Source: an optimization exercise on an open RTL-to-GDS flow (aim: small area, a short achievable clock period and few clock cycles per item). Production flows keep margins and buffers that such runs may drop. The RTL was checked by simulation tests, not by an equivalence proof against the original design. The series may have gaps, and a smaller design here may also do less where the tests do not look. Power is estimated from default activity; no workload was simulated.

File: design.v
module fpadder (output logic [31:0] sum, output logic ready,
                input logic [31:0] a, input logic clock, nreset);
    logic [31:0] m,n;       
    logic [1:0] exp;
	logic sign; 
    logic adding, stopOp, infNum, abSum, notNum, bigNum;    
	logic [7:0] exp_m, exp_n;        						  
	logic [22:0] manti_m, manti_n;						 
	logic [23:0] manti_m2, manti_n2, manti_m1, manti_n1;	 
	logic sign_m, sign_n;		 
    assign sign_m = m[31];
    assign sign_n = n[31];
    assign exp_m = {m[30:23]};
    assign exp_n = {n[30:23]};
    assign manti_m = {m[22:0]};
    assign manti_n = {n[22:0]};
	assign manti_m2 = {1'b1, manti_m};
	assign manti_n2 = {1'b1, manti_n};
	always_comb 
      begin
        notNum = (exp_m == 255 & manti_m != 0) || (exp_n == 255 & manti_n != 0);  
		bigNum = (exp_m == 255 & manti_m == 0) || (exp_n == 255 & manti_n == 0);
      end 
    always_comb 
      begin
        exp = (exp_m > exp_n)? 2'b10 : (exp_m < exp_n)? 2'b01 : 2'b00;
        sign = (sign_m == sign_n)? '1 : '0;
      end
    always_comb
      begin
          if (exp == 2'b10) begin
            manti_n1 = manti_n2 >> (exp_m - exp_n);       
			manti_m1 = manti_m2;  
			end
          else if (exp == 2'b01) begin
            manti_m1 = manti_m2 >> (exp_n - exp_m);
			manti_n1 = manti_n2;	
			end
          else begin
			manti_m1 = manti_m2; 
			manti_n1 = manti_n2;	
			end
      end                                                
    logic [24:0] manti_m3, manti_n3, sum_manti;
    logic [7:0]  sum_exp;
    logic sum_sign;
    assign manti_m3 = {1'b0, manti_m1[23:0]};
    assign manti_n3 = {1'b0, manti_n1[23:0]};
    always_ff @(posedge clock, negedge nreset)      
      if(!nreset) begin
      	sum_manti <= 0;
        sum_exp <= 0; 
        sum_sign <= 0; end
      else if (adding == '1) begin	 
        if (sign == '1) begin               
        sum_manti <= (manti_n3 + manti_m3);    
		sum_exp <= (exp ==  2'b10)? exp_m : exp_n;
        sum_sign <= sign_m; end
        else if (sign == '0 & exp == 2'b10) begin
      	sum_manti <= manti_m3 - manti_n3;
		sum_exp <= exp_m; 
        sum_sign <= sign_m; end
        else if (sign == '0 & exp == 2'b01) begin
      	sum_manti <= manti_n3 - manti_m3;
      	sum_exp <= exp_n; 
        sum_sign <= sign_n; end
        else if (sign == '0 & exp == 2'b00) begin
       	sum_manti <= (manti_m3 > manti_n3)? (manti_m3 - manti_n3) : (manti_m3 < manti_n3)? (manti_n3 - manti_m3) : 25'h1000000;
      	sum_exp <= (manti_m3 > manti_n3)? exp_m : (manti_m3 < manti_n3)? exp_n : 8'h0; 
        sum_sign <= (manti_m3 > manti_n3)? sign_m : (manti_m3 < manti_n3)? sign_n : '0; end 	end
	  else if (stopOp == 1) begin
		sum_manti[24:23] <= 2'b01;
		sum_manti[22:0] <= 23'h7fffff;
      	sum_exp <= 8'hff; 
        sum_sign <= '0; end
	  else if (infNum == 1) begin
		if (sign == 1) begin			 
			sum_manti[24:23] <= 2'b01;
			sum_manti[22:0] <= 0;
			sum_exp <= 8'hff; 
			sum_sign <= sign_m; end	
		else begin						 
			sum_manti[24:23] <= 2'b01;
			sum_manti[22:0] <= 0;
			sum_exp <= (exp == 2'b0) ? 8'h0 : 8'hff; 
			sum_sign <= (exp == 2'b10)? sign_m : (exp == 2'b01)? sign_n : 1'b0; end	end				
      always_ff @(posedge clock, negedge nreset)
		if(!nreset)
			sum <= 0;
		else if(abSum == 1) begin
        if (sum_manti[24] == 1)	begin 
			if (sum_exp == 254)						 
				sum <= {sum_sign, 8'hff, 23'b0};      
			else if (sum_exp == 0 & sum_manti[22:0] == 0)
				sum <= 0;
			else 
				sum <= {sum_sign, sum_exp + 8'b1, sum_manti[23:1]}; end			
        else begin
			if (sum_manti[23] == 1)
			sum <= {sum_sign, sum_exp, sum_manti[22:0]};  
			else if (sum_manti[22] == 1)
			sum <= {sum_sign, (sum_exp - 8'h1), sum_manti[21:0], 1'b0}; 
			else if (sum_manti[21] == 1)
			sum <= {sum_sign, (sum_exp - 8'h2), sum_manti[20:0], 2'b0};
			else if (sum_manti[20] == 1)
			sum <= {sum_sign, (sum_exp - 8'h3), sum_manti[19:0], 3'b0};
			else if (sum_manti[19] == 1)
			sum <= {sum_sign, (sum_exp - 8'h4), sum_manti[18:0], 4'b0};
			else if (sum_manti[18] == 1)
			sum <= {sum_sign, (sum_exp - 8'h5), sum_manti[17:0], 5'b0}; 
			else if (sum_manti[17] == 1)
			sum <= {sum_sign, (sum_exp - 8'h6), sum_manti[16:0], 6'b0};
			else if (sum_manti[16] == 1)
			sum <= {sum_sign, (sum_exp - 8'h7), sum_manti[15:0], 7'b0};
			else if (sum_manti[15] == 1)
			sum <= {sum_sign, (sum_exp - 8'h8), sum_manti[14:0], 8'b0};
			else if (sum_manti[14] == 1)
			sum <= {sum_sign, (sum_exp - 8'h9), sum_manti[13:0], 9'b0}; 
			else if (sum_manti[13] == 1)
			sum <= {sum_sign, (sum_exp - 8'ha), sum_manti[12:0], 10'b0};
			else if (sum_manti[12] == 1)
			sum <= {sum_sign, (sum_exp - 8'hb), sum_manti[11:0], 11'b0};
			else if (sum_manti[11] == 1)
			sum <= {sum_sign, (sum_exp - 8'hc), sum_manti[10:0], 12'b0};
			else if (sum_manti[10] == 1)
			sum <= {sum_sign, (sum_exp - 8'hd), sum_manti[9:0], 13'b0}; 
			else if (sum_manti[9] == 1)
			sum <= {sum_sign, (sum_exp - 8'he), sum_manti[8:0], 14'b0};
			else if (sum_manti[8] == 1)
			sum <= {sum_sign, (sum_exp - 8'hf), sum_manti[7:0], 15'b0};
			else if (sum_manti[7] == 1)
			sum <= {sum_sign, (sum_exp - 8'h10), sum_manti[6:0], 16'b0};
			else if (sum_manti[6] == 1)
			sum <= {sum_sign, (sum_exp - 8'h11), sum_manti[5:0], 17'b0};
			else if (sum_manti[5] == 1)
			sum <= {sum_sign, (sum_exp - 8'h12), sum_manti[4:0], 18'b0};
			else if (sum_manti[4] == 1)
			sum <= {sum_sign, (sum_exp - 8'h13), sum_manti[3:0], 19'b0};
			else if (sum_manti[3] == 1)
			sum <= {sum_sign, (sum_exp - 8'h14), sum_manti[2:0], 20'b0}; 
			else if (sum_manti[2] == 1)
			sum <= {sum_sign, (sum_exp - 8'h15), sum_manti[1:0], 21'b0};
			else if (sum_manti[1] == 1)
			sum <= {sum_sign, (sum_exp - 8'h16), sum_manti[0], 22'b0};
			else if (sum_manti[0] == 1)
			sum <= {sum_sign, (sum_exp - 8'h17), 23'b0};
			end
			end
	enum {start, loadN1, loadN2, pred, asblSum, stop} state;
    always_ff @(posedge clock, negedge nreset)
    	if(!nreset)begin
    		state <= start;
			m <= 0;
			n <= 0;
			ready <= 0;
			infNum <= 0;
			stopOp <= 0;
			adding <= 0;
			abSum <= 0;  end
    	else begin
			ready <= 0;
			infNum <= 0;
			stopOp <= 0;
			adding <= 0;
			abSum <= 0;
			case(state)
				start:begin
					state <= loadN1; end
				loadN1:begin
					n <= a;
					state <= loadN2; end
				loadN2:begin
					m <= a;
					state <= pred; end
				pred: begin
					state <= asblSum;
					if (!notNum & bigNum)
						infNum <= 1;
					else if (notNum)
						stopOp <= 1;
					else
						adding <= 1; end
				asblSum:begin
					state <= stop;
					abSum <= 1; end
				stop:begin
					ready <= 1;
					state <= start; end				
            endcase
			end		
endmodule
File: run.sh
#!/bin/bash
# synth_recipe.tcl (not shown) runs the flow's synth.tcl, then flattens the netlist and writes it again
# the make line also repeats each setting of config.mk as NAME=value (left out here)
make -C /OpenROAD-flow-scripts/flow DESIGN_CONFIG=/design/flow/config.mk WORK_HOME=/design/flow/orfs CLKGATE_MAP_FILE= SYNTH_SCRIPT=/design/flow/synth_recipe.tcl finish
File: config.mk
export PLATFORM = sky130hd
export DESIGN_NAME = fpadder
export DESIGN_NICKNAME = fpadder
export VERILOG_FILES = /design/flow/design.v
export SDC_FILE = /design/flow/constraint.sdc
export NUM_CORES = 4
export LEC_CHECK = 0
export CAP_MARGIN = 20
export CORE_MARGIN = 2
export CORE_UTILIZATION = 40
export SLEW_MARGIN = 20
File: constraint.sdc
create_clock -name core_clock -period 20.0 [get_ports {clock}]
set_input_delay 4.0000 -clock core_clock [delete_from_list [all_inputs] [get_ports {clock}]]
set_output_delay 4.0000 -clock core_clock [all_outputs]
set_load 0.01 [all_outputs]
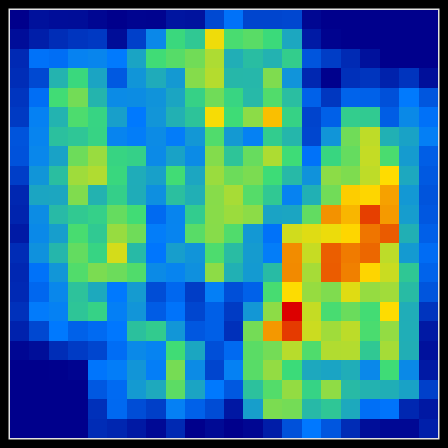
Figure 1: run 1, wiring heat map.
The die is cut into 22 by 22 equal tiles; dark blue is low, red is high, scaled to the fullest tile. Values are wire area over tile area, all layers added.
mean over tiles = 0.27
tiles over half the peak = 27%
nearly empty tiles = 9.3%
densest ninth of the die = middle right
vias post-DR: 20.49k
final WL: 77500 um
overall global routing resource usage: 32.47%
WL/cell: 25.56 um

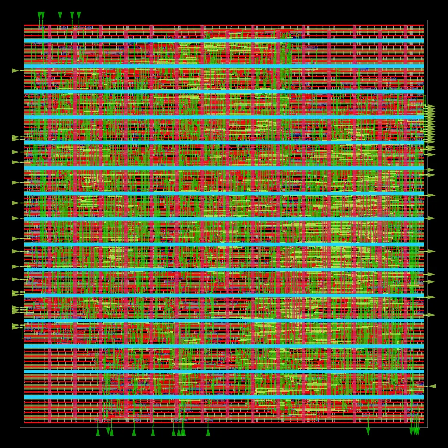
Figure 2: run 1, finished layout with every layer on.
height of the die: 217.8 um
post-route cell area: 19930 um2
DIE AREA: 47440 um2
Util after Layout: 44.02%
# IOs: 67

==> run summary, run 1 <==
- Setup TNS: 0 ps
- Initial core utilization: roughly two fifths
- Tightest Hold Check Type: flip-flop to flip-flop
- # setup viols final: 0
- Post-CTS setup buffers: 0
- Status: complete, no violations
- Hold Worst Slack: 480.9 ps
- Largest net degree at the start of global routing: 86
- Setup crit end kind: flip-flop
- DIE WIDTH: between 200 and 250 um
- Drt drc: 0
- P&R area growth vs syn: 9.005%
- Antenna Nets Post-Route: 0
- Fraction of layout cells with a size suffix above 1: 8.388%
- Placed Area: 19370 um2
- Antenna cell count: 0
- CP max stage delay: 730 ps
- Syn Area/Cell: 7.329 um2
- Critical Path RT: 20330 ps
- Hold Buf Count CTS: 0
- Core ar.: 45280 um2
- Post-synth top flop: dfrtp_1
- Vias per inst: 6.757
- Pwr Density: roughly 120 nW/um2
- Fillers: 4716
- Seq/Total Area, Yosys: about a fifth
- Yosys warns: 1
- Global-route wire length before repair: 119500 um
- Highest Clock Rate: between 0.1 and 0.15 GHz
- Worst path buffer plus inverter count: 2
- Period utilisation layout: 37.16%
- Nets: 2564
- Number of synthesized flops with an enable pin: 0
- Initial antenna violation count: 0
- Seq. cell area: 3453 um2
- Multi-input gate area: about 14000 um2
- IO buf count: 66
- Ys async rst share: 100.0%
- Worst Skew: 18.74 ps
- Critical path class: flip-flop to flip-flop
- P_leak: between 7 and 8 nW
- CTS Root Cell: clkbuf_16
- Max-cap violations: 0
- Post-synth top area share: 18.89%
- Clock Path Buffers: 2
- DRT iter0 DRCs: 2740
- RePlAce Congestion: 1.014
- Crit path DAT: 7760 ps
- Slowest library cell on the worst path: a22oi_1
- CP delay by family, top: compound AO/OA/AOI/OAI gates
- CTS resizes: 0
- Startpoint Class: flip-flop
- Dpl hpwl: about 57000 um
- H-tree Lvls: 4
- Slew Viols, Final: 0
- Worst-path clk slew: around 70 ps
- Final Hold Viols: 0
- TritonRoute pass-1 iters: 7
- Grt total ovfl: 0
- Placement Rows: 78
- Synth top area cells: dfrtp_1 (19%), a21oi_1 (7.6%), ha_1 (7.3%)
- Pre-CTS WS: 12620 ps
- CP cell instances: inv_1 -> ha_1 -> a21oi_1 -> or3_1 -> a21oi_1 -> or3_1 -> buf_4 -> nor2_1 -> nand2_1 -> o31ai_1 -> a22oi_1 -> ha_1 -> nor2b_1 -> o211a_1 -> o22a_1 -> o21ai_1 -> a221o_1 -> and2_1 -> o21ai_1 -> and3_1 -> o21ai_1 -> a21oi_1
- Number of distinct library cells after synthesis: 86
- Fin crit period: 7432 ps
- RSZ-0062 raised after global routing: no
- Setup WS post-layout: 12570 ps
- Vias in the first global route: 19.17k
- Synthesized cell area: between 15000 and 20000 um2
- Crit-path max FO: 42
- Post-synth net total: 2640
- Most common library cells after synthesis: a21oi_1 (277), nand2_1 (266), o21ai_0 (195)
- Yosys top cell by area: dfrtp_1
- Synth Register Bits: 138
- Post-synthesis instance total: 2495
- CTS tree: done
- Worst Tran Pin Value: around 1300 ps
- Most frequent cell after synthesis: a21oi_1
- Slew headroom: a little over an eighth
- Clk sinks: 138
- Peak supply drop: 0.00007098 V
Testbench counts for the RTL of run 1, summed over its fixed seeds: cycles 19,200, items 3,200.
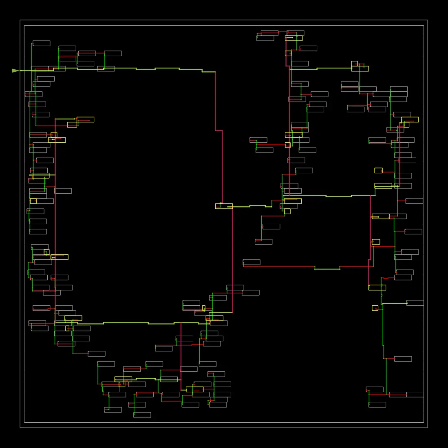
Figure 3: run 1, clock nets.
latest clock arrival within the worst-skew pair: 500 ps
FFs & Latches: 138
total CTS buffers: 17
clk pwr: 309 uW
CLK BUF: 19

## run 1: registers in the layout, indices dropped and copies added, names as in the netlist, 3 cells and up
register   count
sum_manti     25
n             32
sum           32
sum_exp        8
m             32
state          3
## run 1: logic make-up after synthesis
logic type,Yosys count,share of synthesized area [%]
flip-flops,138,18.89
multiplexers,110,7.972
buffers and inverters,352,7.363
AND/OR/NAND/NOR,689,17.04
AO/OA/AOI/OAI,1014,37.06
adder cells (fa/ha/maj),111,7.801
XOR/XNOR,81,3.880
## run 1: routing by layer
metal | track usage, % | share of wire, % | up-vias
met5 | 0 | 0 | -
met4 | 14.78 | 4.4 | 0
met3 | 4.658 | 8.3 | 218
li1 | - | - | 9158
met2 | 52.38 | 46 | 1236
met1 | 42.98 | 41 | 9876
## run 1: path summary, 6_finish.rpt
kind | slack [ps] | start | depth (start not counted) | endpoint
setup / recovery | 12570 | m[25]$_DFFE_PN0P_ | 22 | sum_exp[4]$_DFFE_PN0P_
hold / removal | 480 | sum[8]$_DFFE_PN0P_ | 2 | sum[8]$_DFFE_PN0P_
setup reg to reg | 12570 | m[25]$_DFFE_PN0P_ | 22 | sum_exp[4]$_DFFE_PN0P_
hold reg to reg | 480 | sum[8]$_DFFE_PN0P_ | 2 | sum[8]$_DFFE_PN0P_
max in group asynchronous | 15130 | nreset | 2 | m[2]$_DFFE_PN0P_
min in group asynchronous | 3500 | nreset | 1 | sum[26]$_DFFE_PN0P_
## run 1: report_power, final
group	switching (mW)	internal, mW	total [mW]
Combinational	1.12	0.562	1.68
Sequential	0.0565	0.341	0.398
Clock	0.145	0.164	0.309
Total	1.32	1.07	2.39
## run 1: cell usage in the layout (no fill, tap or decap), types with 32 or more instances in the layout
master	Yosys	layout
a211oi_1	65	65
a21oi_1	277	277
a221oi_1	63	63
a31oi_1	34	34
buf_4	4	60
clkdlybuf4s50_1	0	65
dfrtp_1	138	138
ha_1	106	105
inv_1	120	120
mux2_2	55	55
mux2i_1	32	32
nand2_1	266	266
nand3_1	40	40
nor2_1	186	185
nor2b_1	32	32
nor3_1	40	39
o211ai_1	38	38
o21ai_0	195	194
xnor2_1	65	62
## run 1: stage by stage
stage | power [mW] | utilization (%) | cells
6_report | 2.389 | 44.02 | 3032
5_1_grt | 2.522 | 44.02 | 3032
4_1_cts | 2.333 | 44.00 | 3032
3_5_place_dp | 2.015 | 42.77 | 3000
3_3_place_gp | 2.008 | 42.77 | 3000
2_1_floorplan | 1.481 | - | 2495
## run 1: cell type report
cell class	count	area share (%)
Timing Repair Buffer	126	5.581
Tap cell	600	3.766
Clock buffer	19	2.222
Clock inverter	13	0.5587
Inverter	131	2.467
Sequential cell	138	17.33
Multi-Input combinational cell	2005	68.08
## run 1: tightest hold or removal path, stage by stage, from the launching register on
cell	delay, ps
dfrtp_1	340
nand2_1	50
o21ai_0	60
Figure 4. Clock network drawn from the DEF (run 1).
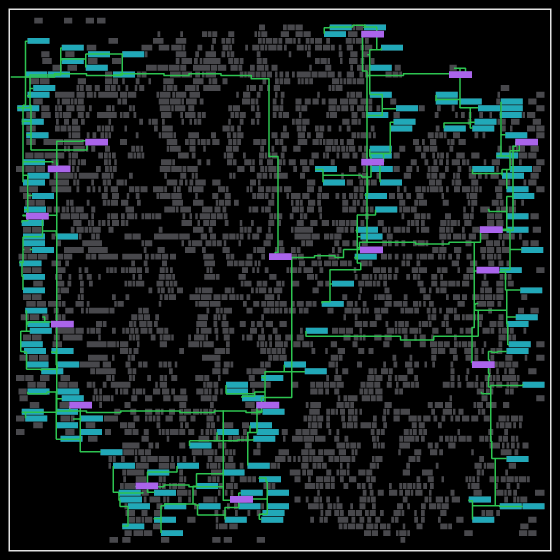

==> inputs of run 2 (changes only) <==
==> design.v (replaced) <==
module fpadder (output logic [31:0] sum, output logic ready,
                input logic [31:0] a, input logic clock, nreset);
    logic [1:0] state;
    always_ff @(posedge clock, negedge nreset)
        if (!nreset) state <= 2'b00;
        else         state <= {state[1] ^ state[0], state[1] | ~state[0]};
    assign ready = state[1] & state[0];
    logic load;
    assign load = state[1] & ~state[0];
    logic [31:0] n;
    always_ff @(posedge clock) n <= a;
    logic [7:0]  em, en;
    logic [22:0] fm, fn;
    logic        sm, sn;
    assign {sm, em, fm} = a;
    assign {sn, en, fn} = n;
    logic nan_m, nan_n, inf_m, inf_n, sg, mbig, ege;
    logic [7:0]  d;
    logic [23:0] bg, sml, shifted;
    logic [24:0] s1;
    logic        nan1, inf1, sign1;
    logic [7:0]  exp1;
    always_comb begin
        nan_m = (em == 8'hff) & (fm != 0);
        nan_n = (en == 8'hff) & (fn != 0);
        inf_m = (em == 8'hff) & (fm == 0);
        inf_n = (en == 8'hff) & (fn == 0);
        sg    = (sm == sn);
        mbig  = (a[30:0] >= n[30:0]);
        ege   = (em >= en);
        d     = ege ? (em - en) : (en - em);
        bg   = mbig ? {1'b1, fm} : {1'b1, fn};
        sml = mbig ? {1'b1, fn} : {1'b1, fm};
        shifted = sml >> d;
        s1    = sg ? ({1'b0, bg} + {1'b0, shifted}) : ({1'b0, bg} - {1'b0, shifted});
        exp1  = mbig ? em : en;
        sign1 = mbig ? sm : sn;
        nan1  = nan_m | nan_n;
        inf1  = (inf_m | inf_n) & ~(inf_m & inf_n & ~sg);
    end
    logic [24:0] s;
    logic [7:0]  e;
    logic        sgn, nan, inf;
    always_ff @(posedge clock)
        if (load) begin
            s   <= s1;
            e   <= exp1;
            sgn <= sign1;
            nan <= nan1;
            inf <= inf1;
        end
    logic [4:0]  lz;
    logic [24:0] norm;
    logic [7:0]  eo;
    logic        zero, ovf;
    always_comb begin
        lz = 5'd25;
        for (int i = 0; i <= 24; i++)
            if (s[i]) lz = 5'(24 - i);
        norm = s << lz;
        eo   = e + 8'd1 - {3'b0, lz};
        zero = (s == 0) | (s[24] & (e == 8'h00) & (s[22:0] == 0));
        ovf  = s[24] & (e == 8'hfe);
        if (nan)             sum = 32'h7fffffff;
        else if (inf | ovf)  sum = {sgn, 8'hff, 23'h0};
        else if (zero)       sum = 32'h0;
        else                 sum = {sgn, eo, norm[23:1]};
    end
endmodule
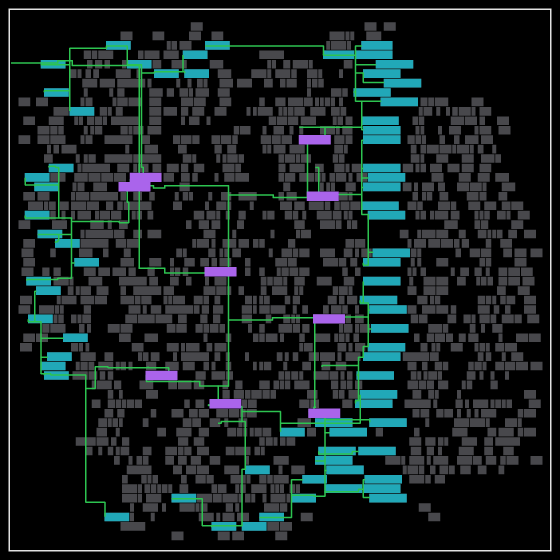
Figure 5: run 2, clock network drawn from the DEF.
clock wires -> green  # length 1180 um
flip-flops -> cyan  # count 70
clock drivers -> purple  # count 9
routed clock nets = 10
flops lie = spread over the die
part of the power in the clock network: 18.9%
clk pwr: 151 uW
latest clock arrival within the worst-skew pair: 350 ps
Worst Skew: 10.09 ps

==> run 2 against run 1 <==
Net effect: count of clock-buffer cells in the layout down 10; via count down 57%; critical path depth up 11; sequential power down 55%; flip-flop and latch count down 68; area after synthesis down 50%; critical path type is now input port to flip-flop; largest power group unchanged; highest routed layer unchanged.
==> run summary, run 2 <==
- Fraction of layout cells with a size suffix above 1: 8.530% (was 8.388%)
- Placement Rows: 55 (was 78)
- Global-route wire length before repair: 44490 um (was 119500 um)
- Reg with most FFs: n
- Hold Buf Count CTS: 0 (unchanged)
- Commonest non-fill, non-tap cell in the layout: nand2_1 (was a21oi_1)
- # IOs: 67 (unchanged)
- Worst Hold Launch: state[1]$_DFF_PN0_ (was sum[8]$_DFFE_PN0P_)
- Synth Area in Simple Gates: 18.05% (was 17.04%)
- Slew headroom: 29.93% (was 13.34%)
- Highest Clock Rate: 0.07578 GHz (was 0.1345 GHz)
- Status: complete, no violations (unchanged)
- Crit path DAT: 13280 ps (was 7760 ps)
- Yosys warns: 1 (unchanged)
- DIE WIDTH: 155.7 um (was 217.8 um)
- Clk sinks: 70 (was 138)
- Most frequent cells in the layout: nand2_1 (100), nor2_1 (88), ha_1 (79) (was a21oi_1 (277), nand2_1 (266), o21ai_0 (194))
- Final Hold Viols: 0 (unchanged)
- Slowest library cell on the worst path: and3_4 (was a22oi_1)
- Total CTS buffers: 9 (was 17)
- H-tree Lvls: 3 (was 4)
- Post-synthesis mux area share: 16.44% (was 7.972%)
- Fin crit period: 13200 ps (was 7432 ps)
- # setup viols final: 0 (unchanged)
- Crit-path max FO: 88 (was 42)
- Syn Area/Cell: 8.062 um2 (was 7.329 um2)
- WL/cell: 18.87 um (was 25.56 um)
- Post-synth net total: 1259 (was 2640)
- Setup crit end kind: flip-flop (unchanged)
- Dpl hpwl: 21910 um (was 57250 um)
- DIE AREA: 24250 um2 (was 47440 um2)
- Seq. cell area: 1772 um2 (was 3453 um2)
- Max reg flops: 32
- Initial core utilization: 40.66% (was 40.38%)
- Post-synth top area share: 11.74% (was 18.89%)
- Worst path buffer plus inverter count: 3 (was 2)
- Post-synthesis instance total: 1142 (was 2495)
- Fillers: 2245 (was 4716)
- Clock Path Buffers: 2 (unchanged)
- P_leak: 4.339 nW (was 7.882 nW)
- Min-Delay Endpoint: state[1]$_DFF_PN0_ (was sum[8]$_DFFE_PN0P_)
- Peak supply drop: 0.00003777 V (was 0.00007098 V)
- Height of the die: 155.7 um (was 217.8 um)
- Startpoint Class: input port (was flip-flop)
- FF-to-FF setup slack: 10770 ps (was 12570 ps)
- Antenna cell count: 0 (unchanged)
- Initial antenna violation count: 0 (unchanged)
- Synthesized cell area: 9206 um2 (was 18290 um2)
- Vias in the first global route: 8187 (was 19.17k)
- Pwr Density: 76.77 nW/um2 (was 119.9 nW/um2)
- Ys async rst share: 2.857% (was 100.0%)
- Critical path class: input port to flip-flop (was flip-flop to flip-flop)
- CTS Root Cell: clkbuf_16 (unchanged)
- Period utilisation layout: 65.98% (was 37.16%)
- CP delay by family, top: compound AO/OA/AOI/OAI gates (unchanged)
- CTS resizes: 0 (unchanged)
Testbench counts for the RTL of run 2, summed over its fixed seeds: cycles 9,600, items 3,200.
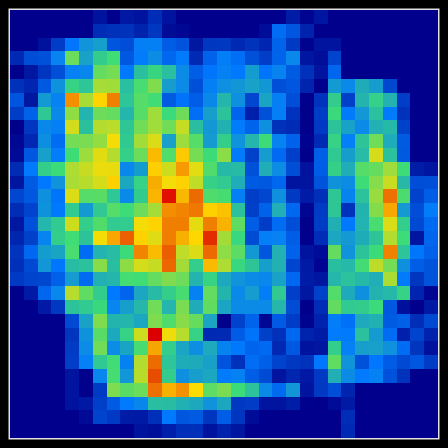
Figure 6: run 2, wiring heat map.
The die is cut into 31 by 31 equal tiles; dark blue is low, red is high, scaled to the fullest tile. Values are wire area over tile area, all layers added.
densest ninth of the die = center
tiles over half the peak = 19%
emptiest ninth of the die = upper right
final WL: 27720 um
vias post-DR: 8901
overall global routing resource usage: 22.96%

[run 2: cell count changes after synthesis, moves of 48 or more]
cell / change
a211oi_1: -48
dfrtp_1: -136
a21oi_1: -202
nor2_1: -98
nand2_1: -166
clkbuf_1: -141
a221oi_1: -49
o21ai_0: -121
[run 2: worst max path at each step]
stage               startpoint         endpoint  slack [ps]
global placement         a[23]  s[24]$_DFFE_PP_        6860
global route             a[23]  s[24]$_DFFE_PP_        6080
finish                   a[23]  s[24]$_DFFE_PP_        6800
CTS                      a[23]  s[24]$_DFFE_PP_        6890
detailed placement       a[23]  s[24]$_DFFE_PP_        6540
floorplan                a[29]  s[24]$_DFFE_PP_        8890
[run 2: routing by layer]
layer | GRT usage, % | vias to the layer above | share of wire (%)
li1 | - | 4387 | -
met1 | 31.99 | 4177 | 47
met2 | 37.08 | 294 | 46
met3 | 3.056 | 43 | 5.2
met4 | 6.903 | 0 | 2.5
met5 | 0 | - | 0
[run 2: kinds of logic (layout without fill, tap and decap cells)]
| logic type | Yosys count | in the layout |
|---|---|---|
| xor+xnor | 48 | 48 |
| compound gates | 337 | 337 |
| simple gates | 345 | 345 |
| flops | 70 | 70 |
| fa+ha+maj | 83 | 83 |
| mux | 128 | 128 |
| buf+inv | 131 | 173 |
[run 2: area by class of cell]
class / instances / share of cell area [%]
repair buffers: 80 / 7.350
well taps: 285 / 3.423
multi-input cells: 941 / 66.79
flip-flops and latches: 70 / 17.01
clock inverters: 7 / 0.4924
inverters: 77 / 2.774
clock buffers: 9 / 2.162
[run 2: power by group]
group	total (mW)	internal, mW	switching [mW]	leakage, nW
clock network	0.151	0.0839	0.0672	0.121
logic	0.470	0.199	0.271	3.61
registers	0.179	0.174	0.00478	0.611
total	0.800	0.456	0.343	4.34
[run 2: worst reg2reg max path: cells and delay by family, from the launching register on]
family	cells	cell delay, ps
xor+xnor	2	230
fa+ha+maj	3	830
flops	1	380
simple gates	6	2060
mux	1	380
compound gates	18	4850
buf+inv	1	250
[run 2: metrics by stage]
step	hold slack, ps	instance area (um2)	utilization, %	power (mW)	setup slack, ps
after detailed placement	557.7	10140	44.79	0.6437	6542
after CTS	567.2	10420	46.01	0.7992	6886
after floorplan	529.3	9206	-	0.5464	8886
after global routing	616.3	10420	46.01	0.8648	6081
after global placement	554.7	10140	44.79	0.6420	6861
final	559.7	10420	46.01	0.7998	6803
Figure 7. Finished layout with every layer on (run 2).
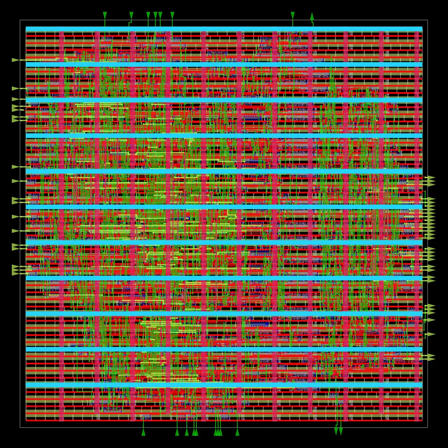

==> inputs of run 3 (changes only) <==
--- a/design.v
+++ b/design.v
@@ -16,6 +16,8 @@
     assign {sn, en, fn} = n;
-    logic nan_m, nan_n, inf_m, inf_n, sg, mbig, ege;
-    logic [7:0]  d;
+    logic nan_m, nan_n, inf_m, inf_n, sg, ege, flip;
+    logic [8:0]  dmn;
+    logic [7:0]  dnm, d;
     logic [23:0] bg, sml, shifted;
     logic [24:0] s1;
+    logic [25:0] sum26;
     logic        nan1, inf1, sign1;
@@ -28,11 +30,14 @@
         sg    = (sm == sn);
-        mbig  = (a[30:0] >= n[30:0]);
-        ege   = (em >= en);
-        d     = ege ? (em - en) : (en - em);
-        bg   = mbig ? {1'b1, fm} : {1'b1, fn};
-        sml = mbig ? {1'b1, fn} : {1'b1, fm};
-        shifted = sml >> d;
-        s1    = sg ? ({1'b0, bg} + {1'b0, shifted}) : ({1'b0, bg} - {1'b0, shifted});
-        exp1  = mbig ? em : en;
-        sign1 = mbig ? sm : sn;
+        dmn   = {1'b0, em} - {1'b0, en};
+        dnm   = en - em;
+        ege   = ~dmn[8];
+        d     = ege ? dmn[7:0] : dnm;
+        bg    = ege ? {1'b1, fm} : {1'b1, fn};
+        sml   = ege ? {1'b1, fn} : {1'b1, fm};
+        shifted = (d[7:5] != 0) ? 24'b0 : (sml >> d[4:0]);
+        flip  = ~sg & (em == en) & (fm < fn);
+        sum26 = {({1'b0, bg} ^ {25{flip}}), 1'b1} + {({1'b0, shifted} ^ {25{~sg & ~flip}}), ~sg};
+        s1    = sum26[25:1];
+        exp1  = ege ? em : en;
+        sign1 = (ege & ~flip) ? sm : sn;
         nan1  = nan_m | nan_n;
@@ -53,2 +58,3 @@
     logic [24:0] norm;
+    logic [31:0] x0, x1, x2, x3, x4, x5;
     logic [7:0]  eo;
@@ -56,6 +62,9 @@
     always_comb begin
-        lz = 5'd25;
-        for (int i = 0; i <= 24; i++)
-            if (s[i]) lz = 5'(24 - i);
-        norm = s << lz;
+        x0 = {s, 7'b0};
+        lz[4] = (x0[31:16] == 0); x1 = lz[4] ? {x0[15:0], 16'b0} : x0;
+        lz[3] = (x1[31:24] == 0); x2 = lz[3] ? {x1[23:0], 8'b0} : x1;
+        lz[2] = (x2[31:28] == 0); x3 = lz[2] ? {x2[27:0], 4'b0} : x2;
+        lz[1] = (x3[31:30] == 0); x4 = lz[1] ? {x3[29:0], 2'b0} : x3;
+        lz[0] = (x4[31] == 0);    x5 = lz[0] ? {x4[30:0], 1'b0} : x4;
+        norm = x5[31:7];
         eo   = e + 8'd1 - {3'b0, lz};
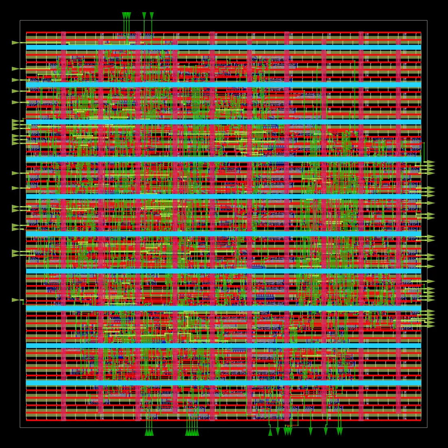
Figure 8: run 3, finished layout with every layer on.
post-route cell area: 9599 um2
Util after Layout: 47.14%
height of the die: 148.6 um
Placement Rows: 52
final std cells w/o fill: 1294

==> run 3 against run 2 <==
Net effect: count of clock-buffer cells in the layout is 1 higher; synthesized cell count shrank 15%; clock power rose by 22%; largest cell class unchanged; highest routed layer unchanged; power shrank 17%; maximum frequency up 22%; sequential power down 5%; final cell count decreased by 12%; flip-flop and latch count unchanged; critical path depth fell by 9; hold slack lost 3.8 ps; area after synthesis down 9.2%.
==> run summary, run 3 <==
- Synthesized cell area: 8359 um2 (was 9206 um2)
- Startpoint Class: input port (unchanged)
- Drt drc: 0 (unchanged)
- Yosys top cell by area: edfxtp_1 (unchanged)
- Most frequent cell after synthesis: a21oi_1 (was nand2_1)
- Max-cap violations: 0 (unchanged)
- Period utilisation layout: 54.29% (was 65.98%)
- RePlAce Congestion: 0.9305 (was 0.9569)
- Crit path DAT: 10950 ps (was 13280 ps)
- Max reg flops: 32 (unchanged)
- Vias post-DR: 7267 (was 8901)
- Clk sinks: 70 (unchanged)
- Hold Worst Slack: 555.9 ps (was 559.7 ps)
- Reg with most FFs: n (unchanged)
- Clock Path Buffers: 2 (unchanged)
- Overall global routing resource usage: 20.20% (was 22.96%)
- P&R area growth vs syn: 14.83% (was 13.16%)
- DRT iter0 DRCs: 452 (was 752)
- WL met2: 10160 um (was 12650 um)
- Final WL: 21850 um (was 27720 um)
- Post-synthesis instance total: 973 (was 1142)
- Setup TNS: 0 ps (unchanged)
- Core ar.: 20360 um2 (was 22640 um2)
- Tightest Hold Check Type: flip-flop to flip-flop (unchanged)
- Pwr Density: 68.91 nW/um2 (was 76.77 nW/um2)
- Vias in the first global route: 6766 (was 8187)
- DR top layer: met4 (unchanged)
- Most frequent cells in the layout: a21oi_1 (85), ha_1 (77), nand2_1 (75) (was nand2_1 (100), nor2_1 (88), ha_1 (79))
- Total CTS buffers: 9 (unchanged)
- Initial core utilization: 41.05% (was 40.66%)
- DIE AREA: 22070 um2 (was 24250 um2)
- Post-synth top flop: edfxtp_1 (unchanged)
- Synth top area cells: edfxtp_1 (13%), ha_1 (12%), mux2i_1 (8.7%) (was edfxtp_1 (12%), ha_1 (11%), mux2i_1 (7.8%))
- # setup viols final: 0 (unchanged)
- Post-synth net total: 1088 (was 1259)
- Hold Buf Count CTS: 0 (unchanged)
- P_leak: 3.950 nW (was 4.339 nW)
- Fin crit period: 10860 ps (was 13200 ps)
- Initial antenna violation count: 0 (unchanged)
- WL/cell: 16.88 um (was 18.87 um)
- IO buf count: 66 (unchanged)
- Setup crit end kind: flip-flop (unchanged)
- Most common library cells after synthesis: a21oi_1 (85), ha_1 (77), nand2_1 (75) (was nand2_1 (100), nor2_1 (88), ha_1 (79))
- DIE WIDTH: 148.6 um (was 155.7 um)
- FF-to-FF setup slack: 13090 ps (was 10770 ps)
- Number of synthesized flops with an enable pin: 36 (unchanged)
- Commonest non-fill, non-tap cell in the layout: a21oi_1 (was nand2_1)
- Worst-path clk slew: 60 ps (about the same)
- Peak supply drop: 0.00003359 V (was 0.00003777 V)
- Worst Skew: 12.88 ps (was 10.09 ps)
- Highest Clock Rate: 0.09209 GHz (was 0.07578 GHz)
- Seq/Total Area, Yosys: 21.19% (was 19.24%)
- # IOs: 67 (unchanged)
- Slew headroom: 37.10% (was 29.93%)
- Worst Hold Launch: state[1]$_DFF_PN0_ (unchanged)
- Worst Tran Pin Value: 935.7 ps (was 1051 ps)
- Number of distinct library cells after synthesis: 75 (was 80)
- CTS tree: done (unchanged)
- Syn Area/Cell: 8.591 um2 (was 8.062 um2)
- Fraction of layout cells with a size suffix above 1: 7.715% (was 8.530%)
- Nets: 1134 (was 1296)
- Ys async rst share: 2.857% (unchanged)
- Latest clock arrival within the worst-skew pair: 350 ps (about the same)
- Critical path class: input port to flip-flop (unchanged)
- Dpl hpwl: 17460 um (was 21910 um)
- Placed Cells: 1276 (was 1453)
- DR WL met3: 934 um (was 1454 um)
- Post-CTS setup buffers: 0 (unchanged)
- CTS resizes: 0 (unchanged)
- CTS Root Cell: clkbuf_16 (unchanged)
- Global-route wire length before repair: 35760 um (was 44490 um)
- Slew Viols, Final: 0 (unchanged)
- Status: complete, no violations (unchanged)
- H-tree Lvls: 3 (unchanged)
- Antenna cell count: 0 (unchanged)
- Top flop regs: n (32), s (25), e (8) (unchanged)
Testbench counts for the RTL of run 3, summed over its fixed seeds: cycles 9,600, items 3,200.
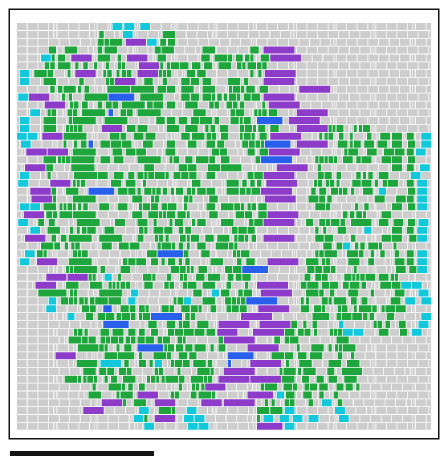
Figure 9: run 3, cell classes on the final placement.
Bar = 50 um. Fill, decap, tap and diode cells in gray.
clock drivers and dummy loads -> blue  # cells 16, share of their area 3.6%
remaining buffers and delay cells -> cyan  # cells 80, share of their area 8.4%
combinational and other logic -> green  # cells 858, share of their area 69%
sequential cells -> purple  # cells 70, share of their area 19%

[run 3: changes by cell type after synthesis, moves of 8 or more]
cell and change:
inv_1 -10, clkbuf_1 -25, nand2_1 -25, o21ai_0 -29
mux4_2 +9, o22ai_1 -11, mux2_2 -36, a21oi_1 +10
a221oi_1 -11, nand3_1 -19, xnor2_1 +13, nor2_1 -17
xor2_1 +19, buf_2 +8
[run 3: power by group]
part / internal, mW / total [mW] / switching [mW] / leakage [nW]
logic: 0.133 / 0.308 / 0.175 / 3.17
registers: 0.166 / 0.170 / 0.00371 / 0.613
clock network: 0.122 / 0.184 / 0.0625 / 0.167
total: 0.420 / 0.661 / 0.241 / 3.95
[run 3: final timing paths]
| check | end | cells after the start |
|---|---|---|
| worst min-delay path | state[1]$_DFF_PN0_ | 2 |
| worst max register to register | s[23]$_DFFE_PP_ | 22 |
| worst min register to register | state[1]$_DFF_PN0_ | 2 |
| worst max-delay path | s[23]$_DFFE_PP_ | 24 |
| min in group asynchronous | state[0]$_DFF_PN0_ | 1 |
| max in group asynchronous | state[1]$_DFF_PN0_ | 1 |
[run 3: worst max-delay path, stage by stage]
cell,delay [ps]
clkdlybuf4s50_1,560
inv_1,80
ha_1,220
fa_1,410
nand3b_1,200
a21oi_1,450
or2_2,250
buf_4,430
a21oi_1,200
xor2_1,640
nand2_1,250
o22a_1,260
a211oi_1,290
xor2_1,180
ha_1,300
a211oi_1,250
o21bai_1,120
a2111oi_0,560
nor2_1,150
a31oi_1,250
a21oi_1,160
a211o_1,310
a311oi_1,330
xnor2_1,100
[run 3: layer usage]
layer,up-vias,global-route usage [%]
met4,0,8.048
met5,-,0
li1,3692,-
met2,192,32.85
met3,33,2.485
met1,3350,27.39
[run 3: logic make-up (layout without fill, tap and decap cells)]
logic type	Yosys count	in the layout	synth area share (%)
compound gates	273	273	21.46
simple gates	256	256	14.91
buf+inv	112	163	5.897
mux	100	100	15.48
fa+ha+maj	81	81	12.48
xor+xnor	81	81	8.577
flops	70	70	21.19
[run 3: final cells by class]
| type | count | area, um2 |
|---|---|---|
| repair buffers | 80 | 775.7 |
| clock buffers | 10 | 229.0 |
| clock inverters | 6 | 108.9 |
| multi-input cells | 791 | 6125 |
| fillers | 2020 | 10770 |
| flip-flops and latches | 70 | 1772 |
| inverters | 67 | 251.5 |
| well taps | 270 | 337.8 |
[run 3: through the flow]
| stage | power (mW) | util, % | cell area (um2) | worst slack, ps |
|---|---|---|---|---|
| 6_report | 0.6615 | 47.14 | 9599 | 9142 |
| 5_1_grt | 0.7051 | 47.14 | 9599 | 8469 |
| 4_1_cts | 0.6602 | 47.01 | 9574 | 9179 |
| 3_5_place_dp | 0.4745 | 45.36 | 9236 | 8852 |
| 3_3_place_gp | 0.4759 | 45.36 | 9236 | 8947 |
| 2_1_floorplan | 0.4086 | - | 8359 | 10590 |
Figure 10. Clock nets (run 3).
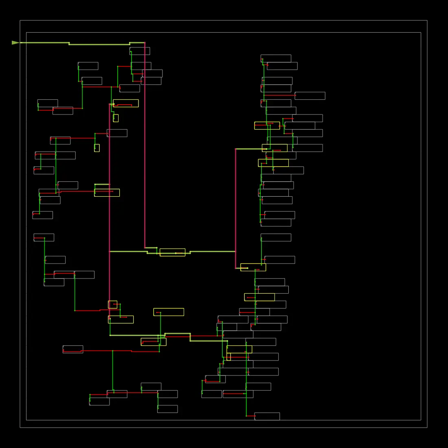

==> inputs of run 4 (changes only) <==
==> flow/run.sh (new file) <==
#!/bin/bash
# Standard ORFS flow, with repair_timing asked to leave a setup margin so
# that it shortens the critical path well below the clock period.
set -uo pipefail
bash standard.sh SETUP_SLACK_MARGIN=10 finish > standard.log 2>&1
==> standard.sh (new file) <==
#!/bin/bash
# synth_recipe.tcl (not shown) runs the flow's synth.tcl, then flattens the netlist and writes it again
# the make line also repeats each setting of config.mk as NAME=value (left out here)
make -C /OpenROAD-flow-scripts/flow DESIGN_CONFIG=/design/flow/config.mk WORK_HOME=/design/flow/orfs CLKGATE_MAP_FILE= SYNTH_SCRIPT=/design/flow/synth_recipe.tcl "${@:-finish}"
removed: run.sh
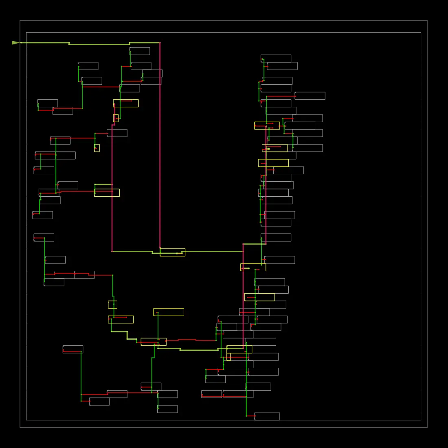
Figure 11: run 4, clock nets.
clk pwr: 184 uW
Worst Skew: 11.32 ps
CLK BUF: 10

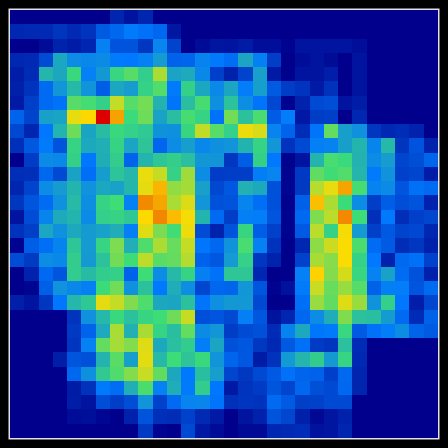
Figure 12: run 4, wiring heat map.
The die is cut into 30 by 30 equal tiles; dark blue is low, red is high, scaled to the fullest tile. Values are wire area over tile area, all layers added.
nearly empty tiles = 21%
mean over tiles = 0.16
emptiest ninth of the die = upper right
tiles over half the peak = 13%
final WL: 22760 um
vias post-DR: 7481
overall global routing resource usage: 20.67%

==> run 4 against run 3 <==
Net effect: first-iteration DRC count up 20%; non-clock buffer count up 10; synthesized cell count unchanged; clock power about the same; power up 3.1%; die area unchanged; register-to-register slack better by 960 ps; clock skew down 1.6 ps; maximum frequency up 11%; largest cell class unchanged; highest routed layer unchanged.
==> run summary, run 4 <==
- Height of the die: 148.6 um (unchanged)
- Setup WS post-layout: 10240 ps (was 9142 ps)
- Largest net degree at the start of global routing: 50 (unchanged)
- Synth top area cells: edfxtp_1 (13%), ha_1 (12%), mux2i_1 (8.7%) (unchanged)
- Crit path DAT: 5760 ps (was 10950 ps)
- Placement Rows: 52 (unchanged)
- IO buf count: 66 (unchanged)
- Most common library cells after synthesis: a21oi_1 (85), ha_1 (77), nand2_1 (75) (unchanged)
- Post-synthesis instance total: 973 (unchanged)
- Max reg flops: 32 (unchanged)
- Xor/xnor cell area share of the yosys netlist: 8.577% (unchanged)
- RePlAce Congestion: 0.9305 (unchanged)
- Clock Path Buffers: 2 (unchanged)
- Final std cells w/o fill: 1306 (was 1294)
- Setup TNS: 0 ps (unchanged)
- Highest Clock Rate: 0.1024 GHz (was 0.09209 GHz)
- Antenna Nets Post-Route: 0 (unchanged)
- Post-synthesis mux area share: 15.48% (unchanged)
- Crit-path max FO: 29 (was 49)
- Seq/Total Area, Yosys: 21.19% (unchanged)
- Combinational family with the most area after synthesis: compound AO/OA/AOI/OAI gates (unchanged)
- Global-route wire length before repair: 36430 um (was 35760 um)
- Latest clock arrival within the worst-skew pair: 350 ps (about the same)
- P_leak: 4.065 nW (was 3.950 nW)
- WL/cell: 17.43 um (was 16.88 um)
- Peak supply drop: 0.00003470 V (was 0.00003359 V)
- Vias in the first global route: 6880 (was 6766)
- Reg-to-reg endpoint: s[23]$_DFFE_PP_ (unchanged)
- Slew headroom: 37.77% (was 37.10%)
- Period utilisation layout: 48.81% (was 54.29%)
- Nets: 1146 (was 1134)
- Min-Delay Endpoint: state[1]$_DFF_PN0_ (unchanged)
- Tightest Hold Check Type: flip-flop to flip-flop (unchanged)
- Worst Hold Launch: state[1]$_DFF_PN0_ (unchanged)
- FF-to-FF setup slack: 14050 ps (was 13090 ps)
- # IOs: 67 (unchanged)
- Total Power: 682.3 uW (was 661.5 uW)
- Worst Tran Pin Value: 930.4 ps (was 935.7 ps)
- Final Hold Viols: 0 (unchanged)
- Fraction of layout cells with a size suffix above 1: 10.71% (was 7.715%)
- DIE AREA: 22070 um2 (unchanged)
- CP cell instances: or4_1 -> or4_4 -> o21ai_4 -> nor2_2 -> buf_4 -> a21o_1 -> a221o_1 -> buf_4 -> ha_1 -> ha_1 -> fa_1 -> a21o_1 -> a21o_1 -> a21o_1 -> a21oi_1 -> xnor2_1 -> o21ai_0 -> clkdlybuf4s50_1 (was clkdlybuf4s50_1 -> inv_1 -> ha_1 -> fa_1 -> nand3b_1 -> a21oi_1 -> or2_2 -> buf_4 -> a21oi_1 -> xor2_1 -> nand2_1 -> o22a_1 -> a211oi_1 -> xor2_1 -> ha_1 -> a211oi_1 -> o21bai_1 -> a2111oi_0 -> nor2_1 -> a31oi_1 -> a21oi_1 -> a211o_1 -> a311oi_1 -> xnor2_1)
- Fin crit period: 9761 ps (was 10860 ps)
- CTS tree: done (unchanged)
- Grt total ovfl: 0 (unchanged)
- Post-synth net total: 1088 (unchanged)
- Initial core utilization: 41.05% (unchanged)
- Synth Area in Adders: 12.48% (unchanged)
- Yosys top cell by area: edfxtp_1 (unchanged)
- Reg with most FFs: n (unchanged)
- Crit-path most repeated cell: a21o_1 (was a21oi_1)
- Post-synth top flop: edfxtp_1 (unchanged)
- Most frequent cell after synthesis: a21oi_1 (unchanged)
- Total CTS buffers: 9 (unchanged)
- P&R area growth vs syn: 18.34% (was 14.83%)
- Synth Area in Simple Gates: 14.91% (unchanged)
- Critical path class: flip-flop to output pin (was input port to flip-flop)
- Pre-CTS WS: 8852 ps (unchanged)
- Synthesized cell area: 8359 um2 (unchanged)
- Drt drc: 0 (unchanged)
- Worst-path clk slew: 60 ps (about the same)
- Initial antenna violation count: 0 (unchanged)
- Yosys warns: 1 (unchanged)
- CP max stage delay: 710 ps (was 640 ps)
- Top flop regs: n (32), s (25), e (8) (unchanged)
- DRT iter0 DRCs: 543 (was 452)
- # setup viols final: 0 (unchanged)
- Most frequent cells in the layout: a21oi_1 (80), ha_1 (76), nand2_1 (75) (was a21oi_1 (85), ha_1 (77), nand2_1 (75))
- Setup crit end kind: output pin (was flip-flop)
- TritonRoute pass-1 iters: 7 (was 6)
- Placed Cells: 1276 (unchanged)
- CTS Root Cell: clkbuf_16 (unchanged)
- Syn Area/Cell: 8.591 um2 (unchanged)
- Slew Viols, Final: 0 (unchanged)
- Critical Path RT: 16000 ps (was 20090 ps)
- Number of synthesized flops with an enable pin: 36 (unchanged)
- Clk sinks: 70 (unchanged)
- DIE WIDTH: 148.6 um (unchanged)
- Post-synth top area share: 12.93% (unchanged)
- Startpoint Class: flip-flop (was input port)
- RSZ-0062 raised after global routing: yes (was no)
- Vias per inst: 5.728 (was 5.616)
- FF-to-FF Start: n[23]$_DFF_P_ (unchanged)
- Number of distinct library cells after synthesis: 75 (unchanged)
- Max-cap violations: 0 (unchanged)
- Worst hold path stage count: 2 (unchanged)
- Commonest non-fill, non-tap cell in the layout: a21oi_1 (unchanged)
- H-tree Lvls: 3 (unchanged)
- Post-synthesis compound-gate area fraction: 21.46% (unchanged)
- Dpl hpwl: 17460 um (unchanged)
- Worst reg2reg path depth: 24 (was 22)
- Synth Register Bits: 70 (unchanged)
- Status: complete, no violations (unchanged)
- Pwr Density: 68.97 nW/um2 (was 68.91 nW/um2)
- Antenna cell count: 0 (unchanged)
- Ys async rst share: 2.857% (unchanged)
- Slowest library cell on the worst path: or4_1 (was xor2_1)
- Core ar.: 20360 um2 (unchanged)
-- run 4: worst max path at each step --
stage / from / end / slack (ps) / depth (start not counted)
floorplan: a[26] / s[23]$_DFFE_PP_ / 10590 / 22
global placement: a[26] / s[23]$_DFFE_PP_ / 8950 / 22
detailed placement: a[26] / s[23]$_DFFE_PP_ / 8850 / 22
CTS: a[23] / s[23]$_DFFE_PP_ / 9950 / 25
global route: a[29] / s[23]$_DFFE_PP_ / 9940 / 23
finish: s[13]$_DFFE_PP_ / sum[30] / 10240 / 18
-- run 4: final cells by class --
cell class,count,area (um2)
fillers,1993,10470
multi-input cells,793,6301
flip-flops and latches,70,1772
repair buffers,90,892.1
well taps,270,337.8
inverters,67,251.5
clock buffers,10,229.0
clock inverters,6,108.9
-- run 4: kinds of logic (layout without fill, tap and decap cells) --
family	count (synthesis)	in the layout
AOI/OAI and AO/OA	273	273
xor gates and xnor gates	81	81
adders and majority gates	81	81
buffers and inverters	112	173
DFF	70	70
muxes	100	100
and+or+nand+nor	256	258
-- run 4: layer usage --
metal  share of wire [%]  vias to the layer above  routed length, um  GRT usage (%)
li1                    -                     3718                  -              -
met1                  45                     3490              10210          27.42
met2                  47                      223              10780          33.98
met3                 4.3                       50                969          2.607
met4                 3.5                        0                801          8.905
met5                   0                        -                  0              0
-- run 4: timing repair --
action / in CTS / in global routing
pin swaps: 2 / 5
gates resized for setup: 11 / 30
buffers inserted: 4 / 5
hold buffers: 0 / 0
setup endpoints to repair: 15 / 11
gates cloned: 2 / 2
-- run 4: critical path, delay by kind of cell, from the launching register on --
family / cells / cell delay (ps)
and+or+nand+nor: 3 / 1380
xor gates and xnor gates: 1 / 70
buffers and inverters: 3 / 1040
adders and majority gates: 3 / 840
AOI/OAI and AO/OA: 8 / 1610
DFF: 1 / 460
-- run 4: metrics by stage --
stage | utilization, % | instance area (um2) | hold slack, ps
final | 48.57 | 9892 | 556.1
after global routing | 48.57 | 9892 | 590.2
after CTS | 47.47 | 9667 | 561.4
after detailed placement | 45.36 | 9236 | 552.1
after global placement | 45.36 | 9236 | 554.3
after floorplan | - | 8359 | 529.3
-- run 4: report_power, final --
part / internal, mW / switching (mW)
clock: 0.122 / 0.0621
sequential: 0.166 / 0.00374
combinational: 0.143 / 0.186
Figure 13. Cell classes on the final placement (run 4).
Bar = 50 um. Fill, decap, tap and diode cells in gray.
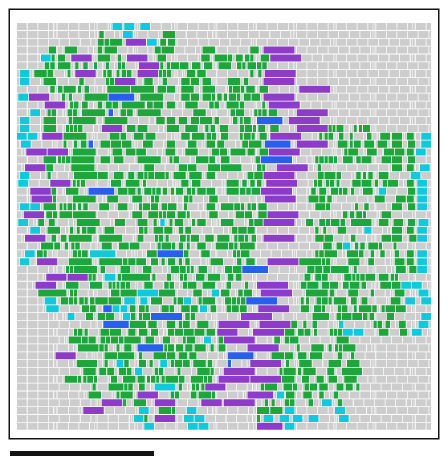

==> inputs of run 5 (changes only) <==
--- a/config.mk
+++ b/config.mk
@@ -7,2 +7,3 @@
 export LEC_CHECK = 0
+export ABC_AREA = 1
 export CAP_MARGIN = 20
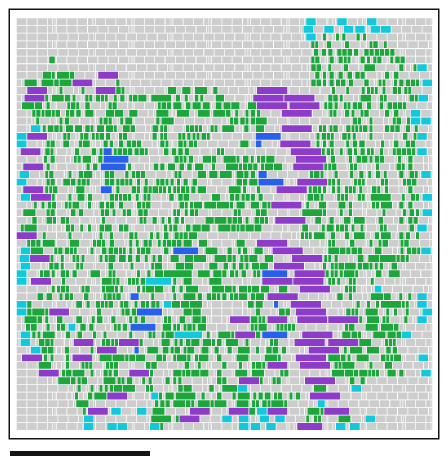
Figure 14: run 5, cell classes on the final placement.
Bar = 50 um. Fill, decap, tap and diode cells in gray.
clock drivers and dummy loads -> blue  # cells 16, share of their area 2.9%
remaining buffers and delay cells -> cyan  # cells 73, share of their area 7.9%
sequential cells -> purple  # cells 70, share of their area 19%
combinational and other logic -> green  # cells 1236, share of their area 71%
post-route cell area: 9910 um2
Util after Layout: 45.55%

==> run 5 against run 4 <==
Net effect: largest cell class unchanged; still clean; via count rose by 19%; critical path depth rose by 9; sequential share of layout area barely moved; area after synthesis rose by 5.4%; clock skew rose by 4.2 ps; global-route usage rose by 0.28 points.
==> run summary, run 5 <==
- Status: complete, no violations (unchanged)
- Min-Delay Endpoint: state[1]$_DFF_PN0_ (unchanged)
- Number of synthesized flops with an enable pin: 36 (unchanged)
- Nets: 1505 (was 1146)
- Critical Path RT: 20090 ps (was 16000 ps)
- Dpl hpwl: 19610 um (was 17460 um)
- FF-to-FF Start: n[28]$_DFF_P_ (was n[23]$_DFF_P_)
- Initial core utilization: 40.50% (was 41.05%)
- Setup TNS: 0 ps (unchanged)
- TritonRoute pass-1 iters: 6 (was 7)
- Synthesized cell area: 8812 um2 (was 8359 um2)
- DRT iter0 DRCs: 578 (was 543)
- Fin crit period: 9458 ps (was 9761 ps)
- Global-route wire length before repair: 40960 um (was 36430 um)
- Crit-path max FO: 28 (was 29)
- Fraction of layout cells with a size suffix above 1: 5.233% (was 10.71%)
- CTS tree: done (unchanged)
- Reg-to-reg endpoint: s[23]$_DFFE_PP_ (unchanged)
- Most frequent cells in the layout: nand2_1 (390), nand3_1 (197), inv_1 (129) (was a21oi_1 (80), ha_1 (76), nand2_1 (75))
- Post-synth net total: 1481 (was 1088)
- Post-CTS setup buffers: 0 (was 4)
- Syn Area/Cell: 6.451 um2 (was 8.591 um2)
- H-tree Lvls: 3 (unchanged)
- Max reg flops: 32 (unchanged)
- Part of the power in the clock network: 25.6% (was 26.9%)
- Pre-CTS WS: 9407 ps (was 8852 ps)
- Pwr Density: 62.30 nW/um2 (was 68.97 nW/um2)
- Worst hold path stage count: 2 (unchanged)
- DIE WIDTH: 152.4 um (was 148.6 um)
- Latest clock arrival within the worst-skew pair: 360 ps (was 350 ps)
- Total Power: 617.4 uW (was 682.3 uW)
- Setup WS post-layout: 10540 ps (was 10240 ps)
- Post-synthesis instance total: 1366 (was 973)
- Crit path DAT: 9550 ps (was 5760 ps)
- IO buf count: 66 (unchanged)
- Worst Hold Launch: state[1]$_DFF_PN0_ (unchanged)
- Total CTS buffers: 9 (unchanged)
- Period utilisation layout: 47.29% (was 48.81%)
- Most common library cells after synthesis: nand2_1 (394), nand3_1 (197), inv_1 (130) (was a21oi_1 (85), ha_1 (77), nand2_1 (75))
- Synth top area cells: nand2_1 (17%), edfxtp_1 (12%), nand3_1 (11%) (was edfxtp_1 (13%), ha_1 (12%), mux2i_1 (8.7%))
- Yosys warns: 1 (unchanged)
- Seq/Total Area, Yosys: 20.11% (was 21.19%)
- Slew Viols, Final: 0 (unchanged)
- RePlAce Congestion: 0.9421 (was 0.9305)
- RSZ-0062 raised after global routing: no (was yes)
- Worst Skew: 15.48 ps (was 11.32 ps)
- Cell-internal power: 353.4 uW (was 430.6 uW)
- Max-cap violations: 0 (unchanged)
- Worst-path clk slew: 60 ps (about the same)
- Net Sw Frac: 42.76% (was 36.89%)
- # setup viols final: 0 (unchanged)
- Final std cells w/o fill: 1675 (was 1306)
- Initial antenna violation count: 0 (unchanged)
- Most frequent cell after synthesis: nand2_1 (was a21oi_1)
- Clock Path Buffers: 2 (unchanged)
- Setup crit end kind: flip-flop (was output pin)
- Ys async rst share: 2.857% (unchanged)
- Drt drc: 0 (unchanged)
- Startpoint Class: input port (was flip-flop)
- Height of the die: 152.4 um (was 148.6 um)
- Final Hold Viols: 0 (unchanged)
- Worst reg2reg path depth: 25 (was 24)
- Multi-input gate area: 6227 um2 (was 6301 um2)
- DIE AREA: 23230 um2 (was 22070 um2)
- Combinational Power Share: 47.3% (was 48.2%)
- Clk sinks: 70 (unchanged)
- Placed Cells: 1655 (was 1276)
- Top flop regs: n (32), s (25), e (8) (unchanged)
- Post-synth top flop: edfxtp_1 (unchanged)
- Yosys top cell by area: nand2_1 (was edfxtp_1)
- Net Sw Power: 264.0 uW (was 251.7 uW)
- Tightest Hold Check Type: flip-flop to flip-flop (unchanged)
- Critical path class: input port to flip-flop (was flip-flop to output pin)
- Grt total ovfl: 0 (unchanged)
- Antenna cell count: 0 (unchanged)
- Placement Rows: 54 (was 52)
- Vias per inst: 5.303 (was 5.728)
- Peak supply drop: 0.00005301 V (was 0.00003470 V)
- Antenna Nets Post-Route: 0 (unchanged)
- Synth Register Bits: 70 (unchanged)
- P_leak: 4.563 nW (was 4.065 nW)
- Fillers: 2335 (was 1993)
- Post-synth top area share: 16.78% (was 12.93%)
- Seq. cell area: 1772 um2 (unchanged)
- Vias in the first global route: 8303 (was 6880)
- Reg with most FFs: n (unchanged)
- Commonest non-fill, non-tap cell in the layout: nand2_1 (was a21oi_1)
- Core ar.: 21760 um2 (was 20360 um2)
- # IOs: 67 (unchanged)
- CTS Root Cell: clkbuf_16 (unchanged)
- P&R area growth vs syn: 12.45% (was 18.34%)
- FF-to-FF setup slack: 14490 ps (was 14050 ps)
- Reg power frac: 27.1% (was 24.9%)
- Number of distinct library cells after synthesis: 53 (was 75)
- Highest Clock Rate: 0.1057 GHz (was 0.1024 GHz)
- Largest net degree at the start of global routing: 115 (was 50)
- Slew headroom: 55.11% (was 37.77%)
- Worst Tran Pin Value: 672.6 ps (was 930.4 ps)
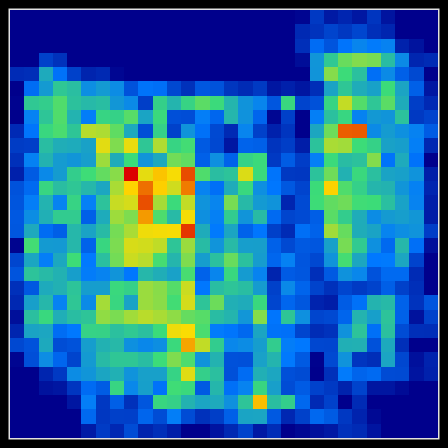
Figure 15: run 5, wiring heat map.
The die is cut into 30 by 30 equal tiles; dark blue is low, red is high, scaled to the fullest tile. Values are wire area over tile area, all layers added.
vias post-DR: 8883
overall global routing resource usage: 20.96%
final WL: 24820 um
WL/cell: 14.81 um

-- run 5: cell types whose count changed after synthesis, sizes merged, moves of 17 or more --
cell	before	now
a21oi	86	59
nand3	14	198
a21o	21	3
mux2i	73	4
xor2	32	62
o21ai	49	114
nand2	75	410
xnor2	49	12
nor2	73	56
inv	66	137
mux4	23	0
-- run 5: how the worst max path moves through the flow --
stage	start	cells past startpoint	slack (ps)	end
after floorplan	a[23]	29	11650	s[23]$_DFFE_PP_
after global placement	a[23]	26	9480	s[23]$_DFFE_PP_
after detailed placement	a[23]	26	9410	s[23]$_DFFE_PP_
after CTS	a[23]	24	10010	s[23]$_DFFE_PP_
after global routing	a[28]	27	9980	s[23]$_DFFE_PP_
final	a[28]	27	10540	s[23]$_DFFE_PP_
-- run 5: per-stage QoR --
stage / utilization [%] / hold WS, ps / instance area (um2)
detailed placement: 43.76 / 562.5 / 9520
finish: 45.55 / 563.4 / 9910
CTS: 45.12 / 572.0 / 9817
floorplan: - / 529.3 / 8812
global route: 45.55 / 605.9 / 9910
global placement: 43.76 / 552.2 / 9520
-- run 5: routing by layer --
layer	GRT usage, %	vias up	part of all wire [%]
li1	-	4642	-
met1	28.00	4038	46
met2	36.79	185	49
met3	2.218	18	3.5
met4	4.321	0	1.2
met5	0	-	0
-- run 5: critical path: stages --
cell and delay (ps):
clkdlybuf4s50_1 540, inv_1 60, ha_1 380, a21oi_1 240
o21bai_1 100, a21oi_1 200, nand2_2 170, inv_2 240
o21ai_0 200, nand2_4 300, clkinvlp_4 310, nand3_1 200
nand3_1 110, a21oi_1 190, nand2_1 80, nand2_1 60
nand2_1 90, fa_1 420, nand3_1 90, nand2_1 90
a31oi_1 220, o21ai_0 220, a21boi_1 290, o21ai_0 170
a21boi_1 270, o211ai_1 130, xor2_1 150
-- run 5: repair_timing --
item | CTS | global route
cloned | 0 | 4
hold endpoints to repair | 0 | 0
gates resized for setup | 3 | 16
endpoints found under the setup margin | 5 | 15
pin swaps | 0 | 2
hold buffers | 0 | 0
-- run 5: layout make-up --
cell class,count,share of cell area (%)
multi-input cells,1097,62.84
flip-flops and latches,70,17.88
repair buffers,73,7.576
inverters,138,5.303
well taps,280,3.535
clock buffers,9,2.273
clock inverters,7,0.5429
repair inverters,1,0.05051
-- run 5: cells by family (layout without fill, tap and decap cells) --
| logic type | count (synthesis) | after routing | share of synthesized area, % |
|---|---|---|---|
| AO/OA/AOI/OAI | 217 | 217 | 13.83 |
| XOR/XNOR | 74 | 74 | 7.440 |
| adder cells (fa/ha/maj) | 81 | 81 | 11.84 |
| buffers and inverters | 201 | 228 | 9.825 |
| flip-flops | 70 | 70 | 20.11 |
| multiplexers | 4 | 4 | 0.4544 |
| AND/OR/NAND/NOR | 719 | 721 | 36.50 |
-- run 5: power by group through the flow --
stage               clock network (mW)  logic [mW]  registers (mW)
global route                     0.166       0.332           0.168
finish                           0.158       0.292           0.167
CTS                              0.160       0.283           0.167
detailed placement                   0       0.281           0.170
floorplan                            0       0.217           0.169
global placement                     0       0.281           0.170
Figure 16. Sequential cells grouped by signal name (run 5).
Other sequential cells in the stronger gray, the rest of the logic in the fainter gray.
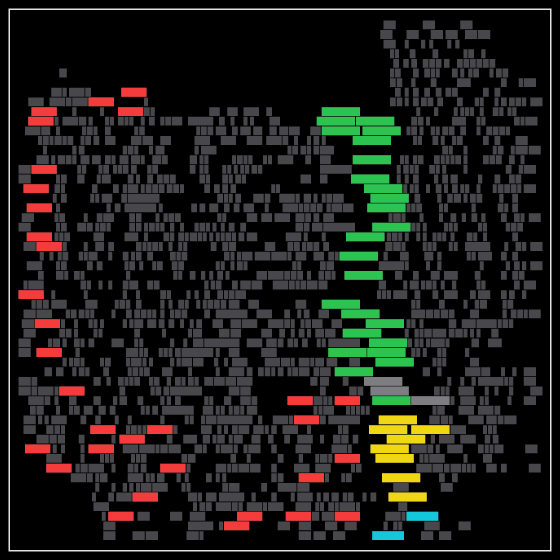

==> inputs of run 6 (changes only) <==
--- a/flow/run.sh
+++ b/flow/run.sh
@@ -4,2 +4,2 @@
 set -uo pipefail
-bash standard.sh SETUP_SLACK_MARGIN=10 finish > standard.log 2>&1
+bash standard.sh SETUP_SLACK_MARGIN=14 finish > standard.log 2>&1
--- a/config.mk
+++ b/config.mk
@@ -7,3 +7,2 @@
 export LEC_CHECK = 0
-export ABC_AREA = 1
 export CAP_MARGIN = 20
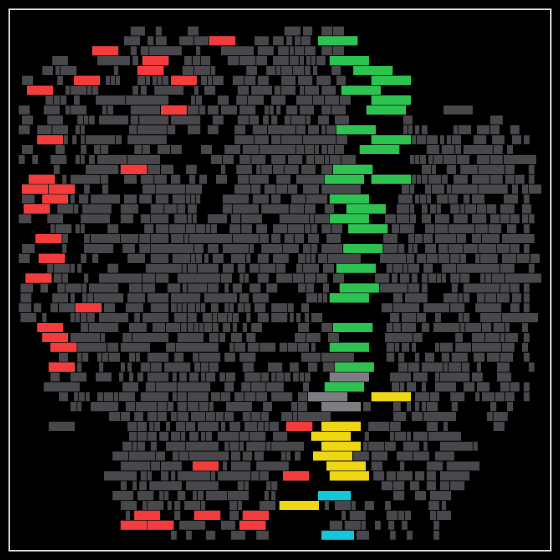
Figure 17: run 6, sequential cells grouped by signal name.
Other sequential cells in the stronger gray, the rest of the logic in the fainter gray.
state -> cyan  # placed flops 2
e -> yellow  # placed flops 8, where bottom center
s -> green  # placed flops 25
n -> red  # placed flops 32

==> run 6 against run 5 <==
Net effect: maximum frequency is 6.0% higher; area after synthesis fell by 5.1%; final cell count down 14%; die area is 5.0% lower; clock power grew 18%; critical path type unchanged; still clean; setup slack gained 540 ps; core utilization up 14 points; largest cell class unchanged; critical path depth shrank 1; first-iteration DRC count is 27% higher; sequential share of layout area decreased by 3.3 points; global-route usage increased by 3.4 points.
==> run summary, run 6 <==
- Fraction of layout cells with a size suffix above 1: 35.62% (was 5.233%)
- Most frequent cells in the layout: buf_4 (86), nand2_1 (74), nor2_1 (65) (was nand2_1 (390), nand3_1 (197), inv_1 (129))
- Slew Viols, Final: 0 (unchanged)
- Grt total ovfl: 0 (unchanged)
- Post-synth top flop: edfxtp_1 (unchanged)
- Most common library cells after synthesis: a21oi_1 (85), ha_1 (77), nand2_1 (75) (was nand2_1 (394), nand3_1 (197), inv_1 (130))
- Status: complete, no violations (unchanged)
- Number of synthesized flops with an enable pin: 36 (unchanged)
- IO buf count: 66 (unchanged)
- Peak supply drop: 0.00003939 V (was 0.00005301 V)
- Latest clock arrival within the worst-skew pair: 350 ps (was 360 ps)
- Period utilisation layout: 44.61% (was 47.29%)
- Post-synth top area share: 12.93% (was 16.78%)
- Antenna cell count: 0 (unchanged)
- Clock Path Buffers: 2 (unchanged)
- Setup crit end kind: flip-flop (unchanged)
- Post-synthesis instance total: 973 (was 1366)
- Antenna Nets Post-Route: 0 (unchanged)
- Nets: 1278 (was 1505)
- Highest Clock Rate: 0.1121 GHz (was 0.1057 GHz)
- Initial core utilization: 41.05% (was 40.50%)
- Top flop regs: n (32), s (25), e (8) (unchanged)
- Dpl hpwl: 18130 um (was 19610 um)
- Vias in the first global route: 8108 (was 8303)
- DIE WIDTH: 148.6 um (was 152.4 um)
- Core ar.: 20360 um2 (was 21760 um2)
- # setup viols final: 0 (unchanged)
- Xor/xnor cell area share of the yosys netlist: 8.577% (was 7.440%)
- Seq/Total Area, Yosys: 21.19% (was 20.11%)
- WL/cell: 19.54 um (was 14.81 um)
- Number of distinct library cells after synthesis: 75 (was 53)
- Crit path DAT: 9010 ps (was 9550 ps)
- Fin crit period: 8922 ps (was 9458 ps)
- Max reg flops: 32 (unchanged)
- Final WL: 28100 um (was 24820 um)
- Combinational family with the most area after synthesis: compound AO/OA/AOI/OAI gates (was simple AND/OR/NAND/NOR gates)
- Worst Tran Pin Value: 739.4 ps (was 672.6 ps)
- TritonRoute pass-1 iters: 6 (unchanged)
- Initial antenna violation count: 0 (unchanged)
- Yosys warns: 1 (unchanged)
- Post-synth net total: 1088 (was 1481)
- H-tree Lvls: 3 (unchanged)
- Synth Area in Simple Gates: 14.91% (was 36.50%)
- Vias post-DR: 8411 (was 8883)
- Setup TNS: 0 ps (unchanged)
- Crit-path max FO: 6 (was 28)
- Overall global routing resource usage: 24.34% (was 20.96%)
- Hold Buf Count CTS: 0 (unchanged)
- Syn Area/Cell: 8.591 um2 (was 6.451 um2)
- Commonest non-fill, non-tap cell in the layout: buf_4 (was nand2_1)
- DIE AREA: 22070 um2 (was 23230 um2)
- Total CTS buffers: 9 (unchanged)
- Drt drc: 0 (unchanged)
- DRT iter0 DRCs: 733 (was 578)
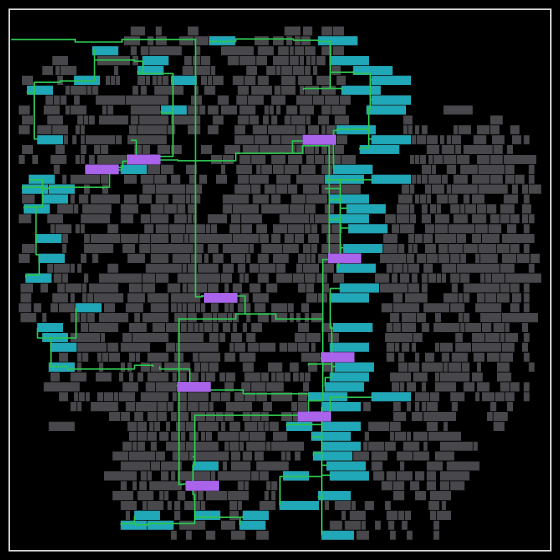
Figure 18: run 6, clock network drawn from the DEF.
clock wires -> green  # length 1110 um
flip-flops -> cyan  # count 70
clock drivers -> purple  # count 9
routed clock nets = 10
clk pwr: 186 uW
part of the power in the clock network: 21.5%
Worst Skew: 11.39 ps

[run 6: changes by cell type after synthesis, sizes merged, moves of 12 or more]
cell    previous run  this run
a21oi             59        86
nand3            198        14
xor2              62        32
nand2            410        75
inv              137        66
a211oi             1        13
o21ai            114        49
xnor2             12        49
o21bai             5        20
nor2              56        73
mux4               0        23
mux2i              4        73
a21o               3        21
[run 6: worst paths after layout]
kind                                          from                  to  slack (ps)  depth (start not counted)
worst max-delay path                         a[23]     s[23]$_DFFE_PP_       11080                         26
worst min-delay path            state[1]$_DFF_PN0_  state[1]$_DFF_PN0_         560                          2
worst max register to register       n[23]$_DFF_P_     s[23]$_DFFE_PP_       14470                         24
worst min register to register  state[1]$_DFF_PN0_  state[1]$_DFF_PN0_         560                          2
max in group asynchronous                   nreset  state[0]$_DFF_PN0_       16070                          1
min in group asynchronous                   nreset  state[1]$_DFF_PN0_        3810                          1
[run 6: final cells by class]
type	count	area [um2]
Clock buffer	10	229.0
Clock inverter	6	111.4
Fill cell	1683	8222
Inverter	67	279.0
Multi-Input combinational cell	792	7158
Sequential cell	70	1772
Tap cell	270	337.8
Timing Repair Buffer	223	2256
[run 6: logic make-up (layout without fill, tap and decap cells)]
kind of cell               Yosys count  count (layout)
muxes                              100             100
DFF                                 70              70
and+or+nand+nor                    256             257
adders and majority gates           81              81
AOI/OAI and AO/OA                  273             273
buffers and inverters              112             306
xor gates and xnor gates            81              81
[run 6: power breakdown]
group / internal [mW] / switching [mW]
Clock: 0.122 / 0.0643
Combinational: 0.253 / 0.256
Sequential: 0.166 / 0.00409
Total: 0.540 / 0.324
[run 6: stage by stage]
stage	instance area [um2]	setup slack, ps	cells	utilization [%]	hold slack, ps
final	12140	11080	1438	59.63	557.7
after global routing	12140	10950	1438	59.63	580.4
after CTS	11350	11000	1397	55.75	564.2
after detailed placement	9544	9366	1276	46.87	555.0
after global placement	9544	9475	1276	46.87	548.8
after floorplan	8761	11040	973	-	529.3
[run 6: critical path, stage by stage]
cell and delay, ps:
buf_12 100, inv_12 30, ha_4 150, fa_2 340, nand3b_1 220, a21oi_4 220, or2_4 190, buf_12 140
o31ai_4 60, xor2_2 240, buf_4 160, buf_12 120, mux2i_2 270, o22ai_2 140, a211oi_4 250, xor2_2 120
fa_2 430, a211oi_2 230, o21bai_2 110, a2111oi_4 340, nor2_2 80, a31oi_2 240, a21oi_2 100, a211o_1 310
a311oi_2 300, xnor2_1 90
[run 6: per-layer routing]
layer	part of all wire, %	global-route usage, %	vias to the layer above
li1	-	-	3971
met1	41	30.44	3996
met2	50	42.55	342
met3	4.5	2.761	102
met4	4.5	10.33	0
met5	0	0	-
[run 6: what timing repair did]
action                                  in CTS  in global routing
setup buffers                               92                 39
resized for setup                          327                116
gates cloned                                13                  2
endpoints found under the setup margin      64                 59
pin swaps                                   88                 79
Figure 19. Clock nets (run 6).
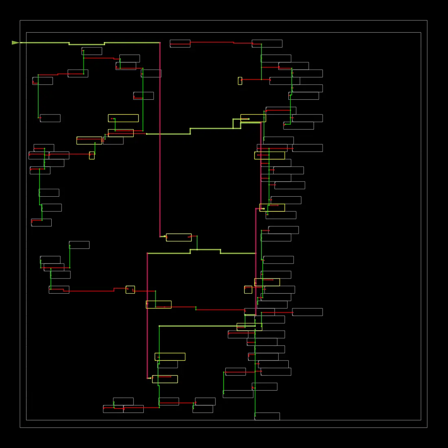

==> inputs of run 7 (changes only) <==
--- a/flow/run.sh
+++ b/flow/run.sh
@@ -4,2 +4,2 @@
 set -uo pipefail
-bash standard.sh SETUP_SLACK_MARGIN=14 finish > standard.log 2>&1
+bash standard.sh SETUP_SLACK_MARGIN=12 finish > standard.log 2>&1
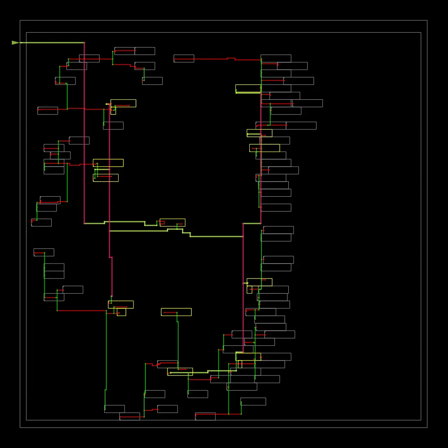
Figure 20: run 7, clock nets.
CLK BUF: 9
clk pwr: 184 uW
total CTS buffers: 9
clk sinks: 70
Worst Skew: 11.78 ps

==> run 7 against run 6 <==
Net effect: still clean; register-to-register slack lost 210 ps; non-clock buffer count fell by 22; global-route usage decreased by 0.24 points; maximum frequency is 2.1% lower; critical path depth is 1 higher; core utilization down 1.9 points; first-iteration DRC count decreased by 21%; hold slack about the same; area after synthesis unchanged; final cell count shrank 1.5%; wire length down 4.2%; sequential share of layout area rose by 0.47 points.
==> run summary, run 7 <==
- Status: complete, no violations (unchanged)
- Period utilisation layout: 45.58% (was 44.61%)
- Max reg flops: 32 (unchanged)
- Setup crit end kind: flip-flop (unchanged)
- Final std cells w/o fill: 1416 (was 1438)
- Syn Area/Cell: 8.591 um2 (unchanged)
- Worst Tran Pin Value: 827.0 ps (was 739.4 ps)
- WL met2: 13310 um (was 13950 um)
- Post-synth top flop: edfxtp_1 (unchanged)
- Crit path DAT: 9210 ps (was 9010 ps)
- Vias post-DR: 8201 (was 8411)
- Top flop regs: n (32), s (25), e (8) (unchanged)
- # setup viols final: 0 (unchanged)
- RSZ-0062 raised after global routing: yes (unchanged)
- Crit-path max FO: 7 (was 6)
- Hold Buf Count CTS: 0 (unchanged)
- Yosys top cell by area: edfxtp_1 (unchanged)
- H-tree Lvls: 3 (unchanged)
- Final Hold Viols: 0 (unchanged)
- Setup WS post-layout: 10880 ps (was 11080 ps)
- Slew headroom: 44.47% (was 50.66%)
- FF-to-FF setup slack: 14260 ps (was 14470 ps)
- Slew Viols, Final: 0 (unchanged)
- Vias in the first global route: 7955 (was 8108)
- Met1 wire length: 11010 um (was 11610 um)
- P_leak: 4.844 nW (was 4.987 nW)
- CP max stage delay: 370 ps (was 430 ps)
- Final WL: 26930 um (was 28100 um)
- Seq/Total Area, Yosys: 21.19% (unchanged)
- Reg-to-reg endpoint: s[23]$_DFFE_PP_ (unchanged)
- Initial core utilization: 41.05% (unchanged)
- Start point of the critical path: a[23] (unchanged)
- P&R area growth vs syn: 40.70% (was 45.26%)
- DRT iter0 DRCs: 578 (was 733)
- Peak supply drop: 0.00003629 V (was 0.00003939 V)
- Drt drc: 0 (unchanged)
- Fillers: 1750 (was 1683)
- Post-synthesis instance total: 973 (unchanged)
- Commonest non-fill, non-tap cell in the layout: buf_4 (unchanged)
- IO buf count: 66 (unchanged)
- Synthesized cell area: 8359 um2 (unchanged)
- Global-route wire length before repair: 42230 um (was 42740 um)
- Dpl hpwl: 18090 um (was 18130 um)
- Tightest Hold Check Type: flip-flop to flip-flop (unchanged)
- Most frequent cells in the layout: buf_4 (93), nand2_1 (72), ha_1 (66) (was buf_4 (86), nand2_1 (74), nor2_1 (65))
- FF-to-FF Start: n[23]$_DFF_P_ (unchanged)
- Setup TNS: 0 ps (unchanged)
- CTS tree: done (unchanged)
- Worst Hold Launch: state[1]$_DFF_PN0_ (unchanged)
- Number of synthesized flops with an enable pin: 36 (unchanged)
- DIE AREA: 22070 um2 (unchanged)
- Grt total ovfl: 0 (unchanged)
- Most frequent cell after synthesis: a21oi_1 (unchanged)
- Post-synth net total: 1088 (unchanged)
- TritonRoute pass-1 iters: 5 (was 6)
- Height of the die: 148.6 um (unchanged)
- Critical path class: input port to flip-flop (unchanged)
- Synth top area cells: edfxtp_1 (13%), ha_1 (12%), mux2i_1 (8.7%) (unchanged)
- WL/cell: 19.02 um (was 19.54 um)
- Vias per inst: 5.792 (was 5.849)
- Slowest library cell on the worst path: a2111oi_4 (was fa_2)
- Initial antenna violation count: 0 (unchanged)
- DIE WIDTH: 148.6 um (unchanged)
- # IOs: 67 (unchanged)
- Reg with most FFs: n (unchanged)
- DR top layer: met4 (unchanged)
- Worst hold path stage count: 2 (unchanged)
- Most common library cells after synthesis: a21oi_1 (85), ha_1 (77), nand2_1 (75) (unchanged)
- Pwr Density: 68.62 nW/um2 (was 71.19 nW/um2)
- Clock Path Buffers: 2 (unchanged)
- Latest clock arrival within the worst-skew pair: 360 ps (was 350 ps)
- Nets: 1256 (was 1278)
- CP delay by family, top: compound AO/OA/AOI/OAI gates (unchanged)
- Worst-path clk slew: 50 ps (about the same)
- Critical Path RT: 20090 ps (about the same)
- Placement Rows: 52 (unchanged)
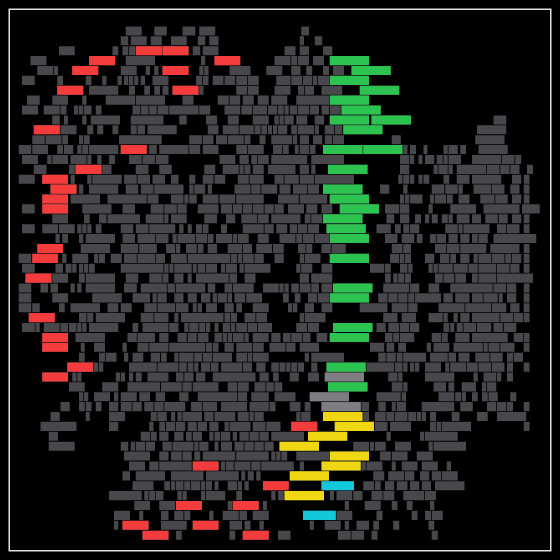
Figure 21: run 7, sequential cells grouped by signal name.
Other sequential cells in the stronger gray, the rest of the logic in the fainter gray.
state -> cyan  # placed flops 2
n -> red  # placed flops 32
s -> green  # placed flops 25
e -> yellow  # placed flops 8, where bottom center
not colored = 3
Seq/total area: 15.06%
Seq. cell area: 1772 um2
P_seq: 170 uW
Util after Layout: 57.75%

## run 7: area by class of cell
cell class	count	area (um2)	share of cell area (%)
flip-flops and latches	70	1772	15.06
well taps	270	337.8	2.872
repair buffers	201	1972	16.77
inverters	67	266.5	2.266
clock inverters	7	112.6	0.9574
clock buffers	9	225.2	1.915
multi-input cells	792	7076	60.16
## run 7: timing repair
item / 4_1_cts / 5_1_grt
setup buffers: 78 / 34
pin swaps: 70 / 60
gates resized for setup: 245 / 121
gates cloned: 12 / 0
setup endpoints to repair: 56 / 52
## run 7: worst max-delay path by stage
| stage | end | slack, ps |
|---|---|---|
| after global placement | s[23]$_DFFE_PP_ | 9490 |
| after CTS | s[23]$_DFFE_PP_ | 10930 |
| after floorplan | s[23]$_DFFE_PP_ | 11040 |
| final | s[23]$_DFFE_PP_ | 10880 |
| after detailed placement | s[23]$_DFFE_PP_ | 9360 |
| after global routing | s[23]$_DFFE_PP_ | 10710 |
## run 7: logic make-up after synthesis
group	Yosys count	share of synthesized area [%]
compound gates	273	21.46
simple gates	256	14.91
buf+inv	112	5.897
mux	100	15.48
xor+xnor	81	8.577
fa+ha+maj	81	12.48
flops	70	21.19
## run 7: metrics by stage
stage	area, um2	hold slack [ps]
after global placement	9395	549.9
after floorplan	8551	529.3
after CTS	11240	563.7
after detailed placement	9395	555.5
after global routing	11760	594.6
final	11760	558.0
## run 7: tightest hold or removal path: stages (launching register included)
cell and delay, ps:
dfrtp_1 370, ha_1 130, inv_1 30
## run 7: where the power goes
group	internal [mW]	switching, mW
clock network	0.121	0.0634
registers	0.166	0.00409
logic	0.220	0.233
## run 7: per-layer routing
metal | vias to the layer above | global-route usage [%]
met2 | 300 | 41.48
li1 | 3938 | -
met3 | 94 | 3.528
met1 | 3869 | 29.03
met5 | - | 0
met4 | 0 | 13.05
Figure 22. Finished layout with every layer on (run 7).
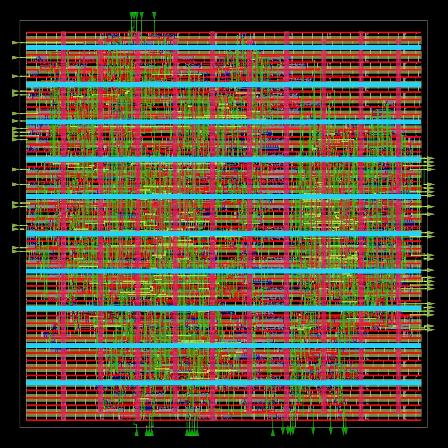

==> inputs of run 8 (changes only) <==
--- a/flow/run.sh
+++ b/flow/run.sh
@@ -4,2 +4,2 @@
 set -uo pipefail
-bash standard.sh SETUP_SLACK_MARGIN=12 finish > standard.log 2>&1
+bash standard.sh SETUP_SLACK_MARGIN=11 finish > standard.log 2>&1
--- a/config.mk
+++ b/config.mk
@@ -7,2 +7,3 @@
 export LEC_CHECK = 0
+export ABC_AREA = 1
 export CAP_MARGIN = 20
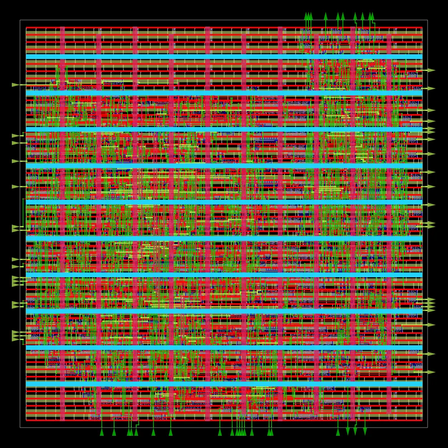
Figure 23: run 8, finished layout with every layer on.
DIE AREA: 23230 um2
DIE WIDTH: 152.4 um
Placement Rows: 54
final WL: 26020 um

==> run 8 against run 7 <==
Net effect: count of clock-buffer cells in the layout did not move; setup slack improved by 380 ps; area after synthesis rose by 5.4%; combinational power fell by 28%; synthesized cell count rose by 40%; still clean; register-to-register slack improved by 980 ps; wire length fell by 3.4%.
==> run summary, run 8 <==
- Worst hold path stage count: 2 (unchanged)
- CTS tree: done (unchanged)
- H-tree Lvls: 3 (unchanged)
- RePlAce Congestion: 0.9421 (was 0.9452)
- Most frequent cells in the layout: nand2_1 (389), nand3_1 (197), inv_1 (129) (was buf_4 (93), nand2_1 (72), ha_1 (66))
- Synthesized cell area: 8812 um2 (was 8359 um2)
- IO buf count: 66 (unchanged)
- DRT iter0 DRCs: 585 (was 578)
- Dpl hpwl: 19610 um (was 18090 um)
- Seq/Total Area, Yosys: 20.11% (was 21.19%)
- Crit path DAT: 8820 ps (was 9210 ps)
- Crit-path max FO: 29 (was 7)
- Post-synth net total: 1481 (was 1088)
- Most common library cells after synthesis: nand2_1 (394), nand3_1 (197), inv_1 (130) (was a21oi_1 (85), ha_1 (77), nand2_1 (75))
- Global-route wire length before repair: 42480 um (was 42230 um)
- Slew headroom: 54.88% (was 44.47%)
- Synth Register Bits: 70 (unchanged)
- Post-synth top area share: 16.78% (was 12.93%)
- Setup crit end kind: flip-flop (unchanged)
- Clock Path Buffers: 2 (unchanged)
- Startpoint Class: input port (unchanged)
- Fraction of layout cells with a size suffix above 1: 9.224% (was 32.29%)
- Syn Area/Cell: 6.451 um2 (was 8.591 um2)
- Critical Path RT: 20080 ps (was 20090 ps)
- CTS Root Cell: clkbuf_16 (unchanged)
- Min-Delay Endpoint: state[1]$_DFF_PN0_ (unchanged)
- Worst-path clk slew: 60 ps (was 50 ps)
- CP delay by family, top: compound AO/OA/AOI/OAI gates (unchanged)
- Status: complete, no violations (unchanged)
- Critical path class: input port to flip-flop (unchanged)
- Ys async rst share: 2.857% (unchanged)
- Number of synthesized flops with an enable pin: 36 (unchanged)
- Crit-path most repeated cell: nand2_1 (was buf_4)
- TritonRoute pass-1 iters: 5 (unchanged)
- Slew Viols, Final: 0 (unchanged)
- Worst Tran Pin Value: 676.0 ps (was 827.0 ps)
- # setup viols final: 0 (unchanged)
- Drt drc: 0 (unchanged)
- Clk sinks: 70 (unchanged)
- Peak supply drop: 0.00005301 V (was 0.00003629 V)
- P_leak: 4.754 nW (was 4.844 nW)
- P&R area growth vs syn: 18.66% (was 40.70%)
- Overall global routing resource usage: 21.86% (was 24.09%)
- Worst reg2reg path depth: 26 (was 25)
- Most frequent cell after synthesis: nand2_1 (was a21oi_1)
- Placed Cells: 1655 (was 1276)
- Pre-CTS WS: 9407 ps (was 9365 ps)
- Vias post-DR: 9188 (was 8201)
- Yosys top cell by area: nand2_1 (was edfxtp_1)
- FF-to-FF Start: n[23]$_DFF_P_ (unchanged)
- Yosys warns: 1 (unchanged)
- Final std cells w/o fill: 1711 (was 1416)
- Worst Hold Launch: state[1]$_DFF_PN0_ (unchanged)
- Setup TNS: 0 ps (unchanged)
- Initial core utilization: 40.50% (was 41.05%)
- Highest Clock Rate: 0.1145 GHz (was 0.1097 GHz)
- RSZ-0062 raised after global routing: no (was yes)
- Tightest Hold Check Type: flip-flop to flip-flop (unchanged)
- Post-synth top flop: edfxtp_1 (unchanged)
- Pwr Density: 61.99 nW/um2 (was 68.62 nW/um2)
- Total CTS buffers: 9 (unchanged)
- Reg with most FFs: n (unchanged)
- Antenna Nets Post-Route: 0 (unchanged)
- Fin crit period: 8734 ps (was 9115 ps)
- Setup WS post-layout: 11270 ps (was 10880 ps)
- Max reg flops: 32 (unchanged)
- Max-cap violations: 0 (unchanged)
- Commonest non-fill, non-tap cell in the layout: nand2_1 (was buf_4)
- Initial antenna violation count: 0 (unchanged)
- Grt total ovfl: 0 (unchanged)
- WL/cell: 15.21 um (was 19.02 um)
- Final Hold Viols: 0 (unchanged)
- Post-synthesis instance total: 1366 (was 973)
- Hold Buf Count CTS: 0 (unchanged)
- Slowest library cell on the worst path: clkdlybuf4s50_1 (was a2111oi_4)
- Largest net degree at the start of global routing: 58 (was 37)
- Reg-to-reg endpoint: s[22]$_DFFE_PP_ (was s[23]$_DFFE_PP_)
- Vias per inst: 5.370 (was 5.792)
- Top flop regs: n (32), s (25), e (8) (unchanged)
- FF-to-FF setup slack: 15240 ps (was 14260 ps)
- Number of distinct library cells after synthesis: 53 (was 75)
- Nets: 1541 (was 1256)
- Worst path buffer plus inverter count: 5 (was 6)
- CP max stage delay: 560 ps (was 370 ps)
- Worst Skew: 16.11 ps (was 11.78 ps)
- # IOs: 67 (unchanged)
- Vias in the first global route: 8673 (was 7955)
- Total Power: 648.2 uW (was 807.1 uW)
- Synth top area cells: nand2_1 (17%), edfxtp_1 (12%), nand3_1 (11%) (was edfxtp_1 (13%), ha_1 (12%), mux2i_1 (8.7%))
- Antenna cell count: 0 (unchanged)
- Latest clock arrival within the worst-skew pair: 350 ps (was 360 ps)
- Period utilisation layout: 43.67% (was 45.58%)
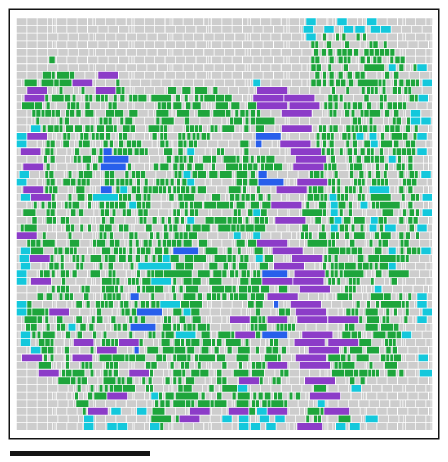
Figure 24: run 8, cell classes on the final placement.
Bar = 50 um. Fill, decap, tap and diode cells in gray.
sequential cells -> purple  # cells 70, share of their area 18%
remaining buffers and delay cells -> cyan  # cells 105, share of their area 10%
clock drivers and dummy loads -> blue  # cells 16, share of their area 2.8%
combinational and other logic -> green  # cells 1240, share of their area 69%
Seq/total area: 16.94%
Core ar.: 21760 um2
Util after Layout: 48.06%

## run 8: changes by cell type in the layout (fill, tap and decap cells not counted), moves of 42 or more
cell             change
nand2_1            +317
nand3_1            +184
inv_1               +71
o21ai_0             +65
buf_4               -61
clkdlybuf4s50_1     +44
mux2i_1             -42
## run 8: tightest hold or removal path: cells and delay by family (launching register included)
family                   cells  cell delay, ps
flip-flops                   1             370
adder cells (fa/ha/maj)      1             130
buffers and inverters        1              30
## run 8: final cells by class
cell class / instances / area, um2
Fill cell: 2279 / 11300
Multi-Input combinational cell: 1101 / 6447
Sequential cell: 70 / 1772
Timing Repair Buffer: 105 / 1055
Inverter: 138 / 545.5
Tap cell: 280 / 350.3
Clock buffer: 9 / 225.2
Clock inverter: 7 / 53.80
Timing Repair inverter: 1 / 7.507
## run 8: cells by family (layout without fill, tap and decap cells)
logic type | Yosys count | count (layout) | share of synthesized area [%]
simple gates | 719 | 725 | 36.50
xor+xnor | 74 | 74 | 7.440
flops | 70 | 70 | 20.11
buf+inv | 201 | 260 | 9.825
compound gates | 217 | 217 | 13.83
mux | 4 | 4 | 0.4544
fa+ha+maj | 81 | 81 | 11.84
## run 8: where the power goes
group          internal, mW  switching, mW
Clock                0.0858         0.0713
Combinational         0.122          0.202
Sequential            0.164        0.00277
Total                 0.372          0.276
## run 8: timing repair
action	in CTS	in global routing
gates cloned	6	3
endpoints found under the setup margin	27	14
gates resized for setup	39	40
setup buffers	18	13
pin swaps	9	11
## run 8: worst max path at each step
stage / cells past startpoint / start / endpoint
3_3_place_gp: 26 / a[23] / s[23]$_DFFE_PP_
3_5_place_dp: 26 / a[23] / s[23]$_DFFE_PP_
2_1_floorplan: 29 / a[23] / s[23]$_DFFE_PP_
6_report: 28 / a[23] / s[22]$_DFFE_PP_
5_1_grt: 29 / a[25] / s[22]$_DFFE_PP_
4_1_cts: 28 / a[23] / s[23]$_DFFE_PP_
## run 8: per-stage QoR
stage	hold slack, ps	cell area (um2)
2_1_floorplan	529.3	8812
3_3_place_gp	552.2	9520
3_5_place_dp	562.5	9520
4_1_cts	572.0	10160
5_1_grt	605.9	10460
6_report	563.4	10460
## run 8: routing by layer
metal	global-route usage, %	vias up	share of wire (%)
met5	0	-	0
met4	6.878	0	2.4
met3	2.873	43	4.2
met2	38.22	244	49
met1	28.04	4185	45
li1	-	4716	-
Figure 25. Sequential cells grouped by signal name (run 8).
Other sequential cells in the stronger gray, the rest of the logic in the fainter gray.
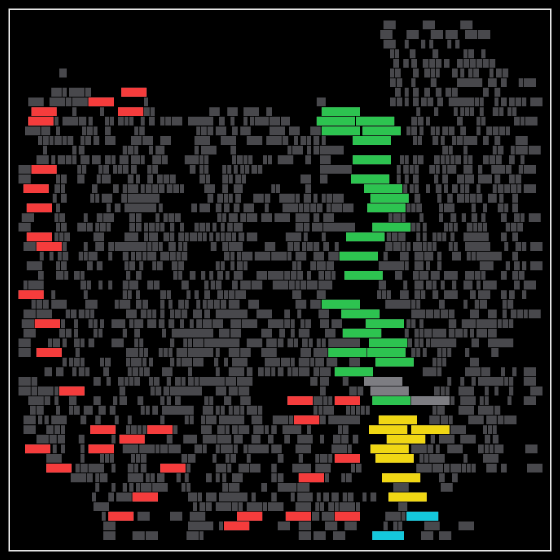

==> inputs of run 9 (changes only) <==
==> flow/run.sh (replaced) <==
#!/bin/bash
# Standard ORFS flow (standard.sh) with two changes to how the layout
# is made: repair_timing is asked to leave a setup margin, so that it shortens
# the critical path well below the clock period, and the port buffers use a
# plain buffer cell instead of the delay cell buffer_ports picks by default.
set -uo pipefail
bash standard.sh SETUP_SLACK_MARGIN=10 "BUFFER_PORTS_ARGS=-buffer_cell sky130_fd_sc_hd__buf_2" finish > standard.log 2>&1
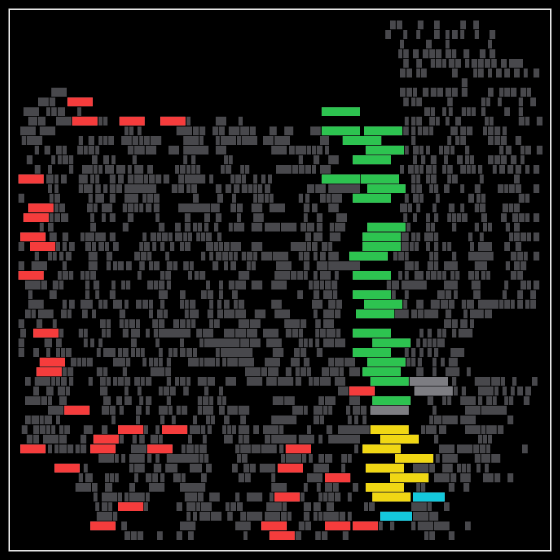
Figure 26: run 9, sequential cells grouped by signal name.
Other sequential cells in the stronger gray, the rest of the logic in the fainter gray.
Util after Layout: 43.83%
Seq/total area: 18.58%
P_seq: 167 uW

==> run 9 against run 8 <==
Net effect: core utilization decreased by 4.2 points; global-route usage decreased by 0.56 points; register-to-register slack got worse by 1200 ps; first-iteration DRC count increased by 6.7%; synthesized cell count unchanged; sequential share of layout area increased by 1.6 points; hold slack got worse by 0.64 ps; via count decreased by 3.5%; sequential power about the same; combinational power decreased by 12%; clock skew increased by 0.72 ps; clock power increased by 5%.
==> run summary, run 9 <==
- Status: complete, no violations (unchanged)
- H-tree Lvls: 3 (unchanged)
- Seq/Total Area, Yosys: 20.11% (unchanged)
- # IOs: 67 (unchanged)
- Worst reg2reg path depth: 25 (was 26)
- Top flop regs: n (32), s (25), e (8) (unchanged)
- Crit-path max FO: 116 (was 29)
- Global-route wire length before repair: 41270 um (was 42480 um)
- Hold Buf Count CTS: 0 (unchanged)
- CTS Root Cell: clkbuf_16 (unchanged)
- Total CTS buffers: 9 (unchanged)
- Initial antenna violation count: 0 (unchanged)
- Period utilisation layout: 47.09% (was 43.67%)
- Highest Clock Rate: 0.1062 GHz (was 0.1145 GHz)
- Max reg flops: 32 (unchanged)
- Fillers: 2355 (was 2279)
- Synth top area cells: nand2_1 (17%), edfxtp_1 (12%), nand3_1 (11%) (unchanged)
- Number of synthesized flops with an enable pin: 36 (unchanged)
- Post-synth top area share: 16.78% (unchanged)
- Reg-to-reg endpoint: s[23]$_DFFE_PP_ (was s[22]$_DFFE_PP_)
- Drt drc: 0 (unchanged)
- Yosys warns: 1 (unchanged)
- Yosys top cell by area: nand2_1 (unchanged)
- CP delay by family, top: compound AO/OA/AOI/OAI gates (unchanged)
- Post-CTS setup buffers: 0 (was 18)
- Syn Area/Cell: 6.451 um2 (unchanged)
- Antenna Nets Post-Route: 0 (unchanged)
- P&R area growth vs syn: 8.221% (was 18.66%)
- Critical path class: input port to flip-flop (unchanged)
- Critical path endpoint: s[23]$_DFFE_PP_ (was s[22]$_DFFE_PP_)
- CP max stage delay: 460 ps (was 560 ps)
- CTS tree: done (unchanged)
- Slowest library cell on the worst path: fa_1 (was clkdlybuf4s50_1)
- Startpoint Class: input port (unchanged)
- Overall global routing resource usage: 21.30% (was 21.86%)
- Pre-CTS WS: 9584 ps (was 9407 ps)
- Pwr Density: 64.88 nW/um2 (was 61.99 nW/um2)
- Crit path depth: 27 (was 28)
- Setup crit end kind: flip-flop (unchanged)
- Nets: 1503 (was 1541)
- Setup WS post-layout: 10580 ps (was 11270 ps)
- Most frequent cell after synthesis: nand2_1 (unchanged)
- Tightest Hold Check Type: flip-flop to flip-flop (unchanged)
- Final WL: 24530 um (was 26020 um)
- Synth Register Bits: 70 (unchanged)
- Seq. cell area: 1772 um2 (unchanged)
- FF-to-FF setup slack: 14090 ps (was 15240 ps)
- Worst Tran Pin Value: 832.8 ps (was 676.0 ps)
- Total Power: 618.7 uW (was 648.2 uW)
- DIE AREA: 23230 um2 (unchanged)
- FF-to-FF Start: n[23]$_DFF_P_ (unchanged)
- Start point of the critical path: a[23] (unchanged)
- Synthesized cell area: 8812 um2 (unchanged)
- Slew headroom: 44.34% (was 54.88%)
- Critical Path RT: 20090 ps (was 20080 ps)
- Height of the die: 152.4 um (unchanged)
- Ys async rst share: 2.857% (unchanged)
- Crit-path most repeated cell: nand2_1 (unchanged)
- Final Hold Viols: 0 (unchanged)
- Crit path DAT: 9510 ps (was 8820 ps)
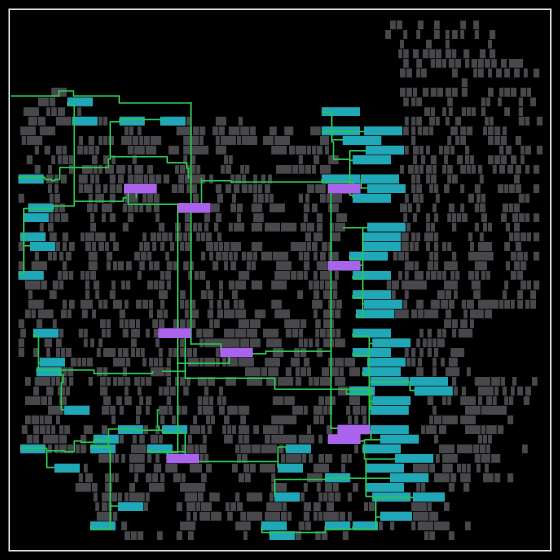
Figure 27: run 9, clock network drawn from the DEF.
flip-flops -> cyan  # count 70
clock drivers -> purple  # count 9
clock wires -> green  # length 1220 um
routed clock nets = 10
part of the power in the clock network: 26.7%
clk pwr: 165 uW

run 9: final cells by class:
type	count	share of cell area (%)
timing repair buffer	73	4.146
tap	280	3.674
clock inverter	7	0.7610
multi-input combinational	1095	64.92
inverter	138	5.510
clock buffer	9	2.362
sequential	70	18.58
timing repair inverter	1	0.05248
run 9: per-layer routing:
layer / track usage, % / part of all wire, % / vias to the layer above
li1: - / - / 4632
met3: 1.820 / 3.6 / 31
met5: 0 / 0 / -
met2: 36.34 / 46 / 193
met1: 28.53 / 48 / 4009
met4: 7.055 / 2.5 / 0
run 9: kinds of logic after synthesis:
logic type	synth area share, %
and+or+nand+nor	36.50
buffers and inverters	9.825
xor gates and xnor gates	7.440
muxes	0.4544
AOI/OAI and AO/OA	13.83
adders and majority gates	11.84
DFF	20.11
run 9: through the flow:
step / area (um2) / std cells
after detailed placement: 9198 / 1656
after floorplan: 8812 / 1366
final: 9537 / 1673
after global placement: 9198 / 1656
after CTS: 9499 / 1672
after global routing: 9537 / 1673
run 9: repair_timing:
item	CTS	global route
hold endpoints to repair	0	0
gates cloned	0	1
gates resized for setup	1	8
endpoints found under the setup margin	2	11
run 9: power breakdown:
part / internal [mW] / switching (mW) / leakage [nW]
registers: 0.164 / 0.00283 / 0.613
clock network: 0.0882 / 0.0771 / 0.144
logic: 0.0979 / 0.188 / 3.72
total: 0.350 / 0.268 / 4.48
run 9: worst reg2reg max path, stage by stage, from the launching register on:
cell and delay (ps):
dfxtp_1 320, ha_1 230, fa_1 460, o21ai_1 200, nand2_1 80, nand2_2 90
buf_12 330, inv_2 180, nand2_1 90, nand2_1 110, xor2_4 450, inv_2 310
nand3_1 200, a21oi_1 100, nand3_1 100, nand2_1 110, fa_1 420, nand3_1 90
nand2_1 90, a31oi_1 240, o21ai_0 210, a21boi_0 350, o21ai_0 190, a21boi_0 380
o211ai_1 160, xor2_1 160
run 9: how the worst min path moves through the flow:
stage                            start                  to  cells past startpoint  slack [ps]
detailed placement  state[1]$_DFF_PN0_  state[1]$_DFF_PN0_                      2         560
finish              state[1]$_DFF_PN0_  state[1]$_DFF_PN0_                      2         560
floorplan           state[1]$_DFF_PN0_  state[1]$_DFF_PN0_                      2         530
global route        state[1]$_DFF_PN0_  state[1]$_DFF_PN0_                      2         620
CTS                 state[1]$_DFF_PN0_  state[1]$_DFF_PN0_                      2         570
global placement    state[1]$_DFF_PN0_  state[1]$_DFF_PN0_                      2         550
Figure 28. Wiring heat map (run 9).
The die is cut into 30 by 30 equal tiles; dark blue is low, red is high, scaled to the fullest tile. Values are wire area over tile area, all layers added.
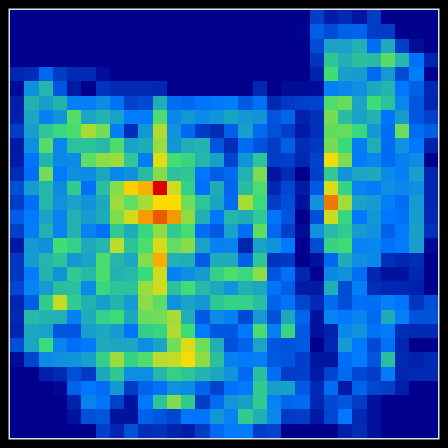

==> inputs of run 10 (changes only) <==
--- a/flow/run.sh
+++ b/flow/run.sh
@@ -6,2 +6,2 @@
 set -uo pipefail
-bash standard.sh SETUP_SLACK_MARGIN=10 "BUFFER_PORTS_ARGS=-buffer_cell sky130_fd_sc_hd__buf_2" finish > standard.log 2>&1
+bash standard.sh SETUP_SLACK_MARGIN=10 "BUFFER_PORTS_ARGS=-buffer_cell sky130_fd_sc_hd__buf_1" finish > standard.log 2>&1
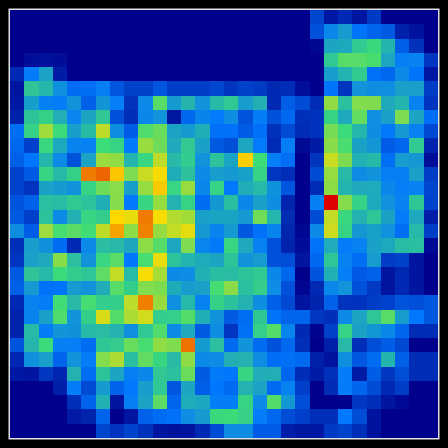
Figure 29: run 10, wiring heat map.
The die is cut into 30 by 30 equal tiles; dark blue is low, red is high, scaled to the fullest tile. Values are wire area over tile area, all layers added.
fullest tile = 0.64
tiles over half the peak = 11%
nearly empty tiles = 18%
mean over tiles = 0.17
densest ninth of the die = middle left

==> run 10 against run 9 <==
Net effect: still clean on timing, DRC and antenna; wire length increased by 1.9%; clock skew down 3.0 ps; setup slack worse by 42 ps; critical path depth is 3 lower; register-to-register slack improved by 50 ps; combinational power up 2%; via count grew 0.28%; synthesized cell count unchanged; flip-flop and latch count unchanged.
==> run summary, run 10 <==
- Initial core utilization: 40.50% (unchanged)
- Reg with most FFs: n (unchanged)
- Worst-path clk slew: 70 ps (about the same)
- Fin crit period: 9460 ps (was 9418 ps)
- P_leak: 4.371 nW (was 4.476 nW)
- Met2 usage in global routing: 38.07% (was 36.34%)
- Most frequent cells in the layout: nand2_1 (392), nand3_1 (197), inv_1 (129) (was nand2_1 (393), nand3_1 (197), inv_1 (129))
- Slew headroom: 42.72% (was 44.34%)
- Largest net degree at the start of global routing: 117 (unchanged)
- Max reg flops: 32 (unchanged)
- Core ar.: 21760 um2 (unchanged)
- Highest Clock Rate: 0.1057 GHz (was 0.1062 GHz)
- Yosys top cell by area: nand2_1 (unchanged)
- Max-cap violations: 0 (unchanged)
- CP cell instances: buf_1 -> inv_1 -> ha_1 -> fa_1 -> o21ai_1 -> nand2_1 -> nand2_2 -> buf_12 -> nand2_1 -> o21ai_1 -> xor2_1 -> nand4_1 -> nor2_2 -> nand3_1 -> xor2_1 -> ha_1 -> a21oi_1 -> o21ai_0 -> a21oi_1 -> a21boi_1 -> o21ai_0 -> a21boi_0 -> o21bai_1 -> xor2_1
- Synthesized cell area: 8812 um2 (unchanged)
- Critical path class: input port to flip-flop (unchanged)
- RePlAce Congestion: 0.9419 (was 0.9326)
- P&R area growth vs syn: 7.866% (was 8.221%)
- Crit path DAT: 9550 ps (was 9510 ps)
- Grt total ovfl: 0 (unchanged)
- Vias per inst: 5.301 (was 5.299)
- Reg power frac: 26.7% (was 27.0%)
- Slowest library cell on the worst path: nor2_2 (was fa_1)
- GRT Max-Usage Layer: met2 (unchanged)
- Crit-path most repeated cell: xor2_1 (was nand2_1)
- DIE AREA: 23230 um2 (unchanged)
- Yosys warns: 1 (unchanged)
- Number of distinct library cells after synthesis: 53 (unchanged)
- FF-to-FF setup slack: 14140 ps (was 14090 ps)
- Post-synth net total: 1481 (unchanged)
- Total CTS buffers: 9 (unchanged)
- Nets: 1507 (was 1503)
- Peak supply drop: 0.00003737 V (was 0.00004634 V)
- Latest clock arrival within the worst-skew pair: 350 ps (was 360 ps)
- Most frequent cell after synthesis: nand2_1 (unchanged)
- Final WL: 24990 um (was 24530 um)
- CP max stage delay: 580 ps (was 460 ps)
- Post-synthesis instance total: 1366 (unchanged)
- RSZ-0062 raised after global routing: no (was yes)
- Hold Buf Count CTS: 0 (unchanged)
- Vias post-DR: 8890 (was 8865)
- Global-route wire length before repair: 41500 um (was 41270 um)
- Synth Register Bits: 70 (unchanged)
- CTS tree: done (unchanged)
- Final Hold Viols: 0 (unchanged)
- Initial antenna violation count: 0 (unchanged)
- Total Power: 625.2 uW (was 618.7 uW)
- Pre-CTS WS: 9218 ps (was 9584 ps)
- Drt drc: 0 (unchanged)
- Antenna Nets Post-Route: 0 (unchanged)
- Ys async rst share: 2.857% (unchanged)
- Cell-internal power: 354.2 uW (was 350.4 uW)
- Commonest non-fill, non-tap cell in the layout: nand2_1 (unchanged)
- Pwr Density: 65.77 nW/um2 (was 64.88 nW/um2)
- CTS Root Cell: clkbuf_16 (unchanged)
- Net Sw Frac: 43.34% (was 43.36%)
- Number of synthesized flops with an enable pin: 36 (unchanged)
- Placement Rows: 54 (unchanged)
- Clk sinks: 70 (unchanged)
- Worst Tran Pin Value: 857.1 ps (was 832.8 ps)
- WL/cell: 14.90 um (was 14.66 um)
- Setup WS post-layout: 10540 ps (was 10580 ps)
- Clock Path Buffers: 2 (unchanged)
- Slew Viols, Final: 0 (unchanged)
- TritonRoute pass-1 iters: 7 (unchanged)
- DIE WIDTH: 152.4 um (unchanged)
- Synth top area cells: nand2_1 (17%), edfxtp_1 (12%), nand3_1 (11%) (unchanged)
- Most common library cells after synthesis: nand2_1 (394), nand3_1 (197), inv_1 (130) (unchanged)
- Setup crit end kind: flip-flop (unchanged)
- Post-synth top flop: edfxtp_1 (unchanged)
- Status: complete, no violations (unchanged)
- Startpoint Class: input port (unchanged)
- Seq/Total Area, Yosys: 20.11% (unchanged)
- GR Layer Usage met3: 1.849% (was 1.820%)
- Grt met1 use: 28.15% (was 28.53%)
- # IOs: 67 (unchanged)
- Height of the die: 152.4 um (unchanged)
- Overall global routing resource usage: 21.58% (was 21.30%)
- Critical Path RT: 20090 ps (about the same)
- Crit-path max FO: 116 (unchanged)
- H-tree Lvls: 3 (unchanged)
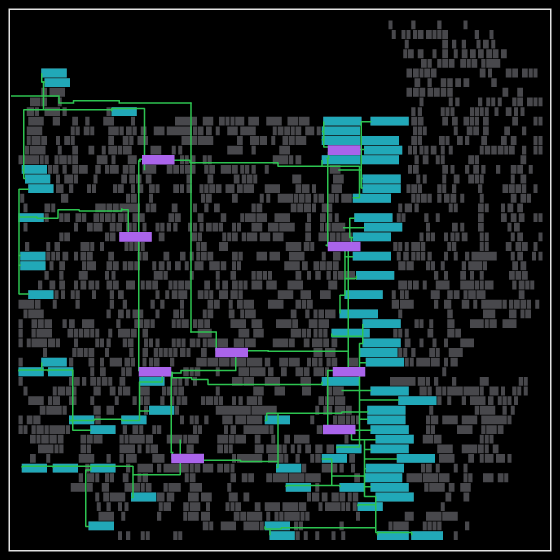
Figure 30: run 10, clock network drawn from the DEF.
Worst Skew: 13.83 ps
part of the power in the clock network: 26.4%

[run 10: cell counts after synthesis]
No cell type changed its count.
[run 10: worst max-delay path, delay by kind of cell]
kind                     cells  cell delay [ps]
AO/OA/AOI/OAI                9             1790
AND/OR/NAND/NOR              6             1550
adder cells (fa/ha/maj)      3             1070
buffers and inverters        3              580
XOR/XNOR                     3              530
[run 10: final cells by class]
type	count	area, um2
fillers	2379	12250
multi-input cells	1095	6198
flip-flops and latches	70	1772
inverters	138	525.5
repair buffers	77	355.3
well taps	280	350.3
clock buffers	9	225.2
clock inverters	7	73.82
repair inverters	1	5.005
[run 10: kinds of logic after synthesis]
kind of cell,synth area share [%]
AND/OR/NAND/NOR,36.50
adder cells (fa/ha/maj),11.84
buffers and inverters,9.825
AO/OA/AOI/OAI,13.83
XOR/XNOR,7.440
flip-flops,20.11
multiplexers,0.4544
[run 10: repair_timing]
action                     CTS  global route
resized for setup            4             8
setup buffers                0             4
gates cloned                 0             1
setup endpoints to repair    6             8
[run 10: path summary, 6_finish.rpt]
path / start / to / cells after the start
setup / recovery: a[23] / s[21]$_DFFE_PP_ / 24
setup reg to reg: n[23]$_DFF_P_ / s[21]$_DFFE_PP_ / 22
hold / removal: state[1]$_DFF_PN0_ / state[1]$_DFF_PN0_ / 2
min in group asynchronous: nreset / state[0]$_DFF_PN0_ / 1
max in group asynchronous: nreset / state[1]$_DFF_PN0_ / 1
hold reg to reg: state[1]$_DFF_PN0_ / state[1]$_DFF_PN0_ / 2
[run 10: metal layers]
metal,wire [um],up-vias
li1,-,4640
met1,11640,4029
met2,12000,192
met3,856,29
met4,488,0
met5,0,-
[run 10: power by group through the flow]
stage,sequential [mW],clock (mW),combinational (mW)
after floorplan,0.169,0,0.217
after global placement,0.170,0,0.277
after detailed placement,0.170,0,0.279
after CTS,0.167,0.169,0.282
after global routing,0.168,0.173,0.330
final,0.167,0.165,0.293
[run 10: stage by stage]
stage               cells  utilization (%)  hold WS [ps]  instance area (um2)
finish               1677            43.69         584.2                 9505
global route         1677            43.69         615.1                 9505
CTS                  1672            43.37         573.8                 9435
detailed placement   1656            41.90         563.2                 9115
global placement     1656            41.90         552.6                 9115
floorplan            1366                -         529.3                 8812
Figure 31. Sequential cells grouped by signal name (run 10).
Other sequential cells in the stronger gray, the rest of the logic in the fainter gray.
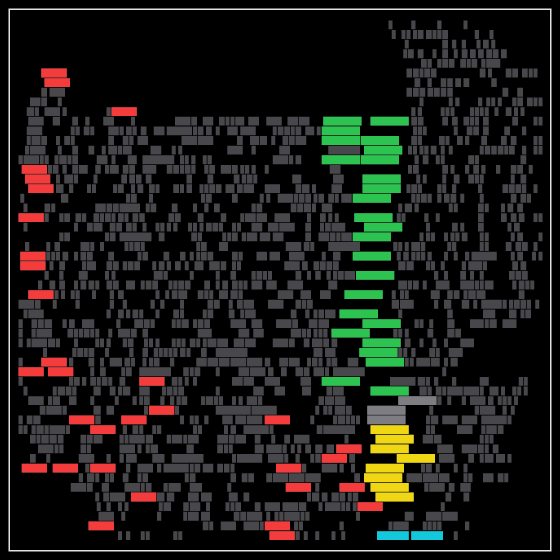

==> inputs of run 11 (changes only) <==
--- a/flow/run.sh
+++ b/flow/run.sh
@@ -6,2 +6,2 @@
 set -uo pipefail
-bash standard.sh SETUP_SLACK_MARGIN=10 "BUFFER_PORTS_ARGS=-buffer_cell sky130_fd_sc_hd__buf_1" finish > standard.log 2>&1
+bash standard.sh SETUP_SLACK_MARGIN=12 "BUFFER_PORTS_ARGS=-buffer_cell sky130_fd_sc_hd__buf_2" finish > standard.log 2>&1
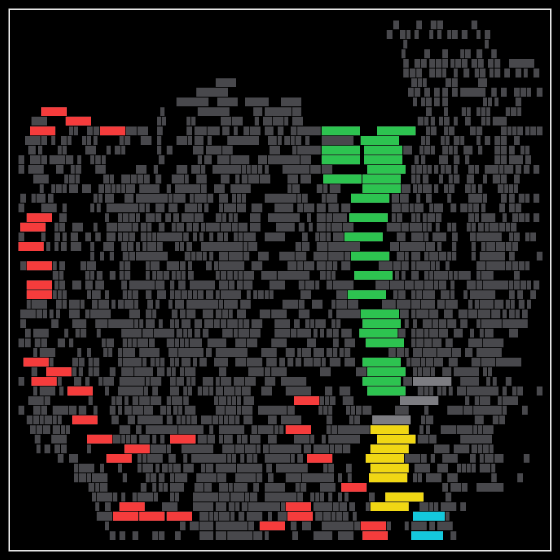
Figure 32: run 11, sequential cells grouped by signal name.
Other sequential cells in the stronger gray, the rest of the logic in the fainter gray.
s -> green  # placed flops 25
state -> cyan  # placed flops 2
e -> yellow  # placed flops 8
n -> red  # placed flops 32
not colored = 3

==> run 11 against run 10 <==
Net effect: sequential share of layout area decreased by 3.8 points; count of clock-buffer cells in the layout unchanged; hold slack got worse by 24 ps; critical endpoint is now sum[30]; highest routed layer unchanged.
==> run summary, run 11 <==
- Vias post-DR: 10.05k (was 8890)
- Drt drc: 0 (unchanged)
- # setup viols final: 0 (unchanged)
- Clk sinks: 70 (unchanged)
- Total CTS buffers: 9 (unchanged)
- Synth Area in Adders: 11.84% (unchanged)
- Post-synthesis instance total: 1366 (unchanged)
- Min-Delay Endpoint: state[1]$_DFF_PN0_ (unchanged)
- Slowest library cell on the worst path: edfxtp_1 (was nor2_2)
- Final Hold Viols: 0 (unchanged)
- WL/cell: 16.80 um (was 14.90 um)
- Post-synthesis mux area share: 0.4544% (unchanged)
- Vias per inst: 5.551 (was 5.301)
- Fin crit period: 8267 ps (was 9460 ps)
- Tightest Hold Check Type: flip-flop to flip-flop (unchanged)
- Cell-internal power: 431.2 uW (was 354.2 uW)
- Slew headroom: 53.89% (was 42.72%)
- Critical Path RT: 16000 ps (was 20090 ps)
- Status: complete, no violations (unchanged)
- Number of synthesized flops with an enable pin: 36 (unchanged)
- P_leak: 5.391 nW (was 4.371 nW)
- Global-route wire length before repair: 47420 um (was 41500 um)
- CTS tree: done (unchanged)
- Reg power frac: 21.8% (was 26.7%)
- DIE WIDTH: 152.4 um (unchanged)
- Core ar.: 21760 um2 (unchanged)
- Net Sw Power: 335.0 uW (was 270.9 uW)
- P&R area growth vs syn: 35.31% (was 7.866%)
- Fraction of layout cells with a size suffix above 1: 27.12% (was 5.082%)
- H-tree Lvls: 3 (unchanged)
- Setup crit end kind: output pin (was flip-flop)
- Commonest non-fill, non-tap cell in the layout: nand2_1 (unchanged)
- Nets: 1640 (was 1507)
- FF-to-FF setup slack: 15400 ps (was 14140 ps)
- # IOs: 67 (unchanged)
- Height of the die: 152.4 um (unchanged)
- Xor/xnor cell area share of the yosys netlist: 7.440% (unchanged)
- Worst-path clk slew: 70 ps (about the same)
- CP max stage delay: 420 ps (was 580 ps)
- Synthesized cell area: 8812 um2 (unchanged)
- Part of the power in the clock network: 21.9% (was 26.4%)
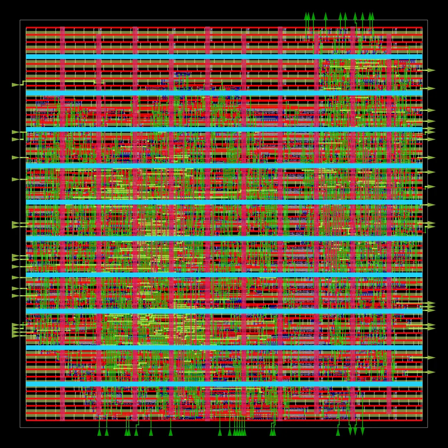
Figure 33: run 11, finished layout with every layer on.
final WL: 30410 um
post-route cell area: 11920 um2

## run 11: cell counts after synthesis
Identical to the previous run, type by type.
## run 11: what timing repair did
item,CTS,global route
setup endpoints to repair,56,22
cloned,18,5
buffers inserted,66,51
endpoints found under the hold margin,0,0
pin swaps,56,85
gates resized for setup,128,143
## run 11: power by group through the flow
stage	Combinational (mW)	Sequential (mW)	Clock (mW)
after CTS	0.341	0.167	0.168
after global routing	0.467	0.168	0.174
after floorplan	0.221	0.169	0
after global placement	0.283	0.170	0
final	0.431	0.167	0.168
after detailed placement	0.284	0.170	0
## run 11: metal layers
metal  vias up  GRT usage (%)  share of wire (%)
met2       386          43.65                 49
met5         -              0                  0
met3       114          3.157                5.0
met4         0          11.51                4.7
met1      4630          29.98                 41
li1       4918              -                  -
## run 11: layout make-up
class / count / area [um2]
flip-flops and latches: 70 / 1772
well taps: 280 / 350.3
fillers: 2077 / 9832
clock buffers: 9 / 225.2
repair buffers: 191 / 1538
multi-input cells: 1111 / 7367
clock inverters: 7 / 73.82
repair inverters: 4 / 22.52
inverters: 138 / 575.6
## run 11: cells by family after synthesis
kind of cell,Yosys count
mux,4
fa+ha+maj,81
compound gates,217
simple gates,719
xor+xnor,74
flops,70
buf+inv,201
## run 11: worst max path at each step
stage,from,slack [ps],cells after the start,to
final,s[11]$_DFFE_PP_,11730,29,sum[30]
after detailed placement,a[28],9800,27,s[23]$_DFFE_PP_
after floorplan,a[23],12000,29,s[23]$_DFFE_PP_
after global routing,s[22]$_DFFE_PP_,11470,29,sum[30]
after global placement,a[28],9990,27,s[23]$_DFFE_PP_
after CTS,s[11]$_DFFE_PP_,11780,28,sum[30]
## run 11: through the flow
stage | setup WS [ps] | instance area [um2] | hold slack [ps] | std cells
6_report | 11730 | 11920 | 560.6 | 1810
3_5_place_dp | 9801 | 9219 | 555.9 | 1654
5_1_grt | 11470 | 11920 | 603.8 | 1810
2_1_floorplan | 12000 | 8852 | 529.3 | 1366
3_3_place_gp | 9994 | 9219 | 551.9 | 1654
4_1_cts | 11780 | 10820 | 565.0 | 1754
## run 11: critical path: cells and delay by family (launching register included)
kind	cells	cell delay [ps]
buffers and inverters	7	740
DFF	1	420
AOI/OAI and AO/OA	3	250
and+or+nand+nor	15	1630
xor gates and xnor gates	1	130
adders and majority gates	3	740
Figure 34. Cell classes on the final placement (run 11).
Bar = 50 um. Fill, decap, tap and diode cells in gray.
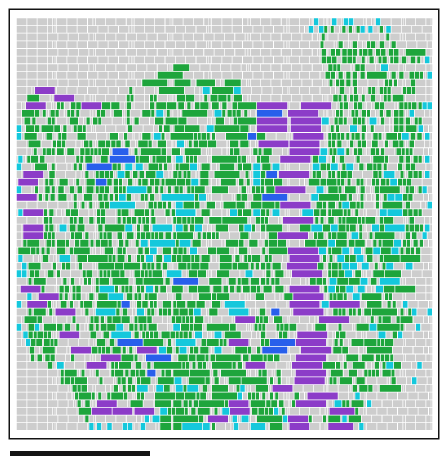

==> inputs of run 12 (changes only) <==
--- a/flow/run.sh
+++ b/flow/run.sh
@@ -6,2 +6,2 @@
 set -uo pipefail
-bash standard.sh SETUP_SLACK_MARGIN=12 "BUFFER_PORTS_ARGS=-buffer_cell sky130_fd_sc_hd__buf_2" finish > standard.log 2>&1
+bash standard.sh SETUP_SLACK_MARGIN=11 "BUFFER_PORTS_ARGS=-buffer_cell sky130_fd_sc_hd__buf_2" finish > standard.log 2>&1
--- a/config.mk
+++ b/config.mk
@@ -10,3 +10,3 @@
 export CORE_MARGIN = 2
-export CORE_UTILIZATION = 40
+export CORE_UTILIZATION = 50
 export SLEW_MARGIN = 20
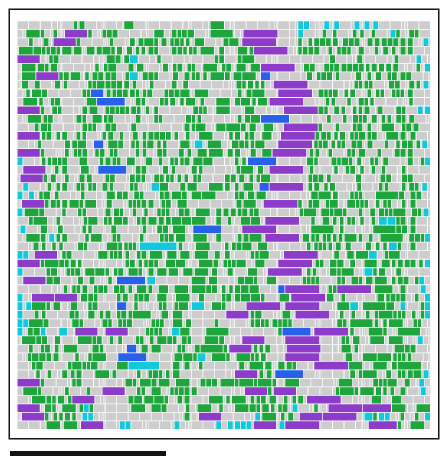
Figure 35: run 12, cell classes on the final placement.
Bar = 50 um. Fill, decap, tap and diode cells in gray.
remaining buffers and delay cells -> cyan  # cells 84, share of their area 5.4%
sequential cells -> purple  # cells 70, share of their area 19%
combinational and other logic -> green  # cells 1239, share of their area 73%
clock drivers and dummy loads -> blue  # cells 16, share of their area 3.0%
Seq/total area: 18.19%
Util after Layout: 56.52%

==> run 12 against run 11 <==
Net effect: wire length shrank 16%; still clean; core utilization grew 1.7 points; critical path type unchanged; largest cell class unchanged; area after synthesis is the same; hold slack gained 4.8 ps.
==> run summary, run 12 <==
- CTS Root Cell: clkbuf_16 (unchanged)
- Slowest library cell on the worst path: edfxtp_1 (unchanged)
- Synth Register Bits: 70 (unchanged)
- RePlAce Congestion: 0.9501 (was 0.9395)
- # setup viols final: 0 (unchanged)
- Max reg flops: 32 (unchanged)
- Synthesized cell area: 8812 um2 (unchanged)
- Final Hold Viols: 0 (unchanged)
- Fillers: 1812 (was 2077)
- Initial core utilization: 51.13% (was 40.50%)
- DIE WIDTH: 136.8 um (was 152.4 um)
- Highest Clock Rate: 0.1156 GHz (was 0.1210 GHz)
- Net Sw Frac: 42.78% (was 43.72%)
- Start point of the critical path: s[9]$_DFFE_PP_ (was s[11]$_DFFE_PP_)
- Worst-path clk slew: 70 ps (about the same)
- Post-synth net total: 1481 (unchanged)
- Number of synthesized flops with an enable pin: 36 (unchanged)
- WL/cell: 15.70 um (was 16.80 um)
- FF-to-FF Start: n[23]$_DFF_P_ (was n[28]$_DFF_P_)
- Part of the power in the clock network: 25.3% (was 21.9%)
- H-tree Lvls: 3 (unchanged)
- Drt drc: 0 (unchanged)
- Critical path class: flip-flop to output pin (unchanged)
- DIE AREA: 18700 um2 (was 23230 um2)
- Final WL: 25650 um (was 30410 um)
- Critical Path RT: 16000 ps (about the same)
- Antenna cell count: 0 (unchanged)
- Height of the die: 136.8 um (was 152.4 um)
- Commonest non-fill, non-tap cell in the layout: nand2_1 (unchanged)
- Most frequent cell after synthesis: nand2_1 (unchanged)
- Yosys warns: 1 (unchanged)
- Tightest Hold Check Type: flip-flop to flip-flop (unchanged)
- Clock Path Buffers: 2 (unchanged)
- Pre-CTS WS: 9383 ps (was 9801 ps)
- Reg with most FFs: n (unchanged)
- Worst Tran Pin Value: 687.7 ps (was 690.8 ps)
- Period utilisation layout: 43.26% (was 41.33%)
- Post-synthesis instance total: 1366 (unchanged)
- Startpoint Class: flip-flop (unchanged)
- FF-to-FF setup slack: 14930 ps (was 15400 ps)
- Most common library cells after synthesis: nand2_1 (394), nand3_1 (197), inv_1 (130) (unchanged)
- Reg-to-reg endpoint: s[23]$_DFFE_PP_ (unchanged)
- CP delay by family, top: simple AND/OR/NAND/NOR gates (unchanged)
- Status: complete, no violations (unchanged)
- Syn Area/Cell: 6.451 um2 (unchanged)
- IO buf count: 66 (unchanged)
- Setup crit end kind: output pin (unchanged)
- Worst path buffer plus inverter count: 4 (was 7)
- CTS tree: done (unchanged)
- Slew headroom: 53.73% (was 53.89%)
- Peak supply drop: 0.00004203 V (was 0.00005045 V)
- Placed Cells: 1601 (was 1654)
- Vias per inst: 5.565 (was 5.551)
- Cell-internal power: 357.5 uW (was 431.2 uW)
- Synth top area cells: nand2_1 (17%), edfxtp_1 (12%), nand3_1 (11%) (unchanged)
- Crit path DAT: 4650 ps (was 4270 ps)
- # IOs: 67 (unchanged)
- Most frequent cells in the layout: nand2_1 (389), nand3_1 (197), inv_1 (129) (was nand2_1 (364), nand3_1 (179), inv_1 (119))
- P&R area growth vs syn: 10.55% (was 35.31%)
- Pwr Density: 64.13 nW/um2 (was 64.26 nW/um2)
- Antenna Nets Post-Route: 0 (unchanged)
- Vias post-DR: 9094 (was 10.05k)
- Placement Rows: 48 (was 54)
- Largest net degree at the start of global routing: 59 (unchanged)
- Fin crit period: 8652 ps (was 8267 ps)
- Ys async rst share: 2.857% (unchanged)
- Vias in the first global route: 8295 (was 9460)
- Combinational Power Share: 47.9% (was 56.3%)
- Setup TNS: 0 ps (unchanged)
- Core ar.: 17240 um2 (was 21760 um2)
- Post-synth top flop: edfxtp_1 (unchanged)
- Net Sw Power: 267.2 uW (was 335.0 uW)
- Final std cells w/o fill: 1634 (was 1810)
- RSZ-0062 raised after global routing: yes (unchanged)
- Initial antenna violation count: 0 (unchanged)
- Dpl hpwl: 19840 um (was 19950 um)
- CP max stage delay: 430 ps (was 420 ps)
- DRT iter0 DRCs: 652 (was 875)
- Grt total ovfl: 0 (unchanged)
- Crit-path max FO: 21 (was 6)
- Clk sinks: 70 (unchanged)
- Seq. cell area: 1772 um2 (unchanged)
- Post-synth top area share: 16.78% (unchanged)
- Hold Buf Count CTS: 0 (unchanged)
- Multi-input gate area: 6340 um2 (was 7367 um2)
- Crit path depth: 28 (was 29)
- Total CTS buffers: 9 (unchanged)
- Global-route wire length before repair: 40810 um (was 47420 um)
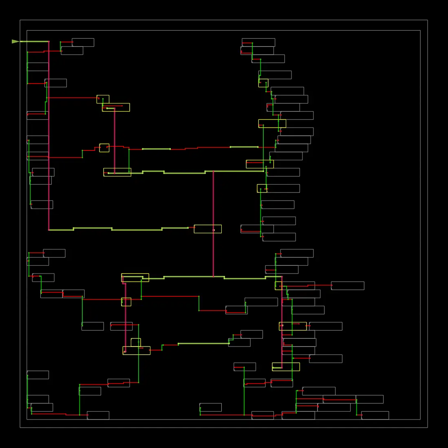
Figure 36: run 12, clock nets.
Worst Skew: 16.33 ps
clk pwr: 158 uW
latest clock arrival within the worst-skew pair: 360 ps
FFs & Latches: 70

## run 12: worst min-delay path: stages (launching register included)
cell and delay, ps:
dfrtp_1 370, ha_1 130, inv_1 30
## run 12: worst min path at each step
stage / end / cells past startpoint / slack, ps / start
after floorplan: state[1]$_DFF_PN0_ / 2 / 530 / state[1]$_DFF_PN0_
after global placement: state[1]$_DFF_PN0_ / 2 / 560 / state[1]$_DFF_PN0_
after detailed placement: state[1]$_DFF_PN0_ / 2 / 570 / state[1]$_DFF_PN0_
after CTS: state[1]$_DFF_PN0_ / 2 / 580 / state[1]$_DFF_PN0_
after global routing: state[1]$_DFF_PN0_ / 2 / 610 / state[1]$_DFF_PN0_
final: state[1]$_DFF_PN0_ / 2 / 570 / state[1]$_DFF_PN0_
## run 12: routing by layer
| layer | global-route usage (%) | up-vias | wire [um] | part of all wire (%) |
|---|---|---|---|---|
| met5 | 0 | - | 0 | 0 |
| met4 | 9.259 | 0 | 738 | 2.9 |
| met3 | 2.667 | 49 | 940 | 3.7 |
| met2 | 49.53 | 272 | 12680 | 49 |
| met1 | 34.40 | 4103 | 11300 | 44 |
| li1 | - | 4670 | - | - |
## run 12: logic make-up (layout without fill, tap and decap cells)
group | Yosys count | count (layout) | synth area share [%]
xor gates and xnor gates | 74 | 74 | 7.440
muxes | 4 | 4 | 0.4544
buffers and inverters | 201 | 239 | 9.825
adders and majority gates | 81 | 81 | 11.84
and+or+nand+nor | 719 | 724 | 36.50
DFF | 70 | 70 | 20.11
AOI/OAI and AO/OA | 217 | 217 | 13.83
## run 12: cell type report
cell class | count | area share (%)
multi-input combinational | 1100 | 65.08
sequential | 70 | 18.19
inverter | 138 | 5.548
timing repair buffer | 84 | 5.279
tap | 225 | 2.890
clock buffer | 9 | 2.312
clock inverter | 7 | 0.6293
timing repair inverter | 1 | 0.07706
## run 12: what timing repair did
action | CTS | global route
endpoints found under the setup margin | 26 | 14
pin swaps | 2 | 5
buffers inserted | 4 | 6
cloned | 4 | 3
resized for setup | 16 | 33
## run 12: per-stage QoR
stage,area [um2],total power [mW]
4_1_cts,9548,0.6126
2_1_floorplan,8812,0.3860
3_5_place_dp,9129,0.4467
3_3_place_gp,9129,0.4459
6_report,9742,0.6247
5_1_grt,9742,0.6724
## run 12: power groups by stage
stage / Sequential, mW / Clock [mW] / Combinational, mW
2_1_floorplan: 0.169 / 0 / 0.217
3_3_place_gp: 0.170 / 0 / 0.276
3_5_place_dp: 0.170 / 0 / 0.276
4_1_cts: 0.167 / 0.161 / 0.285
5_1_grt: 0.168 / 0.167 / 0.337
6_report: 0.167 / 0.158 / 0.299

-- what the ideal ports hide --
The results above use ideal ports. As a check the final layouts listed here were re-extracted and re-timed, cells and wires unchanged.
Step 1: set_driving_cell puts a clkbuf_16 on clock and a buf_2 on each other input, an assumption about the parent block.
Step 2, shift: input delay + t, output delay - t, t = (earliest + latest rising clock arrival at the registers) / 2. This alone moves slack from input paths to output paths.
a / b / c = ideal ports / drivers / drivers and shift; a / b = the first two.
| run | shift t [ns] | slack for setup (ns) | pins driven straight from the clock port |
|---|---|---|---|
| run 1 | 0.548 | 12.568 / 12.568 / 12.568 | 1 |
| run 2 | 0.386 | 6.803 / 6.822 / 6.436 | 1 |
| run 3 | 0.394 | 9.142 / 9.160 / 8.767 | 1 |
| run 4 | 0.391 | 10.239 / 10.194 / 9.872 | 1 |
| run 5 | 0.392 | 10.542 / 10.517 / 10.162 | 1 |
| run 6 | 0.393 | 11.079 / 11.061 / 10.668 | 1 |
| run 7 | 0.397 | 10.885 / 10.869 / 10.472 | 1 |
| run 8 | 0.390 | 11.266 / 11.286 / 10.898 | 1 |
| run 9 | 0.396 | 10.582 / 10.595 / 10.208 | 1 |
| run 10 | 0.393 | 10.540 / 10.559 / 10.166 | 1 |
| run 11 | 0.402 | 11.733 / 11.687 / 11.636 | 1 |
| run 12 | 0.394 | 11.348 / 11.302 / 11.029 | 1 |
After both steps setup and hold are still met in every run listed. The setup slack of run 7, which loses most, moves by -0.016 ns with the drivers and by -0.413 ns with both steps.
